What follows belongs to an exercise in optimizing a design on an open flow for small area; a production flow would make more cautious choices. Only simulation tests tie the RTL to the original design; equivalence was not proved. Some runs may be left out. An edit can pass the tests and still lose a function that they never use.

run_1/util_map.png
The bar under the picture is 200 um long. 34 x 34 tiles, from white (low) to dark blue (high), 0 to 100% covered.
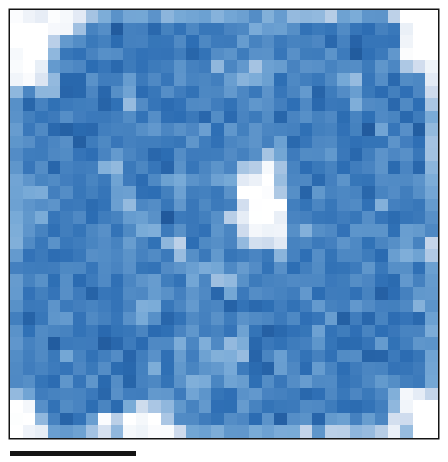
run_1/port_trees.png
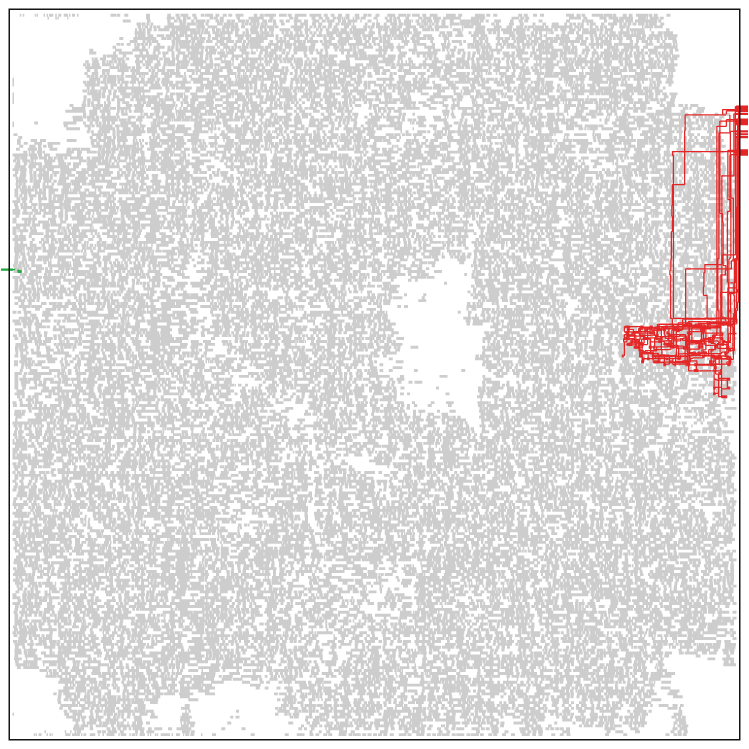
run_1/clock_nets.png
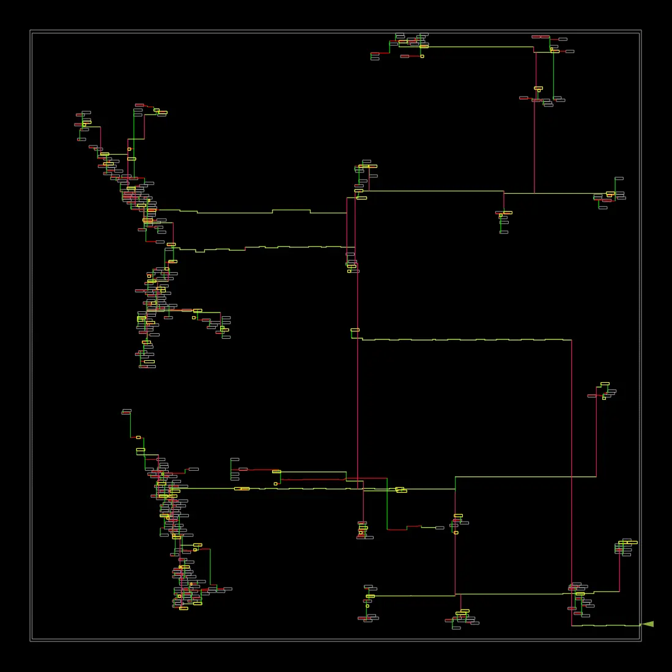
run_1/m2.png
Cells faint in the background.
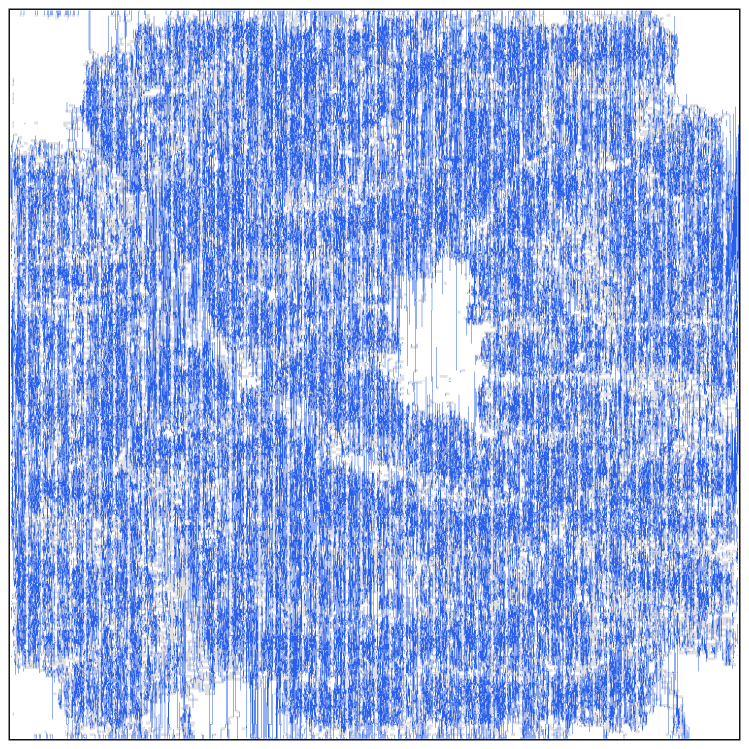
==> design/flow/design.v <==
module relu_neuron (
    input  [7:0]  one1,
    input  [7:0]  two1,
    input  [7:0]  neg1,
    input  [7:0]  one2,
    input  [7:0]  two2,
    input  [7:0]  neg2,
    input  [15:0] weight1,
    input  [15:0] weight2,
    input  [15:0] bias,
    output [15:0] result
);
    wire [15:0] s1, c1;
    wire cl1, k1;
    mul_rows p1 (.a(weight1), .one(one1), .two(two1), .neg(neg1), .s(s1), .c(c1), .cl(cl1), .k(k1));
    wire [15:0] s2, c2;
    wire cl2, k2;
    mul_rows p2 (.a(weight2), .one(one2), .two(two2), .neg(neg2), .s(s2), .c(c2), .cl(cl2), .k(k2));
    wire n1 = ~bias[15];
    wire n2, n3;
    add2 un2 (.a(s1[0]), .b(c1[0]), .s(n2), .co(n3));
    wire n4, n5;
    add3 un4 (.a(cl1), .b(s2[0]), .c(c2[0]), .s(n4), .co(n5));
    wire n6, n7;
    add3 un6 (.a(s1[1]), .b(c1[1]), .c(s2[1]), .s(n6), .co(n7));
    wire n8, n9;
    add2 un8 (.a(c2[1]), .b(bias[1]), .s(n8), .co(n9));
    wire n10, n11;
    add3 un10 (.a(s1[2]), .b(c1[2]), .c(s2[2]), .s(n10), .co(n11));
    wire n12, n13;
    add2 un12 (.a(c2[2]), .b(bias[2]), .s(n12), .co(n13));
    wire n14, n15;
    add3 un14 (.a(s1[3]), .b(c1[3]), .c(s2[3]), .s(n14), .co(n15));
    wire n16, n17;
    add2 un16 (.a(c2[3]), .b(bias[3]), .s(n16), .co(n17));
    wire n18, n19;
    add3 un18 (.a(s1[4]), .b(c1[4]), .c(s2[4]), .s(n18), .co(n19));
    wire n20, n21;
    add2 un20 (.a(c2[4]), .b(bias[4]), .s(n20), .co(n21));
    wire n22, n23;
    add3 un22 (.a(s1[5]), .b(c1[5]), .c(s2[5]), .s(n22), .co(n23));
    wire n24, n25;
    add2 un24 (.a(c2[5]), .b(bias[5]), .s(n24), .co(n25));
    wire n26, n27;
    add3 un26 (.a(s1[6]), .b(c1[6]), .c(s2[6]), .s(n26), .co(n27));
    wire n28, n29;
    add2 un28 (.a(c2[6]), .b(bias[6]), .s(n28), .co(n29));
    wire n30, n31;
    add3 un30 (.a(s1[7]), .b(c1[7]), .c(s2[7]), .s(n30), .co(n31));
    wire n32, n33;
    add2 un32 (.a(c2[7]), .b(bias[7]), .s(n32), .co(n33));
    wire n34, n35;
    add3 un34 (.a(s1[8]), .b(c1[8]), .c(s2[8]), .s(n34), .co(n35));
    wire n36, n37;
    add2 un36 (.a(c2[8]), .b(bias[8]), .s(n36), .co(n37));
    wire n38, n39;
    add3 un38 (.a(s1[9]), .b(c1[9]), .c(s2[9]), .s(n38), .co(n39));
    wire n40, n41;
    add2 un40 (.a(c2[9]), .b(bias[9]), .s(n40), .co(n41));
    wire n42, n43;
    add3 un42 (.a(s1[10]), .b(c1[10]), .c(s2[10]), .s(n42), .co(n43));
    wire n44, n45;
    add2 un44 (.a(c2[10]), .b(bias[10]), .s(n44), .co(n45));
    wire n46, n47;
    add3 un46 (.a(s1[11]), .b(c1[11]), .c(s2[11]), .s(n46), .co(n47));
    wire n48, n49;
    add2 un48 (.a(c2[11]), .b(bias[11]), .s(n48), .co(n49));
    wire n50, n51;
    add3 un50 (.a(s1[12]), .b(c1[12]), .c(s2[12]), .s(n50), .co(n51));
    wire n52, n53;
    add2 un52 (.a(c2[12]), .b(bias[12]), .s(n52), .co(n53));
    wire n54, n55;
    add3 un54 (.a(s1[13]), .b(c1[13]), .c(s2[13]), .s(n54), .co(n55));
    wire n56, n57;
    add2 un56 (.a(c2[13]), .b(bias[13]), .s(n56), .co(n57));
    wire n58, n59;
    add3 un58 (.a(s1[14]), .b(c1[14]), .c(s2[14]), .s(n58), .co(n59));
    wire n60, n61;
    add2 un60 (.a(c2[14]), .b(bias[14]), .s(n60), .co(n61));
    wire n62, n63;
    add3 un62 (.a(s1[15]), .b(c1[15]), .c(s2[15]), .s(n62), .co(n63));
    wire n64 = ~(c2[15] ^ n1);
    wire n65 = c2[15] | n1;
    wire n66, n67;
    add2 un66 (.a(cl2), .b(bias[0]), .s(n66), .co(n67));
    wire n68, n69;
    add3 un68 (.a(n3), .b(n6), .c(n8), .s(n68), .co(n69));
    wire n70, n71;
    add3 un70 (.a(n10), .b(n12), .c(n7), .s(n70), .co(n71));
    wire n72, n73;
    add3 un72 (.a(n14), .b(n16), .c(n11), .s(n72), .co(n73));
    wire n74, n75;
    add3 un74 (.a(n18), .b(n20), .c(n15), .s(n74), .co(n75));
    wire n76, n77;
    add3 un76 (.a(n22), .b(n24), .c(n19), .s(n76), .co(n77));
    wire n78, n79;
    add3 un78 (.a(n26), .b(n28), .c(n23), .s(n78), .co(n79));
    wire n80, n81;
    add3 un80 (.a(n30), .b(n32), .c(n27), .s(n80), .co(n81));
    wire n82, n83;
    add3 un82 (.a(n34), .b(n36), .c(n31), .s(n82), .co(n83));
    wire n84, n85;
    add3 un84 (.a(n38), .b(n40), .c(n35), .s(n84), .co(n85));
    wire n86, n87;
    add3 un86 (.a(n42), .b(n44), .c(n39), .s(n86), .co(n87));
    wire n88, n89;
    add3 un88 (.a(n46), .b(n48), .c(n43), .s(n88), .co(n89));
    wire n90, n91;
    add3 un90 (.a(n50), .b(n52), .c(n47), .s(n90), .co(n91));
    wire n92, n93;
    add3 un92 (.a(n54), .b(n56), .c(n51), .s(n92), .co(n93));
    wire n94, n95;
    add3 un94 (.a(n58), .b(n60), .c(n55), .s(n94), .co(n95));
    wire n96, n97;
    add3 un96 (.a(n62), .b(n64), .c(n59), .s(n96), .co(n97));
    wire n98 = k1 ^ k2 ^ n63;
    wire n99, n100;
    add2 un99 (.a(n2), .b(n4), .s(n99), .co(n100));
    wire n101, n102;
    add3 un101 (.a(n5), .b(n68), .c(n67), .s(n101), .co(n102));
    wire n103, n104;
    add3 un103 (.a(n9), .b(n70), .c(n69), .s(n103), .co(n104));
    wire n105, n106;
    add3 un105 (.a(n13), .b(n72), .c(n71), .s(n105), .co(n106));
    wire n107, n108;
    add3 un107 (.a(n17), .b(n74), .c(n73), .s(n107), .co(n108));
    wire n109, n110;
    add3 un109 (.a(n21), .b(n76), .c(n75), .s(n109), .co(n110));
    wire n111, n112;
    add3 un111 (.a(n25), .b(n78), .c(n77), .s(n111), .co(n112));
    wire n113, n114;
    add3 un113 (.a(n29), .b(n80), .c(n79), .s(n113), .co(n114));
    wire n115, n116;
    add3 un115 (.a(n33), .b(n82), .c(n81), .s(n115), .co(n116));
    wire n117, n118;
    add3 un117 (.a(n37), .b(n84), .c(n83), .s(n117), .co(n118));
    wire n119, n120;
    add3 un119 (.a(n41), .b(n86), .c(n85), .s(n119), .co(n120));
    wire n121, n122;
    add3 un121 (.a(n45), .b(n88), .c(n87), .s(n121), .co(n122));
    wire n123, n124;
    add3 un123 (.a(n49), .b(n90), .c(n89), .s(n123), .co(n124));
    wire n125, n126;
    add3 un125 (.a(n53), .b(n92), .c(n91), .s(n125), .co(n126));
    wire n127, n128;
    add3 un127 (.a(n57), .b(n94), .c(n93), .s(n127), .co(n128));
    wire n129, n130;
    add3 un129 (.a(n61), .b(n96), .c(n95), .s(n129), .co(n130));
    wire n131 = n65 ^ n98 ^ n97;
    wire [16:0] q0 = {n131, n129, n127, n125, n123, n121, n119, n117, n115, n113, n111, n109, n107, n105, n103, n101, n66};
    wire [16:0] q1 = {n130, n128, n126, n124, n122, n120, n118, n116, n114, n112, n110, n108, n106, n104, n102, n100, n99};
    wire n132, n133;
    add2 un132 (.a(n66), .b(n99), .s(n132), .co(n133));
    wire n134, n135;
    add2 un134 (.a(n101), .b(n100), .s(n134), .co(n135));
    wire n136, n137;
    add2 un136 (.a(n103), .b(n102), .s(n136), .co(n137));
    wire n138, n139;
    add2 un138 (.a(n105), .b(n104), .s(n138), .co(n139));
    wire n140, n141;
    add2 un140 (.a(n107), .b(n106), .s(n140), .co(n141));
    wire n142, n143;
    add2 un142 (.a(n109), .b(n108), .s(n142), .co(n143));
    wire n144, n145;
    add2 un144 (.a(n111), .b(n110), .s(n144), .co(n145));
    wire n146, n147;
    add2 un146 (.a(n113), .b(n112), .s(n146), .co(n147));
    wire n148, n149;
    add2 un148 (.a(n115), .b(n114), .s(n148), .co(n149));
    wire n150, n151;
    add2 un150 (.a(n117), .b(n116), .s(n150), .co(n151));
    wire n152, n153;
    add2 un152 (.a(n119), .b(n118), .s(n152), .co(n153));
    wire n154, n155;
    add2 un154 (.a(n121), .b(n120), .s(n154), .co(n155));
    wire n156, n157;
    add2 un156 (.a(n123), .b(n122), .s(n156), .co(n157));
    wire n158, n159;
    add2 un158 (.a(n125), .b(n124), .s(n158), .co(n159));
    wire n160, n161;
    add2 un160 (.a(n127), .b(n126), .s(n160), .co(n161));
    wire n162, n163;
    add2 un162 (.a(n129), .b(n128), .s(n162), .co(n163));
    wire n164, n165;
    add2 un164 (.a(n131), .b(n130), .s(n164), .co(n165));
    wire n166 = n135 | (n134 & n133);
    wire n167 = n134 & n132;
    wire n168 = n139 | (n138 & n137);
    wire n169 = n138 & n136;
    wire n170 = n143 | (n142 & n141);
    wire n171 = n142 & n140;
    wire n172 = n147 | (n146 & n145);
    wire n173 = n146 & n144;
    wire n174 = n151 | (n150 & n149);
    wire n175 = n150 & n148;
    wire n176 = n155 | (n154 & n153);
    wire n177 = n154 & n152;
    wire n178 = n159 | (n158 & n157);
    wire n179 = n158 & n156;
    wire n180 = n163 | (n162 & n161);
    wire n181 = n162 & n160;
    wire n182 = n168 | (n169 & n166);
    wire n183 = n169 & n167;
    wire n184 = n172 | (n173 & n170);
    wire n185 = n173 & n171;
    wire n186 = n176 | (n177 & n174);
    wire n187 = n177 & n175;
    wire n188 = n180 | (n181 & n178);
    wire n189 = n181 & n179;
    wire n190 = n184 | (n185 & n182);
    wire n191 = n185 & n183;
    wire n192 = n188 | (n189 & n186);
    wire n193 = n189 & n187;
    wire n194 = n192 | (n193 & n190);
    wire n195 = n193 & n191;
    wire n196 = n186 | (n187 & n190);
    wire n197 = n187 & n191;
    wire n198 = n170 | (n171 & n182);
    wire n199 = n171 & n183;
    wire n200 = n174 | (n175 & n190);
    wire n201 = n175 & n191;
    wire n202 = n178 | (n179 & n196);
    wire n203 = n179 & n197;
    wire n204 = n137 | (n136 & n166);
    wire n205 = n136 & n167;
    wire n206 = n141 | (n140 & n182);
    wire n207 = n140 & n183;
    wire n208 = n145 | (n144 & n198);
    wire n209 = n144 & n199;
    wire n210 = n149 | (n148 & n190);
    wire n211 = n148 & n191;
    wire n212 = n153 | (n152 & n200);
    wire n213 = n152 & n201;
    wire n214 = n157 | (n156 & n196);
    wire n215 = n156 & n197;
    wire n216 = n161 | (n160 & n202);
    wire n217 = n160 & n203;
    wire n218 = n165 | (n164 & n194);
    wire n219 = n164 & n195;
    wire n220 = n134 ^ n133;
    wire n221 = n136 ^ n166;
    wire n222 = n138 ^ n204;
    wire n223 = n140 ^ n182;
    wire n224 = n142 ^ n206;
    wire n225 = n144 ^ n198;
    wire n226 = n146 ^ n208;
    wire n227 = n148 ^ n190;
    wire n228 = n150 ^ n210;
    wire n229 = n152 ^ n200;
    wire n230 = n154 ^ n212;
    wire n231 = n156 ^ n196;
    wire n232 = n158 ^ n214;
    wire n233 = n160 ^ n202;
    wire n234 = n162 ^ n216;
    wire n235 = n164 ^ n194;
    wire [16:0] xs = {n235, n234, n233, n232, n231, n230, n229, n228, n227, n226, n225, n224, n223, n222, n221, n220, n132};
    wire [16:0] x = xs;
    assign result = x[16] ? 16'd0 : x[15:0];
endmodule
module mul_rows (
    input  [15:0] a,
    input  [7:0]  one,
    input  [7:0]  two,
    input  [7:0]  neg,
    output [15:0] s,
    output [15:0] c,
    output        cl,
    output        k
);
    wire n1 = ((one[0] & a[0]) ^ neg[0]);
    wire n2 = (((one[0] & a[1]) | (two[0] & a[0])) ^ neg[0]);
    wire n3 = (((one[0] & a[2]) | (two[0] & a[1])) ^ neg[0]);
    wire n4 = (((one[0] & a[3]) | (two[0] & a[2])) ^ neg[0]);
    wire n5 = (((one[0] & a[4]) | (two[0] & a[3])) ^ neg[0]);
    wire n6 = (((one[0] & a[5]) | (two[0] & a[4])) ^ neg[0]);
    wire n7 = (((one[0] & a[6]) | (two[0] & a[5])) ^ neg[0]);
    wire n8 = (((one[0] & a[7]) | (two[0] & a[6])) ^ neg[0]);
    wire n9 = (((one[0] & a[8]) | (two[0] & a[7])) ^ neg[0]);
    wire n10 = (((one[0] & a[9]) | (two[0] & a[8])) ^ neg[0]);
    wire n11 = (((one[0] & a[10]) | (two[0] & a[9])) ^ neg[0]);
    wire n12 = (((one[0] & a[11]) | (two[0] & a[10])) ^ neg[0]);
    wire n13 = (((one[0] & a[12]) | (two[0] & a[11])) ^ neg[0]);
    wire n14 = (((one[0] & a[13]) | (two[0] & a[12])) ^ neg[0]);
    wire n15 = (((one[0] & a[14]) | (two[0] & a[13])) ^ neg[0]);
    wire n16 = (((one[0] & a[15]) | (two[0] & a[14])) ^ neg[0]);
    wire n17 = ~(((one[0] | two[0]) & a[15]) ^ neg[0]);
    wire n18 = neg[0];
    wire n19 = ((one[1] & a[0]) ^ neg[1]);
    wire n20 = (((one[1] & a[1]) | (two[1] & a[0])) ^ neg[1]);
    wire n21 = (((one[1] & a[2]) | (two[1] & a[1])) ^ neg[1]);
    wire n22 = (((one[1] & a[3]) | (two[1] & a[2])) ^ neg[1]);
    wire n23 = (((one[1] & a[4]) | (two[1] & a[3])) ^ neg[1]);
    wire n24 = (((one[1] & a[5]) | (two[1] & a[4])) ^ neg[1]);
    wire n25 = (((one[1] & a[6]) | (two[1] & a[5])) ^ neg[1]);
    wire n26 = (((one[1] & a[7]) | (two[1] & a[6])) ^ neg[1]);
    wire n27 = (((one[1] & a[8]) | (two[1] & a[7])) ^ neg[1]);
    wire n28 = (((one[1] & a[9]) | (two[1] & a[8])) ^ neg[1]);
    wire n29 = (((one[1] & a[10]) | (two[1] & a[9])) ^ neg[1]);
    wire n30 = (((one[1] & a[11]) | (two[1] & a[10])) ^ neg[1]);
    wire n31 = (((one[1] & a[12]) | (two[1] & a[11])) ^ neg[1]);
    wire n32 = (((one[1] & a[13]) | (two[1] & a[12])) ^ neg[1]);
    wire n33 = (((one[1] & a[14]) | (two[1] & a[13])) ^ neg[1]);
    wire n34 = (((one[1] & a[15]) | (two[1] & a[14])) ^ neg[1]);
    wire n35 = ~(((one[1] | two[1]) & a[15]) ^ neg[1]);
    wire n36 = neg[1];
    wire n37 = ((one[2] & a[0]) ^ neg[2]);
    wire n38 = (((one[2] & a[1]) | (two[2] & a[0])) ^ neg[2]);
    wire n39 = (((one[2] & a[2]) | (two[2] & a[1])) ^ neg[2]);
    wire n40 = (((one[2] & a[3]) | (two[2] & a[2])) ^ neg[2]);
    wire n41 = (((one[2] & a[4]) | (two[2] & a[3])) ^ neg[2]);
    wire n42 = (((one[2] & a[5]) | (two[2] & a[4])) ^ neg[2]);
    wire n43 = (((one[2] & a[6]) | (two[2] & a[5])) ^ neg[2]);
    wire n44 = (((one[2] & a[7]) | (two[2] & a[6])) ^ neg[2]);
    wire n45 = (((one[2] & a[8]) | (two[2] & a[7])) ^ neg[2]);
    wire n46 = (((one[2] & a[9]) | (two[2] & a[8])) ^ neg[2]);
    wire n47 = (((one[2] & a[10]) | (two[2] & a[9])) ^ neg[2]);
    wire n48 = (((one[2] & a[11]) | (two[2] & a[10])) ^ neg[2]);
    wire n49 = (((one[2] & a[12]) | (two[2] & a[11])) ^ neg[2]);
    wire n50 = (((one[2] & a[13]) | (two[2] & a[12])) ^ neg[2]);
    wire n51 = (((one[2] & a[14]) | (two[2] & a[13])) ^ neg[2]);
    wire n52 = (((one[2] & a[15]) | (two[2] & a[14])) ^ neg[2]);
    wire n53 = ~(((one[2] | two[2]) & a[15]) ^ neg[2]);
    wire n54 = neg[2];
    wire n55 = ((one[3] & a[0]) ^ neg[3]);
    wire n56 = (((one[3] & a[1]) | (two[3] & a[0])) ^ neg[3]);
    wire n57 = (((one[3] & a[2]) | (two[3] & a[1])) ^ neg[3]);
    wire n58 = (((one[3] & a[3]) | (two[3] & a[2])) ^ neg[3]);
    wire n59 = (((one[3] & a[4]) | (two[3] & a[3])) ^ neg[3]);
    wire n60 = (((one[3] & a[5]) | (two[3] & a[4])) ^ neg[3]);
    wire n61 = (((one[3] & a[6]) | (two[3] & a[5])) ^ neg[3]);
    wire n62 = (((one[3] & a[7]) | (two[3] & a[6])) ^ neg[3]);
    wire n63 = (((one[3] & a[8]) | (two[3] & a[7])) ^ neg[3]);
    wire n64 = (((one[3] & a[9]) | (two[3] & a[8])) ^ neg[3]);
    wire n65 = (((one[3] & a[10]) | (two[3] & a[9])) ^ neg[3]);
    wire n66 = (((one[3] & a[11]) | (two[3] & a[10])) ^ neg[3]);
    wire n67 = (((one[3] & a[12]) | (two[3] & a[11])) ^ neg[3]);
    wire n68 = (((one[3] & a[13]) | (two[3] & a[12])) ^ neg[3]);
    wire n69 = (((one[3] & a[14]) | (two[3] & a[13])) ^ neg[3]);
    wire n70 = (((one[3] & a[15]) | (two[3] & a[14])) ^ neg[3]);
    wire n71 = ~(((one[3] | two[3]) & a[15]) ^ neg[3]);
    wire n72 = neg[3];
    wire n73 = ((one[4] & a[0]) ^ neg[4]);
    wire n74 = (((one[4] & a[1]) | (two[4] & a[0])) ^ neg[4]);
    wire n75 = (((one[4] & a[2]) | (two[4] & a[1])) ^ neg[4]);
    wire n76 = (((one[4] & a[3]) | (two[4] & a[2])) ^ neg[4]);
    wire n77 = (((one[4] & a[4]) | (two[4] & a[3])) ^ neg[4]);
    wire n78 = (((one[4] & a[5]) | (two[4] & a[4])) ^ neg[4]);
    wire n79 = (((one[4] & a[6]) | (two[4] & a[5])) ^ neg[4]);
    wire n80 = (((one[4] & a[7]) | (two[4] & a[6])) ^ neg[4]);
    wire n81 = (((one[4] & a[8]) | (two[4] & a[7])) ^ neg[4]);
    wire n82 = (((one[4] & a[9]) | (two[4] & a[8])) ^ neg[4]);
    wire n83 = (((one[4] & a[10]) | (two[4] & a[9])) ^ neg[4]);
    wire n84 = (((one[4] & a[11]) | (two[4] & a[10])) ^ neg[4]);
    wire n85 = (((one[4] & a[12]) | (two[4] & a[11])) ^ neg[4]);
    wire n86 = (((one[4] & a[13]) | (two[4] & a[12])) ^ neg[4]);
    wire n87 = (((one[4] & a[14]) | (two[4] & a[13])) ^ neg[4]);
    wire n88 = (((one[4] & a[15]) | (two[4] & a[14])) ^ neg[4]);
    wire n89 = neg[4];
    wire n90 = ((one[5] & a[0]) ^ neg[5]);
    wire n91 = (((one[5] & a[1]) | (two[5] & a[0])) ^ neg[5]);
    wire n92 = (((one[5] & a[2]) | (two[5] & a[1])) ^ neg[5]);
    wire n93 = (((one[5] & a[3]) | (two[5] & a[2])) ^ neg[5]);
    wire n94 = (((one[5] & a[4]) | (two[5] & a[3])) ^ neg[5]);
    wire n95 = (((one[5] & a[5]) | (two[5] & a[4])) ^ neg[5]);
    wire n96 = (((one[5] & a[6]) | (two[5] & a[5])) ^ neg[5]);
    wire n97 = (((one[5] & a[7]) | (two[5] & a[6])) ^ neg[5]);
    wire n98 = (((one[5] & a[8]) | (two[5] & a[7])) ^ neg[5]);
    wire n99 = (((one[5] & a[9]) | (two[5] & a[8])) ^ neg[5]);
    wire n100 = (((one[5] & a[10]) | (two[5] & a[9])) ^ neg[5]);
    wire n101 = (((one[5] & a[11]) | (two[5] & a[10])) ^ neg[5]);
    wire n102 = (((one[5] & a[12]) | (two[5] & a[11])) ^ neg[5]);
    wire n103 = (((one[5] & a[13]) | (two[5] & a[12])) ^ neg[5]);
    wire n104 = neg[5];
    wire n105 = ((one[6] & a[0]) ^ neg[6]);
    wire n106 = (((one[6] & a[1]) | (two[6] & a[0])) ^ neg[6]);
    wire n107 = (((one[6] & a[2]) | (two[6] & a[1])) ^ neg[6]);
    wire n108 = (((one[6] & a[3]) | (two[6] & a[2])) ^ neg[6]);
    wire n109 = (((one[6] & a[4]) | (two[6] & a[3])) ^ neg[6]);
    wire n110 = (((one[6] & a[5]) | (two[6] & a[4])) ^ neg[6]);
    wire n111 = (((one[6] & a[6]) | (two[6] & a[5])) ^ neg[6]);
    wire n112 = (((one[6] & a[7]) | (two[6] & a[6])) ^ neg[6]);
    wire n113 = (((one[6] & a[8]) | (two[6] & a[7])) ^ neg[6]);
    wire n114 = (((one[6] & a[9]) | (two[6] & a[8])) ^ neg[6]);
    wire n115 = (((one[6] & a[10]) | (two[6] & a[9])) ^ neg[6]);
    wire n116 = (((one[6] & a[11]) | (two[6] & a[10])) ^ neg[6]);
    wire n117 = neg[6];
    wire n118 = ((one[7] & a[0]) ^ neg[7]);
    wire n119 = (((one[7] & a[1]) | (two[7] & a[0])) ^ neg[7]);
    wire n120 = (((one[7] & a[2]) | (two[7] & a[1])) ^ neg[7]);
    wire n121 = (((one[7] & a[3]) | (two[7] & a[2])) ^ neg[7]);
    wire n122 = (((one[7] & a[4]) | (two[7] & a[3])) ^ neg[7]);
    wire n123 = (((one[7] & a[5]) | (two[7] & a[4])) ^ neg[7]);
    wire n124 = (((one[7] & a[6]) | (two[7] & a[5])) ^ neg[7]);
    wire n125 = (((one[7] & a[7]) | (two[7] & a[6])) ^ neg[7]);
    wire n126 = (((one[7] & a[8]) | (two[7] & a[7])) ^ neg[7]);
    wire n127 = (((one[7] & a[9]) | (two[7] & a[8])) ^ neg[7]);
    wire n128 = neg[7];
    wire n129, n130;
    add2 un129 (.a(n11), .b(n27), .s(n129), .co(n130));
    wire n131, n132;
    add2 un131 (.a(n12), .b(n28), .s(n131), .co(n132));
    wire n133, n134;
    add3 un133 (.a(n13), .b(n29), .c(n45), .s(n133), .co(n134));
    wire n135, n136;
    add2 un135 (.a(n61), .b(n77), .s(n135), .co(n136));
    wire n137, n138;
    add3 un137 (.a(n14), .b(n30), .c(n46), .s(n137), .co(n138));
    wire n139, n140;
    add2 un139 (.a(n62), .b(n78), .s(n139), .co(n140));
    wire n141, n142;
    add3 un141 (.a(n15), .b(n31), .c(n47), .s(n141), .co(n142));
    wire n143, n144;
    add3 un143 (.a(n63), .b(n79), .c(n94), .s(n143), .co(n144));
    wire n145, n146;
    add2 un145 (.a(n107), .b(n118), .s(n145), .co(n146));
    wire n147, n148;
    add3 un147 (.a(n16), .b(n32), .c(n48), .s(n147), .co(n148));
    wire n149, n150;
    add3 un149 (.a(n64), .b(n80), .c(n95), .s(n149), .co(n150));
    wire n151, n152;
    add2 un151 (.a(n108), .b(n119), .s(n151), .co(n152));
    wire n153, n154;
    add3 un153 (.a(n17), .b(n33), .c(n49), .s(n153), .co(n154));
    wire n155, n156;
    add3 un155 (.a(n65), .b(n81), .c(n96), .s(n155), .co(n156));
    wire n157 = ~(n109 ^ n120);
    wire n158 = n109 | n120;
    wire n159, n160;
    add3 un159 (.a(n34), .b(n50), .c(n66), .s(n159), .co(n160));
    wire n161, n162;
    add3 un161 (.a(n82), .b(n97), .c(n110), .s(n161), .co(n162));
    wire n163 = ~n121;
    wire n164, n165;
    add3 un164 (.a(n35), .b(n51), .c(n67), .s(n164), .co(n165));
    wire n166, n167;
    add3 un166 (.a(n83), .b(n98), .c(n111), .s(n166), .co(n167));
    wire n168, n169;
    add3 un168 (.a(n52), .b(n68), .c(n84), .s(n168), .co(n169));
    wire n170, n171;
    add2 un170 (.a(n99), .b(n112), .s(n170), .co(n171));
    wire n172, n173;
    add3 un172 (.a(n53), .b(n69), .c(n85), .s(n172), .co(n173));
    wire n174, n175;
    add2 un174 (.a(n70), .b(n86), .s(n174), .co(n175));
    wire n176, n177;
    add2 un176 (.a(n7), .b(n23), .s(n176), .co(n177));
    wire n178, n179;
    add2 un178 (.a(n8), .b(n24), .s(n178), .co(n179));
    wire n180, n181;
    add3 un180 (.a(n9), .b(n25), .c(n41), .s(n180), .co(n181));
    wire n182, n183;
    add2 un182 (.a(n57), .b(n73), .s(n182), .co(n183));
    wire n184, n185;
    add3 un184 (.a(n10), .b(n26), .c(n42), .s(n184), .co(n185));
    wire n186, n187;
    add2 un186 (.a(n58), .b(n74), .s(n186), .co(n187));
    wire n188, n189;
    add3 un188 (.a(n43), .b(n59), .c(n75), .s(n188), .co(n189));
    wire n190, n191;
    add3 un190 (.a(n90), .b(n104), .c(n129), .s(n190), .co(n191));
    wire n192, n193;
    add3 un192 (.a(n44), .b(n60), .c(n76), .s(n192), .co(n193));
    wire n194, n195;
    add3 un194 (.a(n91), .b(n131), .c(n130), .s(n194), .co(n195));
    wire n196, n197;
    add3 un196 (.a(n92), .b(n105), .c(n117), .s(n196), .co(n197));
    wire n198, n199;
    add3 un198 (.a(n133), .b(n135), .c(n132), .s(n198), .co(n199));
    wire n200, n201;
    add3 un200 (.a(n93), .b(n106), .c(n137), .s(n200), .co(n201));
    wire n202, n203;
    add3 un202 (.a(n139), .b(n134), .c(n136), .s(n202), .co(n203));
    wire n204, n205;
    add3 un204 (.a(n128), .b(n141), .c(n143), .s(n204), .co(n205));
    wire n206, n207;
    add3 un206 (.a(n145), .b(n138), .c(n140), .s(n206), .co(n207));
    wire n208, n209;
    add3 un208 (.a(n147), .b(n149), .c(n151), .s(n208), .co(n209));
    wire n210, n211;
    add3 un210 (.a(n142), .b(n144), .c(n146), .s(n210), .co(n211));
    wire n212, n213;
    add3 un212 (.a(n153), .b(n155), .c(n157), .s(n212), .co(n213));
    wire n214, n215;
    add3 un214 (.a(n148), .b(n150), .c(n152), .s(n214), .co(n215));
    wire n216, n217;
    add3 un216 (.a(n159), .b(n161), .c(n163), .s(n216), .co(n217));
    wire n218, n219;
    add3 un218 (.a(n154), .b(n156), .c(n158), .s(n218), .co(n219));
    wire n220, n221;
    add3 un220 (.a(n122), .b(n164), .c(n166), .s(n220), .co(n221));
    wire n222, n223;
    add3 un222 (.a(n160), .b(n162), .c(n121), .s(n222), .co(n223));
    wire n224, n225;
    add3 un224 (.a(n123), .b(n168), .c(n170), .s(n224), .co(n225));
    wire n226 = ~(n165 ^ n167);
    wire n227 = n165 | n167;
    wire n228, n229;
    add3 un228 (.a(n100), .b(n113), .c(n124), .s(n228), .co(n229));
    wire n230, n231;
    add3 un230 (.a(n172), .b(n169), .c(n171), .s(n230), .co(n231));
    wire n232, n233;
    add3 un232 (.a(n101), .b(n114), .c(n125), .s(n232), .co(n233));
    wire n234 = ~(n174 ^ n173);
    wire n235 = n174 | n173;
    wire n236, n237;
    add3 un236 (.a(n71), .b(n87), .c(n102), .s(n236), .co(n237));
    wire n238, n239;
    add3 un238 (.a(n115), .b(n126), .c(n175), .s(n238), .co(n239));
    wire n240 = n88 ^ n103 ^ n116;
    wire n241, n242;
    add2 un241 (.a(n5), .b(n21), .s(n241), .co(n242));
    wire n243, n244;
    add2 un243 (.a(n6), .b(n22), .s(n243), .co(n244));
    wire n245, n246;
    add3 un245 (.a(n39), .b(n55), .c(n72), .s(n245), .co(n246));
    wire n247, n248;
    add3 un247 (.a(n40), .b(n56), .c(n178), .s(n247), .co(n248));
    wire n249, n250;
    add3 un249 (.a(n89), .b(n180), .c(n182), .s(n249), .co(n250));
    wire n251, n252;
    add3 un251 (.a(n184), .b(n186), .c(n181), .s(n251), .co(n252));
    wire n253, n254;
    add3 un253 (.a(n188), .b(n190), .c(n185), .s(n253), .co(n254));
    wire n255, n256;
    add3 un255 (.a(n192), .b(n194), .c(n189), .s(n255), .co(n256));
    wire n257, n258;
    add3 un257 (.a(n196), .b(n198), .c(n193), .s(n257), .co(n258));
    wire n259, n260;
    add3 un259 (.a(n200), .b(n202), .c(n197), .s(n259), .co(n260));
    wire n261, n262;
    add3 un261 (.a(n204), .b(n206), .c(n201), .s(n261), .co(n262));
    wire n263, n264;
    add3 un263 (.a(n208), .b(n210), .c(n205), .s(n263), .co(n264));
    wire n265, n266;
    add3 un265 (.a(n212), .b(n214), .c(n209), .s(n265), .co(n266));
    wire n267, n268;
    add3 un267 (.a(n216), .b(n218), .c(n213), .s(n267), .co(n268));
    wire n269, n270;
    add3 un269 (.a(n220), .b(n222), .c(n217), .s(n269), .co(n270));
    wire n271, n272;
    add3 un271 (.a(n224), .b(n226), .c(n221), .s(n271), .co(n272));
    wire n273, n274;
    add3 un273 (.a(n228), .b(n230), .c(n225), .s(n273), .co(n274));
    wire n275, n276;
    add3 un275 (.a(n232), .b(n234), .c(n229), .s(n275), .co(n276));
    wire n277, n278;
    add3 un277 (.a(n236), .b(n238), .c(n233), .s(n277), .co(n278));
    wire n279 = n127 ^ n240 ^ n237;
    wire n280, n281;
    add2 un280 (.a(n3), .b(n19), .s(n280), .co(n281));
    wire n282, n283;
    add2 un282 (.a(n4), .b(n20), .s(n282), .co(n283));
    wire n284, n285;
    add3 un284 (.a(n37), .b(n54), .c(n241), .s(n284), .co(n285));
    wire n286, n287;
    add3 un286 (.a(n38), .b(n243), .c(n242), .s(n286), .co(n287));
    wire n288, n289;
    add3 un288 (.a(n176), .b(n245), .c(n244), .s(n288), .co(n289));
    wire n290, n291;
    add3 un290 (.a(n177), .b(n247), .c(n246), .s(n290), .co(n291));
    wire n292, n293;
    add3 un292 (.a(n179), .b(n249), .c(n248), .s(n292), .co(n293));
    wire n294, n295;
    add3 un294 (.a(n183), .b(n251), .c(n250), .s(n294), .co(n295));
    wire n296, n297;
    add3 un296 (.a(n187), .b(n253), .c(n252), .s(n296), .co(n297));
    wire n298, n299;
    add3 un298 (.a(n191), .b(n255), .c(n254), .s(n298), .co(n299));
    wire n300, n301;
    add3 un300 (.a(n195), .b(n257), .c(n256), .s(n300), .co(n301));
    wire n302, n303;
    add3 un302 (.a(n199), .b(n259), .c(n258), .s(n302), .co(n303));
    wire n304, n305;
    add3 un304 (.a(n203), .b(n261), .c(n260), .s(n304), .co(n305));
    wire n306, n307;
    add3 un306 (.a(n207), .b(n263), .c(n262), .s(n306), .co(n307));
    wire n308, n309;
    add3 un308 (.a(n211), .b(n265), .c(n264), .s(n308), .co(n309));
    wire n310, n311;
    add3 un310 (.a(n215), .b(n267), .c(n266), .s(n310), .co(n311));
    wire n312, n313;
    add3 un312 (.a(n219), .b(n269), .c(n268), .s(n312), .co(n313));
    wire n314, n315;
    add3 un314 (.a(n223), .b(n271), .c(n270), .s(n314), .co(n315));
    wire n316, n317;
    add3 un316 (.a(n227), .b(n273), .c(n272), .s(n316), .co(n317));
    wire n318, n319;
    add3 un318 (.a(n231), .b(n275), .c(n274), .s(n318), .co(n319));
    wire n320, n321;
    add3 un320 (.a(n235), .b(n277), .c(n276), .s(n320), .co(n321));
    wire n322 = n239 ^ n279 ^ n278;
    wire [23:0] r0 = {n322, n320, n318, n316, n314, n312, n310, n308, n306, n304, n302, n300, n298, n296, n294, n292, n290, n288, n286, n284, n282, n36, n2, n1};
    wire [23:0] r1 = {n321, n319, n317, n315, n313, n311, n309, n307, n305, n303, n301, n299, n297, n295, n293, n291, n289, n287, n285, n283, n281, n280, 1'b0, n18};
    wire n323 = r0[0] & r1[0];
    wire n324 = r0[0] | r1[0];
    wire n325 = r0[2] & r1[2];
    wire n326 = r0[2] | r1[2];
    wire n327 = r0[3] & r1[3];
    wire n328 = r0[3] | r1[3];
    wire n329 = r0[4] & r1[4];
    wire n330 = r0[4] | r1[4];
    wire n331 = r0[5] & r1[5];
    wire n332 = r0[5] | r1[5];
    wire n333 = r0[6] & r1[6];
    wire n334 = r0[6] | r1[6];
    wire n335 = r0[7] & r1[7];
    wire n336 = r0[7] | r1[7];
    wire n337 = r0[8] & r1[8];
    wire n338 = r0[8] | r1[8];
    wire n339 = r0[9] & r1[9];
    wire n340 = r0[9] | r1[9];
    wire n341 = r0[10] & r1[10];
    wire n342 = r0[10] | r1[10];
    wire n343 = r0[11] & r1[11];
    wire n344 = r0[11] | r1[11];
    wire n345 = r0[12] & r1[12];
    wire n346 = r0[12] | r1[12];
    wire n347 = r0[13] & r1[13];
    wire n348 = r0[13] | r1[13];
    wire n349 = r0[14] & r1[14];
    wire n350 = r0[14] | r1[14];
    wire n351 = r0[15] & r1[15];
    wire n352 = r0[15] | r1[15];
    wire n353 = r0[16] & r1[16];
    wire n354 = r0[16] | r1[16];
    wire n355 = r0[17] & r1[17];
    wire n356 = r0[17] | r1[17];
    wire n357 = r0[18] & r1[18];
    wire n358 = r0[18] | r1[18];
    wire n359 = r0[19] & r1[19];
    wire n360 = r0[19] | r1[19];
    wire n361 = r0[20] & r1[20];
    wire n362 = r0[20] | r1[20];
    wire n363 = r0[21] & r1[21];
    wire n364 = r0[21] | r1[21];
    wire n365 = r0[22] & r1[22];
    wire n366 = r0[22] | r1[22];
    wire n367 = r0[23] & r1[23];
    wire n368 = r0[23] | r1[23];
    wire n369 = r0[1] & n323;
    wire n370 = r0[1] & n324;
    wire n371 = n327 | (n328 & n325);
    wire n372 = n328 & n326;
    wire n373 = n371 | (n372 & n369);
    wire n374 = n372 & n370;
    wire n375 = n331 | (n332 & n329);
    wire n376 = n332 & n330;
    wire n377 = n335 | (n336 & n333);
    wire n378 = n336 & n334;
    wire n379 = n377 | (n378 & n375);
    wire n380 = n378 & n376;
    wire n381 = n379 | (n380 & n373);
    wire n382 = n380 & n374;
    wire n383 = n339 | (n340 & n337);
    wire n384 = n340 & n338;
    wire n385 = n343 | (n344 & n341);
    wire n386 = n344 & n342;
    wire n387 = n385 | (n386 & n383);
    wire n388 = n386 & n384;
    wire n389 = n347 | (n348 & n345);
    wire n390 = n348 & n346;
    wire n391 = n351 | (n352 & n349);
    wire n392 = n352 & n350;
    wire n393 = n391 | (n392 & n389);
    wire n394 = n392 & n390;
    wire n395 = n393 | (n394 & n387);
    wire n396 = n394 & n388;
    wire n397 = n355 | (n356 & n353);
    wire n398 = n356 & n354;
    wire n399 = n359 | (n360 & n357);
    wire n400 = n360 & n358;
    wire n401 = n399 | (n400 & n397);
    wire n402 = n400 & n398;
    wire n403 = n363 | (n364 & n361);
    wire n404 = n364 & n362;
    wire n405 = n367 | (n368 & n365);
    wire n406 = n368 & n366;
    wire n407 = n405 | (n406 & n403);
    wire n408 = n406 & n404;
    wire n409 = n407 | (n408 & n401);
    wire n410 = n408 & n402;
    wire n411 = n409 | (n410 & n395);
    wire n412 = n410 & n396;
    assign cl = n381;
    assign k = n411 | (n412 & n381);
    assign s = r0[23:8];
    assign c = r1[23:8];
endmodule
module add3 (input a, input b, input c, output s, output co);
    assign s = (a ^ b) ^ c;
    assign co = (b & c) | (a & (b | c));
endmodule
module add2 (input a, input b, output s, output co);
    assign s = a ^ b;
    assign co = a & b;
endmodule
module booth_enc (
    input  [15:0] b,
    output [7:0]  one,
    output [7:0]  two,
    output [7:0]  neg
);
    wire [16:0] bx = {b, 1'b0};
    genvar k;
    generate
        for (k = 0; k < 8; k = k + 1) begin : dig
            assign one[k] = bx[2*k+1] ^ bx[2*k];
            assign two[k] = (bx[2*k+2] & ~bx[2*k+1] & ~bx[2*k]) | (~bx[2*k+2] & bx[2*k+1] & bx[2*k]);
            assign neg[k] = bx[2*k+2];
        end
    endgenerate
endmodule
module sigmoid_neuron (
    input  [7:0]  one1,
    input  [7:0]  two1,
    input  [7:0]  neg1,
    input  [7:0]  one2,
    input  [7:0]  two2,
    input  [7:0]  neg2,
    input  [7:0]  one3,
    input  [7:0]  two3,
    input  [7:0]  neg3,
    input  [7:0]  one4,
    input  [7:0]  two4,
    input  [7:0]  neg4,
    input  [15:0] weight1,
    input  [15:0] weight2,
    input  [15:0] weight3,
    input  [15:0] weight4,
    input  [15:0] bias,
    output [3:0]  idx
);
    wire [15:0] s1, c1;
    wire cl1, k1;
    mul_rows p1 (.a(weight1), .one(one1), .two(two1), .neg(neg1), .s(s1), .c(c1), .cl(cl1), .k(k1));
    wire [15:0] s2, c2;
    wire cl2, k2;
    mul_rows p2 (.a(weight2), .one(one2), .two(two2), .neg(neg2), .s(s2), .c(c2), .cl(cl2), .k(k2));
    wire [15:0] s3, c3;
    wire cl3, k3;
    mul_rows p3 (.a(weight3), .one(one3), .two(two3), .neg(neg3), .s(s3), .c(c3), .cl(cl3), .k(k3));
    wire [15:0] s4, c4;
    wire cl4, k4;
    mul_rows p4 (.a(weight4), .one(one4), .two(two4), .neg(neg4), .s(s4), .c(c4), .cl(cl4), .k(k4));
    wire n1 = ~bias[15];
    wire n2, n3;
    add3 un2 (.a(s1[0]), .b(c1[0]), .c(cl1), .s(n2), .co(n3));
    wire n4, n5;
    add3 un4 (.a(s2[0]), .b(c2[0]), .c(cl2), .s(n4), .co(n5));
    wire n6, n7;
    add3 un6 (.a(s1[1]), .b(c1[1]), .c(s2[1]), .s(n6), .co(n7));
    wire n8, n9;
    add2 un8 (.a(s1[2]), .b(c1[2]), .s(n8), .co(n9));
    wire n10, n11;
    add2 un10 (.a(s1[3]), .b(c1[3]), .s(n10), .co(n11));
    wire n12, n13;
    add2 un12 (.a(s1[4]), .b(c1[4]), .s(n12), .co(n13));
    wire n14, n15;
    add2 un14 (.a(s1[5]), .b(c1[5]), .s(n14), .co(n15));
    wire n16, n17;
    add2 un16 (.a(s1[6]), .b(c1[6]), .s(n16), .co(n17));
    wire n18, n19;
    add2 un18 (.a(s1[7]), .b(c1[7]), .s(n18), .co(n19));
    wire n20, n21;
    add2 un20 (.a(s1[8]), .b(c1[8]), .s(n20), .co(n21));
    wire n22, n23;
    add2 un22 (.a(s1[9]), .b(c1[9]), .s(n22), .co(n23));
    wire n24, n25;
    add2 un24 (.a(s1[10]), .b(c1[10]), .s(n24), .co(n25));
    wire n26, n27;
    add2 un26 (.a(s1[11]), .b(c1[11]), .s(n26), .co(n27));
    wire n28, n29;
    add2 un28 (.a(s1[12]), .b(c1[12]), .s(n28), .co(n29));
    wire n30, n31;
    add2 un30 (.a(s1[13]), .b(c1[13]), .s(n30), .co(n31));
    wire n32, n33;
    add2 un32 (.a(s1[14]), .b(c1[14]), .s(n32), .co(n33));
    wire n34, n35;
    add3 un34 (.a(s1[15]), .b(c1[15]), .c(s2[15]), .s(n34), .co(n35));
    wire n36, n37;
    add3 un36 (.a(s3[0]), .b(c3[0]), .c(cl3), .s(n36), .co(n37));
    wire n38, n39;
    add2 un38 (.a(s4[0]), .b(c4[0]), .s(n38), .co(n39));
    wire n40, n41;
    add3 un40 (.a(c2[1]), .b(s3[1]), .c(c3[1]), .s(n40), .co(n41));
    wire n42, n43;
    add3 un42 (.a(s4[1]), .b(c4[1]), .c(bias[1]), .s(n42), .co(n43));
    wire n44, n45;
    add2 un44 (.a(n6), .b(n3), .s(n44), .co(n45));
    wire n46, n47;
    add3 un46 (.a(s2[2]), .b(c2[2]), .c(s3[2]), .s(n46), .co(n47));
    wire n48, n49;
    add3 un48 (.a(c3[2]), .b(s4[2]), .c(c4[2]), .s(n48), .co(n49));
    wire n50, n51;
    add3 un50 (.a(bias[2]), .b(n8), .c(n7), .s(n50), .co(n51));
    wire n52, n53;
    add3 un52 (.a(s2[3]), .b(c2[3]), .c(s3[3]), .s(n52), .co(n53));
    wire n54, n55;
    add3 un54 (.a(c3[3]), .b(s4[3]), .c(c4[3]), .s(n54), .co(n55));
    wire n56, n57;
    add3 un56 (.a(bias[3]), .b(n10), .c(n9), .s(n56), .co(n57));
    wire n58, n59;
    add3 un58 (.a(s2[4]), .b(c2[4]), .c(s3[4]), .s(n58), .co(n59));
    wire n60, n61;
    add3 un60 (.a(c3[4]), .b(s4[4]), .c(c4[4]), .s(n60), .co(n61));
    wire n62, n63;
    add3 un62 (.a(bias[4]), .b(n12), .c(n11), .s(n62), .co(n63));
    wire n64, n65;
    add3 un64 (.a(s2[5]), .b(c2[5]), .c(s3[5]), .s(n64), .co(n65));
    wire n66, n67;
    add3 un66 (.a(c3[5]), .b(s4[5]), .c(c4[5]), .s(n66), .co(n67));
    wire n68, n69;
    add3 un68 (.a(bias[5]), .b(n14), .c(n13), .s(n68), .co(n69));
    wire n70, n71;
    add3 un70 (.a(s2[6]), .b(c2[6]), .c(s3[6]), .s(n70), .co(n71));
    wire n72, n73;
    add3 un72 (.a(c3[6]), .b(s4[6]), .c(c4[6]), .s(n72), .co(n73));
    wire n74, n75;
    add3 un74 (.a(bias[6]), .b(n16), .c(n15), .s(n74), .co(n75));
    wire n76, n77;
    add3 un76 (.a(s2[7]), .b(c2[7]), .c(s3[7]), .s(n76), .co(n77));
    wire n78, n79;
    add3 un78 (.a(c3[7]), .b(s4[7]), .c(c4[7]), .s(n78), .co(n79));
    wire n80, n81;
    add3 un80 (.a(bias[7]), .b(n18), .c(n17), .s(n80), .co(n81));
    wire n82, n83;
    add3 un82 (.a(s2[8]), .b(c2[8]), .c(s3[8]), .s(n82), .co(n83));
    wire n84, n85;
    add3 un84 (.a(c3[8]), .b(s4[8]), .c(c4[8]), .s(n84), .co(n85));
    wire n86, n87;
    add3 un86 (.a(bias[8]), .b(n20), .c(n19), .s(n86), .co(n87));
    wire n88, n89;
    add3 un88 (.a(s2[9]), .b(c2[9]), .c(s3[9]), .s(n88), .co(n89));
    wire n90, n91;
    add3 un90 (.a(c3[9]), .b(s4[9]), .c(c4[9]), .s(n90), .co(n91));
    wire n92, n93;
    add3 un92 (.a(bias[9]), .b(n22), .c(n21), .s(n92), .co(n93));
    wire n94, n95;
    add3 un94 (.a(s2[10]), .b(c2[10]), .c(s3[10]), .s(n94), .co(n95));
    wire n96, n97;
    add3 un96 (.a(c3[10]), .b(s4[10]), .c(c4[10]), .s(n96), .co(n97));
    wire n98, n99;
    add3 un98 (.a(bias[10]), .b(n24), .c(n23), .s(n98), .co(n99));
    wire n100, n101;
    add3 un100 (.a(s2[11]), .b(c2[11]), .c(s3[11]), .s(n100), .co(n101));
    wire n102, n103;
    add3 un102 (.a(c3[11]), .b(s4[11]), .c(c4[11]), .s(n102), .co(n103));
    wire n104, n105;
    add3 un104 (.a(bias[11]), .b(n26), .c(n25), .s(n104), .co(n105));
    wire n106, n107;
    add3 un106 (.a(s2[12]), .b(c2[12]), .c(s3[12]), .s(n106), .co(n107));
    wire n108, n109;
    add3 un108 (.a(c3[12]), .b(s4[12]), .c(c4[12]), .s(n108), .co(n109));
    wire n110, n111;
    add3 un110 (.a(bias[12]), .b(n28), .c(n27), .s(n110), .co(n111));
    wire n112, n113;
    add3 un112 (.a(s2[13]), .b(c2[13]), .c(s3[13]), .s(n112), .co(n113));
    wire n114, n115;
    add3 un114 (.a(c3[13]), .b(s4[13]), .c(c4[13]), .s(n114), .co(n115));
    wire n116, n117;
    add3 un116 (.a(bias[13]), .b(n30), .c(n29), .s(n116), .co(n117));
    wire n118, n119;
    add3 un118 (.a(s2[14]), .b(c2[14]), .c(s3[14]), .s(n118), .co(n119));
    wire n120, n121;
    add3 un120 (.a(c3[14]), .b(s4[14]), .c(c4[14]), .s(n120), .co(n121));
    wire n122, n123;
    add3 un122 (.a(bias[14]), .b(n32), .c(n31), .s(n122), .co(n123));
    wire n124, n125;
    add3 un124 (.a(c2[15]), .b(s3[15]), .c(c3[15]), .s(n124), .co(n125));
    wire n126, n127;
    add3 un126 (.a(s4[15]), .b(c4[15]), .c(n1), .s(n126), .co(n127));
    wire n128 = ~(n34 ^ n33);
    wire n129 = n34 | n33;
    wire n130 = k1 ^ k2 ^ k3;
    wire n131 = k4 ^ n35;
    wire n132, n133;
    add3 un132 (.a(cl4), .b(bias[0]), .c(n2), .s(n132), .co(n133));
    wire n134, n135;
    add3 un134 (.a(n5), .b(n40), .c(n42), .s(n134), .co(n135));
    wire n136, n137;
    add2 un136 (.a(n44), .b(n37), .s(n136), .co(n137));
    wire n138, n139;
    add3 un138 (.a(n46), .b(n48), .c(n50), .s(n138), .co(n139));
    wire n140, n141;
    add3 un140 (.a(n41), .b(n43), .c(n45), .s(n140), .co(n141));
    wire n142, n143;
    add3 un142 (.a(n52), .b(n54), .c(n56), .s(n142), .co(n143));
    wire n144, n145;
    add3 un144 (.a(n47), .b(n49), .c(n51), .s(n144), .co(n145));
    wire n146, n147;
    add3 un146 (.a(n58), .b(n60), .c(n62), .s(n146), .co(n147));
    wire n148, n149;
    add3 un148 (.a(n53), .b(n55), .c(n57), .s(n148), .co(n149));
    wire n150, n151;
    add3 un150 (.a(n64), .b(n66), .c(n68), .s(n150), .co(n151));
    wire n152, n153;
    add3 un152 (.a(n59), .b(n61), .c(n63), .s(n152), .co(n153));
    wire n154, n155;
    add3 un154 (.a(n70), .b(n72), .c(n74), .s(n154), .co(n155));
    wire n156, n157;
    add3 un156 (.a(n65), .b(n67), .c(n69), .s(n156), .co(n157));
    wire n158, n159;
    add3 un158 (.a(n76), .b(n78), .c(n80), .s(n158), .co(n159));
    wire n160, n161;
    add3 un160 (.a(n71), .b(n73), .c(n75), .s(n160), .co(n161));
    wire n162, n163;
    add3 un162 (.a(n82), .b(n84), .c(n86), .s(n162), .co(n163));
    wire n164, n165;
    add3 un164 (.a(n77), .b(n79), .c(n81), .s(n164), .co(n165));
    wire n166, n167;
    add3 un166 (.a(n88), .b(n90), .c(n92), .s(n166), .co(n167));
    wire n168, n169;
    add3 un168 (.a(n83), .b(n85), .c(n87), .s(n168), .co(n169));
    wire n170, n171;
    add3 un170 (.a(n94), .b(n96), .c(n98), .s(n170), .co(n171));
    wire n172, n173;
    add3 un172 (.a(n89), .b(n91), .c(n93), .s(n172), .co(n173));
    wire n174, n175;
    add3 un174 (.a(n100), .b(n102), .c(n104), .s(n174), .co(n175));
    wire n176, n177;
    add3 un176 (.a(n95), .b(n97), .c(n99), .s(n176), .co(n177));
    wire n178, n179;
    add3 un178 (.a(n106), .b(n108), .c(n110), .s(n178), .co(n179));
    wire n180, n181;
    add3 un180 (.a(n101), .b(n103), .c(n105), .s(n180), .co(n181));
    wire n182, n183;
    add3 un182 (.a(n112), .b(n114), .c(n116), .s(n182), .co(n183));
    wire n184, n185;
    add3 un184 (.a(n107), .b(n109), .c(n111), .s(n184), .co(n185));
    wire n186, n187;
    add3 un186 (.a(n118), .b(n120), .c(n122), .s(n186), .co(n187));
    wire n188, n189;
    add3 un188 (.a(n113), .b(n115), .c(n117), .s(n188), .co(n189));
    wire n190, n191;
    add3 un190 (.a(n124), .b(n126), .c(n128), .s(n190), .co(n191));
    wire n192, n193;
    add3 un192 (.a(n119), .b(n121), .c(n123), .s(n192), .co(n193));
    wire n194 = n130 ^ n131 ^ n125;
    wire n195 = n127 ^ n129 ^ 1'b1;
    wire n196, n197;
    add2 un196 (.a(n4), .b(n36), .s(n196), .co(n197));
    wire n198, n199;
    add3 un198 (.a(n39), .b(n134), .c(n136), .s(n198), .co(n199));
    wire n200, n201;
    add3 un200 (.a(n138), .b(n140), .c(n135), .s(n200), .co(n201));
    wire n202, n203;
    add3 un202 (.a(n142), .b(n144), .c(n139), .s(n202), .co(n203));
    wire n204, n205;
    add3 un204 (.a(n146), .b(n148), .c(n143), .s(n204), .co(n205));
    wire n206, n207;
    add3 un206 (.a(n150), .b(n152), .c(n147), .s(n206), .co(n207));
    wire n208, n209;
    add3 un208 (.a(n154), .b(n156), .c(n151), .s(n208), .co(n209));
    wire n210, n211;
    add3 un210 (.a(n158), .b(n160), .c(n155), .s(n210), .co(n211));
    wire n212, n213;
    add3 un212 (.a(n162), .b(n164), .c(n159), .s(n212), .co(n213));
    wire n214, n215;
    add3 un214 (.a(n166), .b(n168), .c(n163), .s(n214), .co(n215));
    wire n216, n217;
    add3 un216 (.a(n170), .b(n172), .c(n167), .s(n216), .co(n217));
    wire n218, n219;
    add3 un218 (.a(n174), .b(n176), .c(n171), .s(n218), .co(n219));
    wire n220, n221;
    add3 un220 (.a(n178), .b(n180), .c(n175), .s(n220), .co(n221));
    wire n222, n223;
    add3 un222 (.a(n182), .b(n184), .c(n179), .s(n222), .co(n223));
    wire n224, n225;
    add3 un224 (.a(n186), .b(n188), .c(n183), .s(n224), .co(n225));
    wire n226, n227;
    add3 un226 (.a(n190), .b(n192), .c(n187), .s(n226), .co(n227));
    wire n228 = n194 ^ n195 ^ n191;
    wire n229, n230;
    add2 un229 (.a(n38), .b(n132), .s(n229), .co(n230));
    wire n231, n232;
    add3 un231 (.a(n133), .b(n198), .c(n197), .s(n231), .co(n232));
    wire n233, n234;
    add3 un233 (.a(n137), .b(n200), .c(n199), .s(n233), .co(n234));
    wire n235, n236;
    add3 un235 (.a(n141), .b(n202), .c(n201), .s(n235), .co(n236));
    wire n237, n238;
    add3 un237 (.a(n145), .b(n204), .c(n203), .s(n237), .co(n238));
    wire n239, n240;
    add3 un239 (.a(n149), .b(n206), .c(n205), .s(n239), .co(n240));
    wire n241, n242;
    add3 un241 (.a(n153), .b(n208), .c(n207), .s(n241), .co(n242));
    wire n243, n244;
    add3 un243 (.a(n157), .b(n210), .c(n209), .s(n243), .co(n244));
    wire n245, n246;
    add3 un245 (.a(n161), .b(n212), .c(n211), .s(n245), .co(n246));
    wire n247, n248;
    add3 un247 (.a(n165), .b(n214), .c(n213), .s(n247), .co(n248));
    wire n249, n250;
    add3 un249 (.a(n169), .b(n216), .c(n215), .s(n249), .co(n250));
    wire n251, n252;
    add3 un251 (.a(n173), .b(n218), .c(n217), .s(n251), .co(n252));
    wire n253, n254;
    add3 un253 (.a(n177), .b(n220), .c(n219), .s(n253), .co(n254));
    wire n255, n256;
    add3 un255 (.a(n181), .b(n222), .c(n221), .s(n255), .co(n256));
    wire n257, n258;
    add3 un257 (.a(n185), .b(n224), .c(n223), .s(n257), .co(n258));
    wire n259, n260;
    add3 un259 (.a(n189), .b(n226), .c(n225), .s(n259), .co(n260));
    wire n261 = n193 ^ n228 ^ n227;
    wire [16:0] q0 = {n261, n259, n257, n255, n253, n251, n249, n247, n245, n243, n241, n239, n237, n235, n233, n231, n196};
    wire [16:0] q1 = {n260, n258, n256, n254, n252, n250, n248, n246, n244, n242, n240, n238, n236, n234, n232, n230, n229};
    wire n262, n263;
    add2 un262 (.a(n196), .b(n229), .s(n262), .co(n263));
    wire n264, n265;
    add2 un264 (.a(n231), .b(n230), .s(n264), .co(n265));
    wire n266, n267;
    add2 un266 (.a(n233), .b(n232), .s(n266), .co(n267));
    wire n268, n269;
    add2 un268 (.a(n235), .b(n234), .s(n268), .co(n269));
    wire n270, n271;
    add2 un270 (.a(n237), .b(n236), .s(n270), .co(n271));
    wire n272, n273;
    add2 un272 (.a(n239), .b(n238), .s(n272), .co(n273));
    wire n274, n275;
    add2 un274 (.a(n241), .b(n240), .s(n274), .co(n275));
    wire n276, n277;
    add2 un276 (.a(n243), .b(n242), .s(n276), .co(n277));
    wire n278, n279;
    add2 un278 (.a(n245), .b(n244), .s(n278), .co(n279));
    wire n280, n281;
    add2 un280 (.a(n247), .b(n246), .s(n280), .co(n281));
    wire n282, n283;
    add2 un282 (.a(n249), .b(n248), .s(n282), .co(n283));
    wire n284, n285;
    add2 un284 (.a(n251), .b(n250), .s(n284), .co(n285));
    wire n286, n287;
    add2 un286 (.a(n253), .b(n252), .s(n286), .co(n287));
    wire n288, n289;
    add2 un288 (.a(n255), .b(n254), .s(n288), .co(n289));
    wire n290, n291;
    add2 un290 (.a(n257), .b(n256), .s(n290), .co(n291));
    wire n292, n293;
    add2 un292 (.a(n259), .b(n258), .s(n292), .co(n293));
    wire n294, n295;
    add2 un294 (.a(n261), .b(n260), .s(n294), .co(n295));
    wire n296 = n265 | (n264 & n263);
    wire n297 = n264 & n262;
    wire n298 = n269 | (n268 & n267);
    wire n299 = n268 & n266;
    wire n300 = n273 | (n272 & n271);
    wire n301 = n272 & n270;
    wire n302 = n277 | (n276 & n275);
    wire n303 = n276 & n274;
    wire n304 = n281 | (n280 & n279);
    wire n305 = n280 & n278;
    wire n306 = n285 | (n284 & n283);
    wire n307 = n284 & n282;
    wire n308 = n289 | (n288 & n287);
    wire n309 = n288 & n286;
    wire n310 = n293 | (n292 & n291);
    wire n311 = n292 & n290;
    wire n312 = n298 | (n299 & n296);
    wire n313 = n299 & n297;
    wire n314 = n302 | (n303 & n300);
    wire n315 = n303 & n301;
    wire n316 = n306 | (n307 & n304);
    wire n317 = n307 & n305;
    wire n318 = n310 | (n311 & n308);
    wire n319 = n311 & n309;
    wire n320 = n314 | (n315 & n312);
    wire n321 = n315 & n313;
    wire n322 = n318 | (n319 & n316);
    wire n323 = n319 & n317;
    wire n324 = n322 | (n323 & n320);
    wire n325 = n323 & n321;
    wire n326 = n316 | (n317 & n320);
    wire n327 = n317 & n321;
    wire n328 = n300 | (n301 & n312);
    wire n329 = n301 & n313;
    wire n330 = n304 | (n305 & n320);
    wire n331 = n305 & n321;
    wire n332 = n308 | (n309 & n326);
    wire n333 = n309 & n327;
    wire n334 = n267 | (n266 & n296);
    wire n335 = n266 & n297;
    wire n336 = n271 | (n270 & n312);
    wire n337 = n270 & n313;
    wire n338 = n275 | (n274 & n328);
    wire n339 = n274 & n329;
    wire n340 = n279 | (n278 & n320);
    wire n341 = n278 & n321;
    wire n342 = n283 | (n282 & n330);
    wire n343 = n282 & n331;
    wire n344 = n287 | (n286 & n326);
    wire n345 = n286 & n327;
    wire n346 = n291 | (n290 & n332);
    wire n347 = n290 & n333;
    wire n348 = n295 | (n294 & n324);
    wire n349 = n294 & n325;
    wire n350 = n264 ^ n263;
    wire n351 = n266 ^ n296;
    wire n352 = n268 ^ n334;
    wire n353 = n270 ^ n312;
    wire n354 = n272 ^ n336;
    wire n355 = n274 ^ n328;
    wire n356 = n276 ^ n338;
    wire n357 = n278 ^ n320;
    wire n358 = n280 ^ n340;
    wire n359 = n282 ^ n330;
    wire n360 = n284 ^ n342;
    wire n361 = n286 ^ n326;
    wire n362 = n288 ^ n344;
    wire n363 = n290 ^ n332;
    wire n364 = n292 ^ n346;
    wire n365 = n294 ^ n324;
    wire [16:0] xs = {n365, n364, n363, n362, n361, n360, n359, n358, n357, n356, n355, n354, n353, n352, n351, n350, n262};
    wire [16:0] x = xs;
    wire [9:0] r = {x[16], x[16:8]} - {9'd0, x[7:0] == 8'd0};
    wire below = r[9] & (r < 10'h3FC);       
    wire above = ~r[9] & (r > 10'd2);        
    assign idx = below ? 4'd0 : above ? 4'd8 : r[3:0] + 4'd5;
endmodule
module vfr_nn #(
    parameter WIDTH = 16
)(
    input                           clk,
    input                           rst,
    input signed    [WIDTH-1:0]     f1_input1,
    input signed    [WIDTH-1:0]     f2_input2,
    input signed    [WIDTH-1:0]     h1_w1,       
    input signed    [WIDTH-1:0]     h1_w2,       
    input signed    [WIDTH-1:0]     h1_bias,     
    input signed    [WIDTH-1:0]     h2_w1,       
    input signed    [WIDTH-1:0]     h2_w2,       
    input signed    [WIDTH-1:0]     h2_bias,     
    input signed    [WIDTH-1:0]     h3_w1,       
    input signed    [WIDTH-1:0]     h3_w2,       
    input signed    [WIDTH-1:0]     h3_bias,     
    input signed    [WIDTH-1:0]     h4_w1,       
    input signed    [WIDTH-1:0]     h4_w2,       
    input signed    [WIDTH-1:0]     h4_bias,     
    input signed    [WIDTH-1:0]     out_w11,      
    input signed    [WIDTH-1:0]     out_w12,      
    input signed    [WIDTH-1:0]     out_w13,      
    input signed    [WIDTH-1:0]     out_w14,      
    input signed    [WIDTH-1:0]     out_bias1,    
    input signed    [WIDTH-1:0]     out_w21,      
    input signed    [WIDTH-1:0]     out_w22,      
    input signed    [WIDTH-1:0]     out_w23,      
    input signed    [WIDTH-1:0]     out_w24,      
    input signed    [WIDTH-1:0]     out_bias2,    
    input signed    [WIDTH-1:0]     out_w31,      
    input signed    [WIDTH-1:0]     out_w32,      
    input signed    [WIDTH-1:0]     out_w33,      
    input signed    [WIDTH-1:0]     out_w34,      
    input signed    [WIDTH-1:0]     out_bias3,    
    input signed    [WIDTH-1:0]     out_w41,      
    input signed    [WIDTH-1:0]     out_w42,      
    input signed    [WIDTH-1:0]     out_w43,      
    input signed    [WIDTH-1:0]     out_w44,      
    input signed    [WIDTH-1:0]     out_bias4,    
    input signed    [WIDTH-1:0]     out_w51,      
    input signed    [WIDTH-1:0]     out_w52,      
    input signed    [WIDTH-1:0]     out_w53,      
    input signed    [WIDTH-1:0]     out_w54,      
    input signed    [WIDTH-1:0]     out_bias5,    
    input signed    [WIDTH-1:0]     out_w61,      
    input signed    [WIDTH-1:0]     out_w62,      
    input signed    [WIDTH-1:0]     out_w63,      
    input signed    [WIDTH-1:0]     out_w64,      
    input signed    [WIDTH-1:0]     out_bias6,    
    input signed    [WIDTH-1:0]     out_w71,      
    input signed    [WIDTH-1:0]     out_w72,      
    input signed    [WIDTH-1:0]     out_w73,      
    input signed    [WIDTH-1:0]     out_w74,      
    input signed    [WIDTH-1:0]     out_bias7,    
    input signed    [WIDTH-1:0]     out_w81,      
    input signed    [WIDTH-1:0]     out_w82,      
    input signed    [WIDTH-1:0]     out_w83,      
    input signed    [WIDTH-1:0]     out_w84,      
    input signed    [WIDTH-1:0]     out_bias8,    
    input signed    [WIDTH-1:0]     out_w91,      
    input signed    [WIDTH-1:0]     out_w92,      
    input signed    [WIDTH-1:0]     out_w93,      
    input signed    [WIDTH-1:0]     out_w94,      
    input signed    [WIDTH-1:0]     out_bias9,    
    input signed    [WIDTH-1:0]     out_w101,      
    input signed    [WIDTH-1:0]     out_w102,      
    input signed    [WIDTH-1:0]     out_w103,      
    input signed    [WIDTH-1:0]     out_w104,      
    input signed    [WIDTH-1:0]     out_bias10,    
    output signed   [WIDTH-1:0]     net_output1,
    output signed   [WIDTH-1:0]     net_output2,
    output signed   [WIDTH-1:0]     net_output3,
    output signed   [WIDTH-1:0]     net_output4,
    output signed   [WIDTH-1:0]     net_output5,
    output signed   [WIDTH-1:0]     net_output6,
    output signed   [WIDTH-1:0]     net_output7,
    output signed   [WIDTH-1:0]     net_output8,
    output signed   [WIDTH-1:0]     net_output9,
    output signed   [WIDTH-1:0]     net_output10
);
    wire [15:0] hn1, hn2, hn3, hn4;
    wire [7:0] f1_one, f1_two, f1_neg, f2_one, f2_two, f2_neg;
    booth_enc enc_f1 (.b(f1_input1), .one(f1_one), .two(f1_two), .neg(f1_neg));
    booth_enc enc_f2 (.b(f2_input2), .one(f2_one), .two(f2_two), .neg(f2_neg));
    relu_neuron hidden_neuron1 (.one1(f1_one), .two1(f1_two), .neg1(f1_neg), .one2(f2_one), .two2(f2_two), .neg2(f2_neg), .weight1(h1_w1), .weight2(h1_w2), .bias(h1_bias), .result(hn1));
    relu_neuron hidden_neuron2 (.one1(f1_one), .two1(f1_two), .neg1(f1_neg), .one2(f2_one), .two2(f2_two), .neg2(f2_neg), .weight1(h2_w1), .weight2(h2_w2), .bias(h2_bias), .result(hn2));
    relu_neuron hidden_neuron3 (.one1(f1_one), .two1(f1_two), .neg1(f1_neg), .one2(f2_one), .two2(f2_two), .neg2(f2_neg), .weight1(h3_w1), .weight2(h3_w2), .bias(h3_bias), .result(hn3));
    relu_neuron hidden_neuron4 (.one1(f1_one), .two1(f1_two), .neg1(f1_neg), .one2(f2_one), .two2(f2_two), .neg2(f2_neg), .weight1(h4_w1), .weight2(h4_w2), .bias(h4_bias), .result(hn4));
    reg [63:0] hid_a, hid_b, hid_c;
    always @(posedge clk or posedge rst) begin
        if (rst) begin
            hid_a <= 64'd0;
            hid_b <= 64'd0;
            hid_c <= 64'd0;
        end else begin
            hid_a <= {hn4, hn3, hn2, hn1};
            hid_b <= hid_a;
            hid_c <= hid_b;
        end
    end
    wire [39:0] idx;
    wire [7:0] h1_one, h1_two, h1_neg;
    booth_enc enc_h1 (.b(hid_c[15:0]), .one(h1_one), .two(h1_two), .neg(h1_neg));
    wire [7:0] h2_one, h2_two, h2_neg;
    booth_enc enc_h2 (.b(hid_c[31:16]), .one(h2_one), .two(h2_two), .neg(h2_neg));
    wire [7:0] h3_one, h3_two, h3_neg;
    booth_enc enc_h3 (.b(hid_c[47:32]), .one(h3_one), .two(h3_two), .neg(h3_neg));
    wire [7:0] h4_one, h4_two, h4_neg;
    booth_enc enc_h4 (.b(hid_c[63:48]), .one(h4_one), .two(h4_two), .neg(h4_neg));
    sigmoid_neuron output_neuron1 (.one1(h1_one), .two1(h1_two), .neg1(h1_neg), .one2(h2_one), .two2(h2_two), .neg2(h2_neg), .one3(h3_one), .two3(h3_two), .neg3(h3_neg), .one4(h4_one), .two4(h4_two), .neg4(h4_neg), 
        .weight1(out_w11), .weight2(out_w12), .weight3(out_w13), .weight4(out_w14), .bias(out_bias1), .idx(idx[3:0]));
    sigmoid_neuron output_neuron2 (.one1(h1_one), .two1(h1_two), .neg1(h1_neg), .one2(h2_one), .two2(h2_two), .neg2(h2_neg), .one3(h3_one), .two3(h3_two), .neg3(h3_neg), .one4(h4_one), .two4(h4_two), .neg4(h4_neg), 
        .weight1(out_w21), .weight2(out_w22), .weight3(out_w23), .weight4(out_w24), .bias(out_bias2), .idx(idx[7:4]));
    sigmoid_neuron output_neuron3 (.one1(h1_one), .two1(h1_two), .neg1(h1_neg), .one2(h2_one), .two2(h2_two), .neg2(h2_neg), .one3(h3_one), .two3(h3_two), .neg3(h3_neg), .one4(h4_one), .two4(h4_two), .neg4(h4_neg), 
        .weight1(out_w31), .weight2(out_w32), .weight3(out_w33), .weight4(out_w34), .bias(out_bias3), .idx(idx[11:8]));
    sigmoid_neuron output_neuron4 (.one1(h1_one), .two1(h1_two), .neg1(h1_neg), .one2(h2_one), .two2(h2_two), .neg2(h2_neg), .one3(h3_one), .two3(h3_two), .neg3(h3_neg), .one4(h4_one), .two4(h4_two), .neg4(h4_neg), 
        .weight1(out_w41), .weight2(out_w42), .weight3(out_w43), .weight4(out_w44), .bias(out_bias4), .idx(idx[15:12]));
    sigmoid_neuron output_neuron5 (.one1(h1_one), .two1(h1_two), .neg1(h1_neg), .one2(h2_one), .two2(h2_two), .neg2(h2_neg), .one3(h3_one), .two3(h3_two), .neg3(h3_neg), .one4(h4_one), .two4(h4_two), .neg4(h4_neg), 
        .weight1(out_w51), .weight2(out_w52), .weight3(out_w53), .weight4(out_w54), .bias(out_bias5), .idx(idx[19:16]));
    sigmoid_neuron output_neuron6 (.one1(h1_one), .two1(h1_two), .neg1(h1_neg), .one2(h2_one), .two2(h2_two), .neg2(h2_neg), .one3(h3_one), .two3(h3_two), .neg3(h3_neg), .one4(h4_one), .two4(h4_two), .neg4(h4_neg), 
        .weight1(out_w61), .weight2(out_w62), .weight3(out_w63), .weight4(out_w64), .bias(out_bias6), .idx(idx[23:20]));
    sigmoid_neuron output_neuron7 (.one1(h1_one), .two1(h1_two), .neg1(h1_neg), .one2(h2_one), .two2(h2_two), .neg2(h2_neg), .one3(h3_one), .two3(h3_two), .neg3(h3_neg), .one4(h4_one), .two4(h4_two), .neg4(h4_neg), 
        .weight1(out_w71), .weight2(out_w72), .weight3(out_w73), .weight4(out_w74), .bias(out_bias7), .idx(idx[27:24]));
    sigmoid_neuron output_neuron8 (.one1(h1_one), .two1(h1_two), .neg1(h1_neg), .one2(h2_one), .two2(h2_two), .neg2(h2_neg), .one3(h3_one), .two3(h3_two), .neg3(h3_neg), .one4(h4_one), .two4(h4_two), .neg4(h4_neg), 
        .weight1(out_w81), .weight2(out_w82), .weight3(out_w83), .weight4(out_w84), .bias(out_bias8), .idx(idx[31:28]));
    sigmoid_neuron output_neuron9 (.one1(h1_one), .two1(h1_two), .neg1(h1_neg), .one2(h2_one), .two2(h2_two), .neg2(h2_neg), .one3(h3_one), .two3(h3_two), .neg3(h3_neg), .one4(h4_one), .two4(h4_two), .neg4(h4_neg), 
        .weight1(out_w91), .weight2(out_w92), .weight3(out_w93), .weight4(out_w94), .bias(out_bias9), .idx(idx[35:32]));
    sigmoid_neuron output_neuron10 (.one1(h1_one), .two1(h1_two), .neg1(h1_neg), .one2(h2_one), .two2(h2_two), .neg2(h2_neg), .one3(h3_one), .two3(h3_two), .neg3(h3_neg), .one4(h4_one), .two4(h4_two), .neg4(h4_neg), 
        .weight1(out_w101), .weight2(out_w102), .weight3(out_w103), .weight4(out_w104), .bias(out_bias10), .idx(idx[39:36]));
    reg [39:0] code_a, code_b, code_c;
    always @(posedge clk or posedge rst) begin
        if (rst) begin
            code_a <= {10{4'd4}};
            code_b <= {10{4'd4}};
            code_c <= 40'd0;
        end else begin
            code_a <= idx;
            code_b <= code_a;
            code_c <= code_b;
        end
    end
    function [15:0] sigmoid_value;
        input [3:0] i;
        begin
            case (i)
                4'd1: sigmoid_value = 16'h0005;
                4'd2: sigmoid_value = 16'h0012;
                4'd3: sigmoid_value = 16'h0049;
                4'd4: sigmoid_value = 16'h0080;
                4'd5: sigmoid_value = 16'h00B7;
                4'd6: sigmoid_value = 16'h00EE;
                4'd7: sigmoid_value = 16'h00FB;
                4'd8: sigmoid_value = 16'h0100;
                default: sigmoid_value = 16'h0000;
            endcase
        end
    endfunction
    assign net_output1 = sigmoid_value(code_c[3:0]);
    assign net_output2 = sigmoid_value(code_c[7:4]);
    assign net_output3 = sigmoid_value(code_c[11:8]);
    assign net_output4 = sigmoid_value(code_c[15:12]);
    assign net_output5 = sigmoid_value(code_c[19:16]);
    assign net_output6 = sigmoid_value(code_c[23:20]);
    assign net_output7 = sigmoid_value(code_c[27:24]);
    assign net_output8 = sigmoid_value(code_c[31:28]);
    assign net_output9 = sigmoid_value(code_c[35:32]);
    assign net_output10 = sigmoid_value(code_c[39:36]);
endmodule
==> design/flow/run.sh <==
#!/bin/bash
# synth_recipe.tcl (not shown) runs the flow's synth.tcl, then flattens the netlist and writes it again
# the make line also repeats each setting of config.mk as NAME=value (left out here)
make -C /OpenROAD-flow-scripts/flow DESIGN_CONFIG=/design/flow/config.mk WORK_HOME=/design/flow/orfs CLKGATE_MAP_FILE= SYNTH_SCRIPT=/design/flow/synth_recipe.tcl finish
==> design/flow/config.mk <==
export PLATFORM = sky130hd
export DESIGN_NAME = vfr_nn
export DESIGN_NICKNAME = vfr_nn
export VERILOG_FILES = /design/flow/design.v
export SDC_FILE = /design/flow/constraint.sdc
export NUM_CORES = 4
export LEC_CHECK = 0
export CAP_MARGIN = 20
export CELL_PAD_IN_SITES_DETAIL_PLACEMENT = 0
export CELL_PAD_IN_SITES_GLOBAL_PLACEMENT = 0
export CORE_MARGIN = 2
export CORE_UTILIZATION = 60
export PLACE_DENSITY = 0.7
export SLEW_MARGIN = 20
export SYNTH_HIERARCHICAL = 1
export SYNTH_MINIMUM_KEEP_SIZE = 0
==> design/flow/constraint.sdc <==
create_clock -name core_clock -period 12.0 [get_ports {clk}]
set_input_delay 2.4000 -clock core_clock [delete_from_list [all_inputs] [get_ports {clk}]]
set_output_delay 2.4000 -clock core_clock [all_outputs]
set_load 0.01 [all_outputs]
==> metrics.md, run 1 <==
| Metric | Value |
|---|---|
| Area Growth Syn to Fin | 3.41% |
| Worst Tran Pin Value | 1.23 ns |
| Hold path cells | 0 |
| Outcome | no timing/DRC/antenna violations |
| RSZ-0062 raised after global routing | no |
| Biggest regs | hid_a (64), hid_b (64), hid_c (64) |
| Final period util | 0.920 |
| DP Wirelength | 788000 um |
| Seq. cell area | 7970 um^2 |
| CTS H-tree depth | 2 |
| Total Wirelength | 1020000 um |
| Post-CTS sizing | 0 |
| Synth Area in Adders | 0.431 |
| Critical Path RT | 12.58 ns |
| Worst skew pair latency | 0.85 ns |
| Crit-path most repeated cell | fa_1 |
| R2r endpoint | code_a[28]$_DFF_PP0_ |
| Layout cell share with drive strength beyond 1 | 0.0759 |
| Post-synthesis sequential area ratio | 0.0285 |
| Commonest cells in the synthesized netlist | xnor2_1, a22oi_1, fa_1 |
| Fill cell count | 37992 |
| Cell Count, Final, Fillers Out | 32199 |
| Initial antenna violation count | 361 |
| Die Ht | 681 um |
| Endpoint of the worst hold path | hid_c[8]$_DFF_PP0_ |
| Data buffer area share | 0.0780 |
| CTS tree | yes |
| Vias | 228563 |
| Post-cts hold buffer count | 0 |
| Vias in the first global route | 234519 |
| Clock root cell | clkbuf_16 |
| Leading cell kind | multi-input gates |
| First-pass GRT wire length | 1510000 um |
Back to the opening pictures, util_map.png:
- tiles over 75% full: 9.5%
- mean over tiles: 60%
- nearly empty tiles: 3.7%
floorplan core area: 456000 um^2
Initial Util: 0.603

Back to the opening pictures, port_trees.png:
- red: `out_w81` (bits 16; direction input; edge right; end cells 120; buffers 30; wire 6570 um)
- green: `rst` (bits 1; direction input; edge left; end cells 1; buffers 1; wire 6.50 um)
Port Buffers: 1115
I/O Pins: 1186

Back to the opening pictures, clock_nets.png:
Sink Count: 312
total CTS buffers: 46
FF+latch count: 312
Setup Skew: 0.149 ns

Back to the opening pictures, m2.png:
- share of all routed wire: 43%
- longest straight run: 157 um
- main direction: vertical

==> run 2: too many edits to list; what changed since run 1 <==
design/flow/design.v: 1286 -> 1265 lines; modules unchanged: 4
  relu_neuron: edited, 259 -> 251 lines
  mul_rows: edited, 429 -> 424 lines
  sigmoid_neuron: edited, 406 -> 398 lines
==> module relu_neuron as of run 2 <==
module relu_neuron (
    input  [7:0]  one1,
    input  [7:0]  two1,
    input  [7:0]  neg1,
    input  [7:0]  one2,
    input  [7:0]  two2,
    input  [7:0]  neg2,
    input  [15:0] weight1,
    input  [15:0] weight2,
    input  [15:0] bias,
    output [15:0] result
);
    wire [15:0] s1, c1;
    wire cl1, k1;
    mul_rows p1 (.a(weight1), .one(one1), .two(two1), .neg(neg1), .s(s1), .c(c1), .cl(cl1), .k(k1));
    wire [15:0] s2, c2;
    wire cl2, k2;
    mul_rows p2 (.a(weight2), .one(one2), .two(two2), .neg(neg2), .s(s2), .c(c2), .cl(cl2), .k(k2));
    wire n1 = ~bias[15];
    wire n2, n3;
    add3 un2 (.a(s1[0]), .b(c1[0]), .c(cl1), .s(n2), .co(n3));
    wire n4, n5;
    add3 un4 (.a(s2[0]), .b(c2[0]), .c(cl2), .s(n4), .co(n5));
    wire n6, n7;
    add3 un6 (.a(s1[1]), .b(c1[1]), .c(s2[1]), .s(n6), .co(n7));
    wire n8, n9;
    add3 un8 (.a(c2[1]), .b(bias[1]), .c(n3), .s(n8), .co(n9));
    wire n10, n11;
    add3 un10 (.a(s1[2]), .b(c1[2]), .c(s2[2]), .s(n10), .co(n11));
    wire n12, n13;
    add2 un12 (.a(c2[2]), .b(bias[2]), .s(n12), .co(n13));
    wire n14, n15;
    add3 un14 (.a(s1[3]), .b(c1[3]), .c(s2[3]), .s(n14), .co(n15));
    wire n16, n17;
    add2 un16 (.a(c2[3]), .b(bias[3]), .s(n16), .co(n17));
    wire n18, n19;
    add3 un18 (.a(s1[4]), .b(c1[4]), .c(s2[4]), .s(n18), .co(n19));
    wire n20, n21;
    add2 un20 (.a(c2[4]), .b(bias[4]), .s(n20), .co(n21));
    wire n22, n23;
    add3 un22 (.a(s1[5]), .b(c1[5]), .c(s2[5]), .s(n22), .co(n23));
    wire n24, n25;
    add2 un24 (.a(c2[5]), .b(bias[5]), .s(n24), .co(n25));
    wire n26, n27;
    add3 un26 (.a(s1[6]), .b(c1[6]), .c(s2[6]), .s(n26), .co(n27));
    wire n28, n29;
    add2 un28 (.a(c2[6]), .b(bias[6]), .s(n28), .co(n29));
    wire n30, n31;
    add3 un30 (.a(s1[7]), .b(c1[7]), .c(s2[7]), .s(n30), .co(n31));
    wire n32, n33;
    add2 un32 (.a(c2[7]), .b(bias[7]), .s(n32), .co(n33));
    wire n34, n35;
    add3 un34 (.a(s1[8]), .b(c1[8]), .c(s2[8]), .s(n34), .co(n35));
    wire n36, n37;
    add2 un36 (.a(c2[8]), .b(bias[8]), .s(n36), .co(n37));
    wire n38, n39;
    add3 un38 (.a(s1[9]), .b(c1[9]), .c(s2[9]), .s(n38), .co(n39));
    wire n40, n41;
    add2 un40 (.a(c2[9]), .b(bias[9]), .s(n40), .co(n41));
    wire n42, n43;
    add3 un42 (.a(s1[10]), .b(c1[10]), .c(s2[10]), .s(n42), .co(n43));
    wire n44, n45;
    add2 un44 (.a(c2[10]), .b(bias[10]), .s(n44), .co(n45));
    wire n46, n47;
    add3 un46 (.a(s1[11]), .b(c1[11]), .c(s2[11]), .s(n46), .co(n47));
    wire n48, n49;
    add2 un48 (.a(c2[11]), .b(bias[11]), .s(n48), .co(n49));
    wire n50, n51;
    add3 un50 (.a(s1[12]), .b(c1[12]), .c(s2[12]), .s(n50), .co(n51));
    wire n52, n53;
    add2 un52 (.a(c2[12]), .b(bias[12]), .s(n52), .co(n53));
    wire n54, n55;
    add3 un54 (.a(s1[13]), .b(c1[13]), .c(s2[13]), .s(n54), .co(n55));
    wire n56, n57;
    add2 un56 (.a(c2[13]), .b(bias[13]), .s(n56), .co(n57));
    wire n58, n59;
    add3 un58 (.a(s1[14]), .b(c1[14]), .c(s2[14]), .s(n58), .co(n59));
    wire n60, n61;
    add2 un60 (.a(c2[14]), .b(bias[14]), .s(n60), .co(n61));
    wire n62, n63;
    add3 un62 (.a(s1[15]), .b(c1[15]), .c(s2[15]), .s(n62), .co(n63));
    wire n64 = ~(c2[15] ^ n1);
    wire n65 = c2[15] | n1;
    wire n66, n67;
    add3 un66 (.a(n10), .b(n12), .c(n7), .s(n66), .co(n67));
    wire n68, n69;
    add3 un68 (.a(n14), .b(n16), .c(n11), .s(n68), .co(n69));
    wire n70, n71;
    add3 un70 (.a(n18), .b(n20), .c(n15), .s(n70), .co(n71));
    wire n72, n73;
    add3 un72 (.a(n22), .b(n24), .c(n19), .s(n72), .co(n73));
    wire n74, n75;
    add3 un74 (.a(n26), .b(n28), .c(n23), .s(n74), .co(n75));
    wire n76, n77;
    add3 un76 (.a(n30), .b(n32), .c(n27), .s(n76), .co(n77));
    wire n78, n79;
    add3 un78 (.a(n34), .b(n36), .c(n31), .s(n78), .co(n79));
    wire n80, n81;
    add3 un80 (.a(n38), .b(n40), .c(n35), .s(n80), .co(n81));
    wire n82, n83;
    add3 un82 (.a(n42), .b(n44), .c(n39), .s(n82), .co(n83));
    wire n84, n85;
    add3 un84 (.a(n46), .b(n48), .c(n43), .s(n84), .co(n85));
    wire n86, n87;
    add3 un86 (.a(n50), .b(n52), .c(n47), .s(n86), .co(n87));
    wire n88, n89;
    add3 un88 (.a(n54), .b(n56), .c(n51), .s(n88), .co(n89));
    wire n90, n91;
    add3 un90 (.a(n58), .b(n60), .c(n55), .s(n90), .co(n91));
    wire n92, n93;
    add3 un92 (.a(n62), .b(n64), .c(n59), .s(n92), .co(n93));
    wire n94 = k1 ^ k2 ^ n63;
    wire n95, n96;
    add3 un95 (.a(bias[0]), .b(n2), .c(n4), .s(n95), .co(n96));
    wire n97, n98;
    add3 un97 (.a(n6), .b(n8), .c(n5), .s(n97), .co(n98));
    wire n99, n100;
    add2 un99 (.a(n9), .b(n66), .s(n99), .co(n100));
    wire n101, n102;
    add3 un101 (.a(n13), .b(n68), .c(n67), .s(n101), .co(n102));
    wire n103, n104;
    add3 un103 (.a(n17), .b(n70), .c(n69), .s(n103), .co(n104));
    wire n105, n106;
    add3 un105 (.a(n21), .b(n72), .c(n71), .s(n105), .co(n106));
    wire n107, n108;
    add3 un107 (.a(n25), .b(n74), .c(n73), .s(n107), .co(n108));
    wire n109, n110;
    add3 un109 (.a(n29), .b(n76), .c(n75), .s(n109), .co(n110));
    wire n111, n112;
    add3 un111 (.a(n33), .b(n78), .c(n77), .s(n111), .co(n112));
    wire n113, n114;
    add3 un113 (.a(n37), .b(n80), .c(n79), .s(n113), .co(n114));
    wire n115, n116;
    add3 un115 (.a(n41), .b(n82), .c(n81), .s(n115), .co(n116));
    wire n117, n118;
    add3 un117 (.a(n45), .b(n84), .c(n83), .s(n117), .co(n118));
    wire n119, n120;
    add3 un119 (.a(n49), .b(n86), .c(n85), .s(n119), .co(n120));
    wire n121, n122;
    add3 un121 (.a(n53), .b(n88), .c(n87), .s(n121), .co(n122));
    wire n123, n124;
    add3 un123 (.a(n57), .b(n90), .c(n89), .s(n123), .co(n124));
    wire n125, n126;
    add3 un125 (.a(n61), .b(n92), .c(n91), .s(n125), .co(n126));
    wire n127 = n65 ^ n94 ^ n93;
    wire [16:0] q0 = {n127, n125, n123, n121, n119, n117, n115, n113, n111, n109, n107, n105, n103, n101, n99, n97, n95};
    wire [16:0] q1 = {n126, n124, n122, n120, n118, n116, n114, n112, n110, n108, n106, n104, n102, n100, n98, n96, 1'b0};
    wire n128, n129;
    add2 un128 (.a(n97), .b(n96), .s(n128), .co(n129));
    wire n130, n131;
    add2 un130 (.a(n99), .b(n98), .s(n130), .co(n131));
    wire n132, n133;
    add2 un132 (.a(n101), .b(n100), .s(n132), .co(n133));
    wire n134, n135;
    add2 un134 (.a(n103), .b(n102), .s(n134), .co(n135));
    wire n136, n137;
    add2 un136 (.a(n105), .b(n104), .s(n136), .co(n137));
    wire n138, n139;
    add2 un138 (.a(n107), .b(n106), .s(n138), .co(n139));
    wire n140, n141;
    add2 un140 (.a(n109), .b(n108), .s(n140), .co(n141));
    wire n142, n143;
    add2 un142 (.a(n111), .b(n110), .s(n142), .co(n143));
    wire n144, n145;
    add2 un144 (.a(n113), .b(n112), .s(n144), .co(n145));
    wire n146, n147;
    add2 un146 (.a(n115), .b(n114), .s(n146), .co(n147));
    wire n148, n149;
    add2 un148 (.a(n117), .b(n116), .s(n148), .co(n149));
    wire n150, n151;
    add2 un150 (.a(n119), .b(n118), .s(n150), .co(n151));
    wire n152, n153;
    add2 un152 (.a(n121), .b(n120), .s(n152), .co(n153));
    wire n154, n155;
    add2 un154 (.a(n123), .b(n122), .s(n154), .co(n155));
    wire n156, n157;
    add2 un156 (.a(n125), .b(n124), .s(n156), .co(n157));
    wire n158, n159;
    add2 un158 (.a(n127), .b(n126), .s(n158), .co(n159));
    wire n160 = n128 & n95;
    wire n161 = n133 | (n132 & n131);
    wire n162 = n132 & n130;
    wire n163 = n137 | (n136 & n135);
    wire n164 = n136 & n134;
    wire n165 = n141 | (n140 & n139);
    wire n166 = n140 & n138;
    wire n167 = n145 | (n144 & n143);
    wire n168 = n144 & n142;
    wire n169 = n149 | (n148 & n147);
    wire n170 = n148 & n146;
    wire n171 = n153 | (n152 & n151);
    wire n172 = n152 & n150;
    wire n173 = n157 | (n156 & n155);
    wire n174 = n156 & n154;
    wire n175 = n161 | (n162 & n129);
    wire n176 = n162 & n160;
    wire n177 = n165 | (n166 & n163);
    wire n178 = n166 & n164;
    wire n179 = n169 | (n170 & n167);
    wire n180 = n170 & n168;
    wire n181 = n173 | (n174 & n171);
    wire n182 = n174 & n172;
    wire n183 = n177 | (n178 & n175);
    wire n184 = n178 & n176;
    wire n185 = n181 | (n182 & n179);
    wire n186 = n182 & n180;
    wire n187 = n185 | (n186 & n183);
    wire n188 = n186 & n184;
    wire n189 = n179 | (n180 & n183);
    wire n190 = n180 & n184;
    wire n191 = n163 | (n164 & n175);
    wire n192 = n164 & n176;
    wire n193 = n167 | (n168 & n183);
    wire n194 = n168 & n184;
    wire n195 = n171 | (n172 & n189);
    wire n196 = n172 & n190;
    wire n197 = n131 | (n130 & n129);
    wire n198 = n130 & n160;
    wire n199 = n135 | (n134 & n175);
    wire n200 = n134 & n176;
    wire n201 = n139 | (n138 & n191);
    wire n202 = n138 & n192;
    wire n203 = n143 | (n142 & n183);
    wire n204 = n142 & n184;
    wire n205 = n147 | (n146 & n193);
    wire n206 = n146 & n194;
    wire n207 = n151 | (n150 & n189);
    wire n208 = n150 & n190;
    wire n209 = n155 | (n154 & n195);
    wire n210 = n154 & n196;
    wire n211 = n159 | (n158 & n187);
    wire n212 = n158 & n188;
    wire n213 = n130 ^ n129;
    wire n214 = n132 ^ n197;
    wire n215 = n134 ^ n175;
    wire n216 = n136 ^ n199;
    wire n217 = n138 ^ n191;
    wire n218 = n140 ^ n201;
    wire n219 = n142 ^ n183;
    wire n220 = n144 ^ n203;
    wire n221 = n146 ^ n193;
    wire n222 = n148 ^ n205;
    wire n223 = n150 ^ n189;
    wire n224 = n152 ^ n207;
    wire n225 = n154 ^ n195;
    wire n226 = n156 ^ n209;
    wire n227 = n158 ^ n187;
    wire [16:0] xs = {n227, n226, n225, n224, n223, n222, n221, n220, n219, n218, n217, n216, n215, n214, n213, n128, n95};
    wire [16:0] x = xs;
    assign result = x[16] ? 16'd0 : x[15:0];
endmodule
--- a/design/flow/config.mk
+++ b/design/flow/config.mk
@@ -10,6 +10,6 @@
 export CELL_PAD_IN_SITES_GLOBAL_PLACEMENT = 0
 export CORE_MARGIN = 2
-export CORE_UTILIZATION = 60
-export PLACE_DENSITY = 0.7
+export CORE_UTILIZATION = 66
+export PLACE_DENSITY = 0.74
 export SLEW_MARGIN = 20
 export SYNTH_HIERARCHICAL = 1
==> metrics.md, run 2 <==
| Metric | Value |
|---|---|
| Fill cell count | 32761 (was 37992) |
| Endpoint of the worst hold path | hid_b[43]$_DFF_PP0_ (was hid_c[8]$_DFF_PP0_) |
| Final period util | 0.928 (was 0.920) |
| Post-cts hold buffer count | 0 (unchanged) |
| Synth Area in Adders | 0.428 (was 0.431) |
| Placed inst area | 283000 um^2 (was 282000 um^2) |
| Compound-gate portion of the synthesized area | 0.203 (was 0.207) |
| FF+latch count, synth | 312 (unchanged) |
| Final TNS setup | 0 ns (unchanged) |
| Seq. cell area | 7970 um^2 (unchanged) |
| Critical Path RT | 12.73 ns (was 12.58 ns) |
| Kind of critical path | in2reg (unchanged) |
| Setup Skew | 0.123 ns (was 0.149 ns) |
| Critical Path End | code_a[38]$_DFF_PP1_ (was code_a[0]$_DFF_PP0_) |
| Commonest cells in the synthesized netlist | xnor2_1, a22oi_1, fa_1 (unchanged) |
| CTS H-tree depth | 2 (unchanged) |
| DP Wirelength | 790000 um (was 788000 um) |
| Rows | 237 (was 248) |
| Grt ovf | 0 (unchanged) |
| Sink Count | 312 (unchanged) |
| Area Growth Syn to Fin | 3.07% (was 3.41%) |
| Setup Slack @ Placement | 0.241 ns (was 0.344 ns) |
| Synth Warn # | 7 (unchanged) |
| Most common cell in the netlist | xnor2_1 (unchanged) |
| R2r endpoint | code_a[38]$_DFF_PP1_ (was code_a[28]$_DFF_PP0_) |
| Floorplan core area | 417000 um^2 (was 456000 um^2) |
| Leading cell kind | multi-input gates (unchanged) |
| Initial Util | 0.663 (was 0.603) |
| CTS tree | yes (unchanged) |
| Cell Count, Final, Fillers Out | 31479 (was 32199) |
| RSZ-0062 raised after global routing | no (unchanged) |
| Clock root cell | clkbuf_16 (unchanged) |
| Initial antenna violation count | 304 (was 361) |
| Layout cell share with drive strength beyond 1 | 0.0735 (was 0.0759) |
| FF+latch count | 312 (unchanged) |
| First-pass GRT wire length | 1530000 um (was 1510000 um) |
| Crit-path most repeated cell | fa_1 (unchanged) |
| Crit path launch | out_w102[11] (was out_w11[7]) |
| Data buffer area share | 0.0794 (was 0.0780) |
| Outcome | no timing/DRC/antenna violations (unchanged) |
| DR pass1 iterations | 12 (unchanged) |
| Post-synthesis sequential area ratio | 0.0284 (was 0.0285) |
| Vias | 230535 (was 228563) |
| Port Buffers | 1115 (unchanged) |
| Crit. path cell count | 27 (unchanged) |
| Crit end category | flop (unchanged) |
| Post-CTS sizing | 0 (unchanged) |
| Vias in the first global route | 234796 (was 234519) |
| I/O Pins | 1186 (unchanged) |
| Total Wirelength | 1040000 um (was 1020000 um) |
| Biggest regs | hid_a (64), hid_b (64), hid_c (64) (unchanged) |
| Finished Core Util | 0.683 (was 0.623) |
| Worst Tran Pin Value | 1.19 ns (was 1.23 ns) |
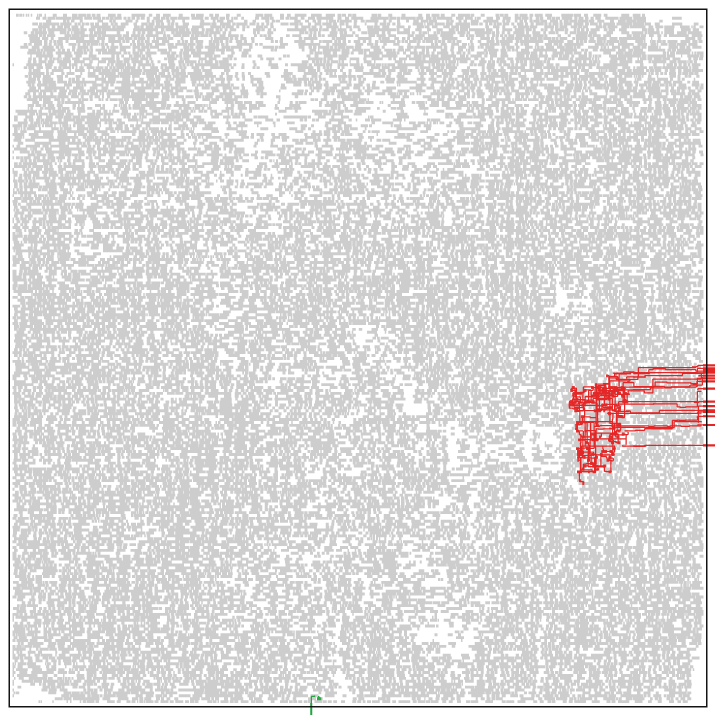
run_2/port_trees.png
- red: `out_w81` (bits 16; direction input; edge right; end cells 121; buffers 30; wire 3770 um)
- green: `rst` (bits 1; direction input; edge bottom; end cells 1; buffers 1; wire 14.9 um)

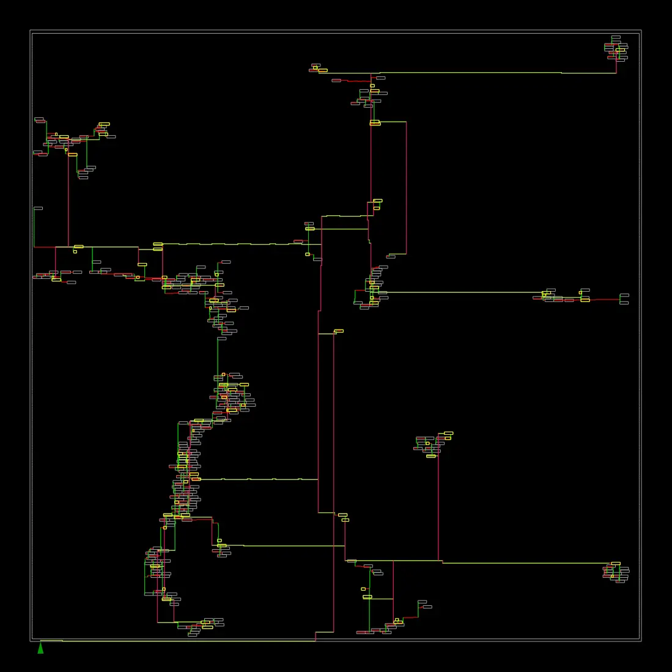
run_2/clock_nets.png
total CTS buffers: 45
worst skew pair latency: 0.82 ns

## Run 3: what changed since run 2
--- a/design/flow/design.v
+++ b/design/flow/design.v
@@ -19,7 +19,7 @@
     wire n1 = ~bias[15];
     wire n2, n3;
-    add3 un2 (.a(s1[0]), .b(c1[0]), .c(cl1), .s(n2), .co(n3));
+    add3 un2 (.a(s1[0]), .b(c1[0]), .c(s2[0]), .s(n2), .co(n3));
     wire n4, n5;
-    add3 un4 (.a(s2[0]), .b(c2[0]), .c(cl2), .s(n4), .co(n5));
+    add3 un4 (.a(c2[0]), .b(bias[0]), .c(cl1), .s(n4), .co(n5));
     wire n6, n7;
     add3 un6 (.a(s1[1]), .b(c1[1]), .c(s2[1]), .s(n6), .co(n7));
@@ -112,5 +112,5 @@
     wire n94 = k1 ^ k2 ^ n63;
     wire n95, n96;
-    add3 un95 (.a(bias[0]), .b(n2), .c(n4), .s(n95), .co(n96));
+    add3 un95 (.a(cl2), .b(n2), .c(n4), .s(n95), .co(n96));
     wire n97, n98;
     add3 un97 (.a(n6), .b(n8), .c(n5), .s(n97), .co(n98));
@@ -626,49 +626,44 @@
     wire n363 = r0[23] & r1[23];
     wire n364 = r0[23] | r1[23];
-    wire n365 = r0[1] & n321;
-    wire n366 = r0[1] & n322;
-    wire n367 = n324 & r0[2];
-    wire n368 = n323 | (n367 & n365);
-    wire n369 = n367 & n366;
-    wire n370 = n327 | (n328 & n325);
-    wire n371 = n328 & n326;
-    wire n372 = n331 | (n332 & n329);
-    wire n373 = n332 & n330;
-    wire n374 = n372 | (n373 & n370);
-    wire n375 = n373 & n371;
-    wire n376 = n374 | (n375 & n368);
-    wire n377 = n375 & n369;
-    wire n378 = n335 | (n336 & n333);
-    wire n379 = n336 & n334;
-    wire n380 = n339 | (n340 & n337);
-    wire n381 = n340 & n338;
-    wire n382 = n380 | (n381 & n378);
-    wire n383 = n381 & n379;
-    wire n384 = n343 | (n344 & n341);
-    wire n385 = n344 & n342;
-    wire n386 = n347 | (n348 & n345);
-    wire n387 = n348 & n346;
-    wire n388 = n386 | (n387 & n384);
-    wire n389 = n387 & n385;
-    wire n390 = n388 | (n389 & n382);
-    wire n391 = n389 & n383;
-    wire n392 = n351 | (n352 & n349);
-    wire n393 = n352 & n350;
-    wire n394 = n355 | (n356 & n353);
-    wire n395 = n356 & n354;
-    wire n396 = n394 | (n395 & n392);
-    wire n397 = n395 & n393;
-    wire n398 = n359 | (n360 & n357);
-    wire n399 = n360 & n358;
-    wire n400 = n363 | (n364 & n361);
-    wire n401 = n364 & n362;
-    wire n402 = n400 | (n401 & n398);
-    wire n403 = n401 & n399;
-    wire n404 = n402 | (n403 & n396);
-    wire n405 = n403 & n397;
-    wire n406 = n404 | (n405 & n390);
-    wire n407 = n405 & n391;
-    assign cl = n376;
-    assign k = n406 | (n407 & n376);
+    wire n365 = r0[0] & r1[0];
+    wire n366 = r0[1] & n365;
+    wire n367 = r0[2] & n366;
+    wire n368 = (r0[3] & r1[3]) | (n367 & (r0[3] | r1[3]));
+    wire n369 = (r0[4] & r1[4]) | (n368 & (r0[4] | r1[4]));
+    wire n370 = (r0[5] & r1[5]) | (n369 & (r0[5] | r1[5]));
+    wire n371 = (r0[6] & r1[6]) | (n370 & (r0[6] | r1[6]));
+    wire n372 = (r0[7] & r1[7]) | (n371 & (r0[7] | r1[7]));
+    wire n373 = n335 | (n336 & n333);
+    wire n374 = n336 & n334;
+    wire n375 = n339 | (n340 & n337);
+    wire n376 = n340 & n338;
+    wire n377 = n375 | (n376 & n373);
+    wire n378 = n376 & n374;
+    wire n379 = n343 | (n344 & n341);
+    wire n380 = n344 & n342;
+    wire n381 = n347 | (n348 & n345);
+    wire n382 = n348 & n346;
+    wire n383 = n381 | (n382 & n379);
+    wire n384 = n382 & n380;
+    wire n385 = n383 | (n384 & n377);
+    wire n386 = n384 & n378;
+    wire n387 = n351 | (n352 & n349);
+    wire n388 = n352 & n350;
+    wire n389 = n355 | (n356 & n353);
+    wire n390 = n356 & n354;
+    wire n391 = n389 | (n390 & n387);
+    wire n392 = n390 & n388;
+    wire n393 = n359 | (n360 & n357);
+    wire n394 = n360 & n358;
+    wire n395 = n363 | (n364 & n361);
+    wire n396 = n364 & n362;
+    wire n397 = n395 | (n396 & n393);
+    wire n398 = n396 & n394;
+    wire n399 = n397 | (n398 & n391);
+    wire n400 = n398 & n392;
+    wire n401 = n399 | (n400 & n385);
+    wire n402 = n400 & n386;
+    assign cl = n372;
+    assign k = n401 | (n402 & n372);
     assign s = r0[23:8];
     assign c = r1[23:8];
@@ -732,7 +727,7 @@
     wire n1 = ~bias[15];
     wire n2, n3;
-    add3 un2 (.a(s1[0]), .b(c1[0]), .c(cl1), .s(n2), .co(n3));
+    add3 un2 (.a(s1[0]), .b(c1[0]), .c(s2[0]), .s(n2), .co(n3));
     wire n4, n5;
-    add3 un4 (.a(s2[0]), .b(c2[0]), .c(cl2), .s(n4), .co(n5));
+    add3 un4 (.a(c2[0]), .b(s3[0]), .c(c3[0]), .s(n4), .co(n5));
     wire n6, n7;
     add3 un6 (.a(s1[1]), .b(c1[1]), .c(s2[1]), .s(n6), .co(n7));
@@ -766,7 +761,7 @@
     add3 un34 (.a(s1[15]), .b(c1[15]), .c(s2[15]), .s(n34), .co(n35));
     wire n36, n37;
-    add3 un36 (.a(s3[0]), .b(c3[0]), .c(cl3), .s(n36), .co(n37));
+    add3 un36 (.a(s4[0]), .b(c4[0]), .c(bias[0]), .s(n36), .co(n37));
     wire n38, n39;
-    add3 un38 (.a(s4[0]), .b(c4[0]), .c(cl4), .s(n38), .co(n39));
+    add3 un38 (.a(cl1), .b(cl2), .c(cl3), .s(n38), .co(n39));
     wire n40, n41;
     add3 un40 (.a(c2[1]), .b(s3[1]), .c(c3[1]), .s(n40), .co(n41));
@@ -862,5 +857,5 @@
     wire n131 = k4 ^ n35 ^ 1'b1;
     wire n132, n133;
-    add3 un132 (.a(bias[0]), .b(n2), .c(n4), .s(n132), .co(n133));
+    add3 un132 (.a(cl4), .b(n2), .c(n4), .s(n132), .co(n133));
     wire n134, n135;
     add3 un134 (.a(n40), .b(n42), .c(n44), .s(n134), .co(n135));
--- a/design/flow/config.mk
+++ b/design/flow/config.mk
@@ -10,6 +10,6 @@
 export CELL_PAD_IN_SITES_GLOBAL_PLACEMENT = 0
 export CORE_MARGIN = 2
-export CORE_UTILIZATION = 66
-export PLACE_DENSITY = 0.74
+export CORE_UTILIZATION = 60
+export PLACE_DENSITY = 0.7
 export SLEW_MARGIN = 20
 export SYNTH_HIERARCHICAL = 1
==> metrics.md, run 3 <==
| Metric | Value |
|---|---|
| CTS tree | yes (unchanged) |
| Vias in the first global route | 228543 (was 234796) |
| Final period util | 0.926 (was 0.928) |
| Critical Path RT | 12.66 ns (was 12.73 ns) |
| Layout cell share with drive strength beyond 1 | 0.0776 (was 0.0735) |
| Seq. cell area | 7970 um^2 (unchanged) |
| FF+latch count, synth | 312 (unchanged) |
| Crit. path cell count | 28 (was 27) |
| FF+latch count | 312 (unchanged) |
| Synth Area in Adders | 0.435 (was 0.428) |
| DR pass1 iterations | 12 (unchanged) |
| Crit end category | flop (unchanged) |
| Post-CTS sizing | 0 (unchanged) |
| Total Wirelength | 1030000 um (was 1040000 um) |
| Synth Warn # | 7 (unchanged) |
| Post-synthesis sequential area ratio | 0.0288 (was 0.0284) |
| RSZ-0062 raised after global routing | no (unchanged) |
| Biggest regs | hid_a (64), hid_b (64), hid_c (64) (unchanged) |
| Total CTS buffers | 42 (was 45) |
| Initial antenna violation count | 320 (was 304) |
| Outcome | no timing/DRC/antenna violations (unchanged) |
| Die Ht | 678 um (was 651 um) |
| First-pass GRT wire length | 1510000 um (was 1530000 um) |
| Initial Util | 0.602 (was 0.663) |
| Post-cts hold buffer count | 0 (unchanged) |
| Worst skew pair latency | 0.80 ns (was 0.82 ns) |
| Setup Slack @ Placement | 0.205 ns (was 0.241 ns) |
| Fill cell count | 37741 (was 32761) |
| Port Buffers | 1115 (unchanged) |
| Rows | 247 (was 237) |
| Commonest cells in the synthesized netlist | xnor2_1, a22oi_1, fa_1 (unchanged) |
| Critical Path End | code_a[4]$_DFF_PP0_ (was code_a[38]$_DFF_PP1_) |
| Compound-gate portion of the synthesized area | 0.205 (was 0.203) |
| Cell Count, Final, Fillers Out | 31435 (was 31479) |
| CTS H-tree depth | 2 (unchanged) |
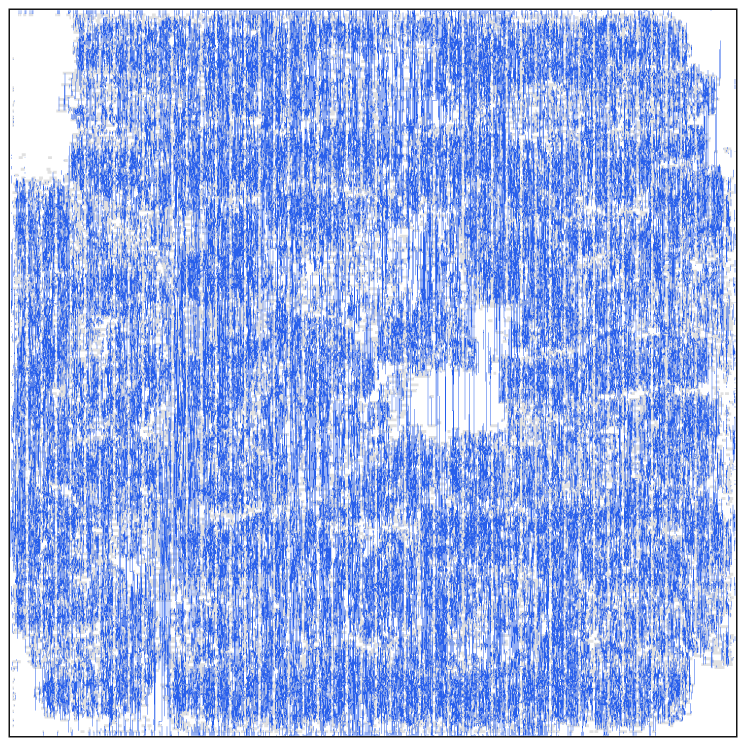
run_3/m2.png
Cells faint in the background.
- share of all routed wire: 42%
- longest straight run: 204 um
- nets with wire on the layer: 28184
- main direction: vertical
vias: 222973
met2 Track Usage GR: 0.626

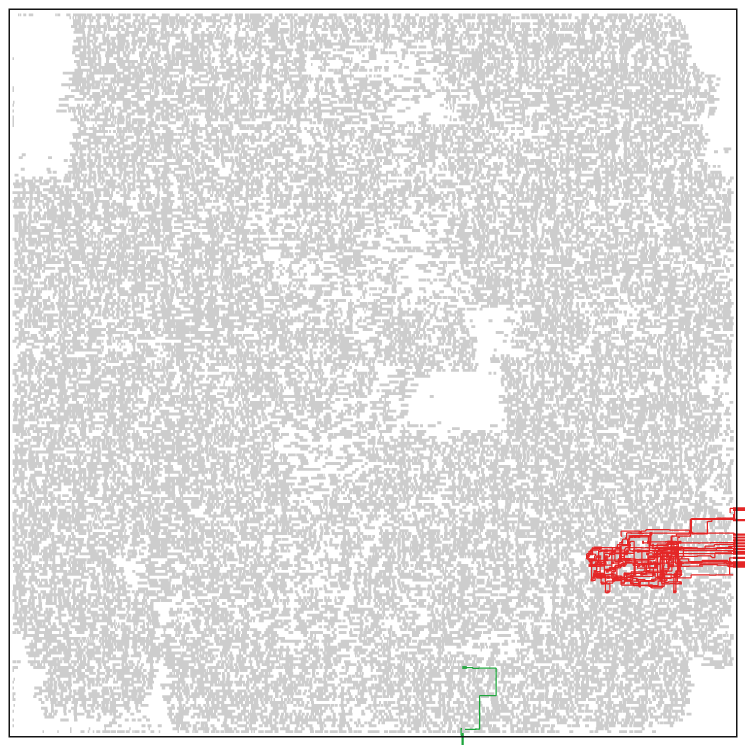
run_3/port_trees.png
- green: `rst` (bits 1; direction input; edge bottom; end cells 1; buffers 1; wire 124 um)
- red: `out_w81` (bits 16; direction input; edge right; end cells 120; buffers 32; wire 4060 um)

## Run 4: what changed since run 3
--- a/design/flow/config.mk
+++ b/design/flow/config.mk
@@ -6,5 +6,5 @@
 export NUM_CORES = 4
 export LEC_CHECK = 0
-export CAP_MARGIN = 20
+export CAP_MARGIN = 10
 export CELL_PAD_IN_SITES_DETAIL_PLACEMENT = 0
 export CELL_PAD_IN_SITES_GLOBAL_PLACEMENT = 0
@@ -12,5 +12,5 @@
 export CORE_UTILIZATION = 60
 export PLACE_DENSITY = 0.7
-export SLEW_MARGIN = 20
+export SLEW_MARGIN = 10
 export SYNTH_HIERARCHICAL = 1
 export SYNTH_MINIMUM_KEEP_SIZE = 0
==> metrics.md, run 4 <==
| Metric | Value |
|---|---|
| Die Ht | 678 um (unchanged) |
| Leading cell kind | multi-input gates (unchanged) |
| Biggest regs | hid_a (64), hid_b (64), hid_c (64) (unchanged) |
| Placed inst area | 279000 um^2 (about the same) |
| Cell Count, Final, Fillers Out | 31432 (was 31435) |
| Final TNS setup | 0 ns (unchanged) |
| Grt ovf | 0 (unchanged) |
| Rows | 247 (unchanged) |
| Sink Count | 312 (unchanged) |
| FF+latch count, synth | 312 (unchanged) |
| Fill cell count | 37704 (was 37741) |
| Worst skew pair latency | 0.82 ns (was 0.80 ns) |
| CTS H-tree depth | 2 (unchanged) |
| DR pass1 iterations | 13 (was 12) |
| Hold path cells | 0 (unchanged) |
| Endpoint of the worst hold path | hid_c[19]$_DFF_PP0_ (unchanged) |
| Synth Area in Adders | 0.435 (unchanged) |
| Kind of critical path | in2reg (unchanged) |
| Data buffer area share | 0.0813 (was 0.0815) |
| Worst Tran Pin Value | 1.30 ns (was 1.17 ns) |
| Post-cts hold buffer count | 0 (unchanged) |
| CTS tree | yes (unchanged) |
| Outcome | no timing/DRC/antenna violations (unchanged) |
| Crit-path most repeated cell | fa_1 (unchanged) |
| Commonest cells in the synthesized netlist | xnor2_1, a22oi_1, fa_1 (unchanged) |
| Setup Slack @ Placement | 0.248 ns (was 0.205 ns) |
| Initial antenna violation count | 318 (was 320) |
| Met2 Track Usage GR | 0.629 (was 0.626) |
| Total Wirelength | 1030000 um (about the same) |
| Critical Path End | code_a[4]$_DFF_PP0_ (unchanged) |
| Port Buffers | 1115 (unchanged) |
| FF+latch count | 312 (unchanged) |
| Synth Warn # | 7 (unchanged) |
| Layout cell share with drive strength beyond 1 | 0.0776 (about the same) |
| Most common cell in the netlist | xnor2_1 (unchanged) |
| Post-CTS sizing | 0 (unchanged) |
| Seq. cell area | 7970 um^2 (unchanged) |
| Clock root cell | clkbuf_16 (unchanged) |
| Crit path launch | out_w22[13] (was out_w24[8]) |
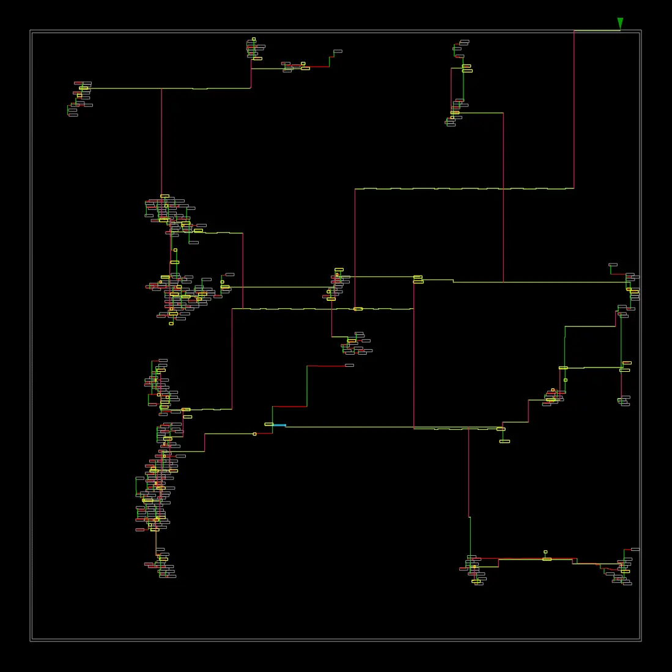
run_4/clock_nets.png
clock buf count: 54
total CTS buffers: 42
Setup Skew: 0.140 ns

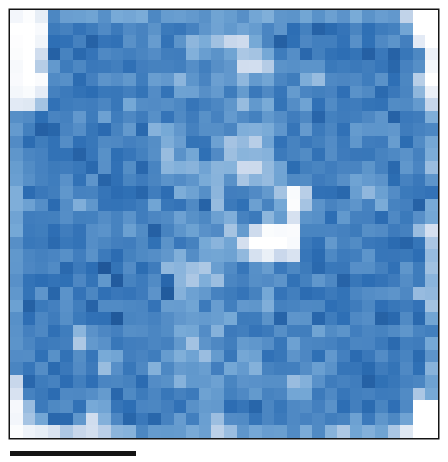
run_4/util_map.png
The bar under the picture is 200 um long. 34 x 34 tiles, from white (low) to dark blue (high), 0 to 100% covered.
- fullest tile: 84%
- mean over tiles: 60%
- nearly empty tiles: 2.2%
- tiles over 75% full: 7.2%
Finished Core Util: 0.622
Initial Util: 0.602

[afterwards: timing with drivers on the ports]
How much do the figures lean on ideal ports? The routed layouts below were timed once more, with nothing changed but the port constraints.
Step 1 (the two cells are an assumption about what drives the block):
set clk [get_ports {clk}]
set_driving_cell -lib_cell sky130_fd_sc_hd__clkbuf_16 $clk
set_driving_cell -lib_cell sky130_fd_sc_hd__buf_2 [delete_from_list [all_inputs] $clk]
Step 2 adds t to the input delays and takes it off the output delays; t is the mean of the earliest and latest rising clock arrival at the registers after step 1. Input paths then give back, and output paths get back, about the clock's delay inside the block.
Three values: no drivers, after step 1, after step 2; two values: the first two.
| run | t, ns | setup slack, ns | worst slew at a driven data input, ns |
|---|---|---|---|
| run 1 | 0.904 | 0.957 / 0.803 / -0.101 | 0.49 |
| run 2 | 0.877 | 0.862 / 0.926 / 0.048 | 0.49 |
| run 3 | 0.881 | 0.886 / 0.605 / -0.277 | 0.44 |
| run 4 | 0.881 | 0.837 / 0.708 / -0.173 | 0.46 |
With both steps, setup timing fails in run 1, run 3 and run 4, where it was met with ideal ports. The setup slack of run 3, which loses most, moves by -0.281 ns with the drivers and by -1.163 ns with both steps.
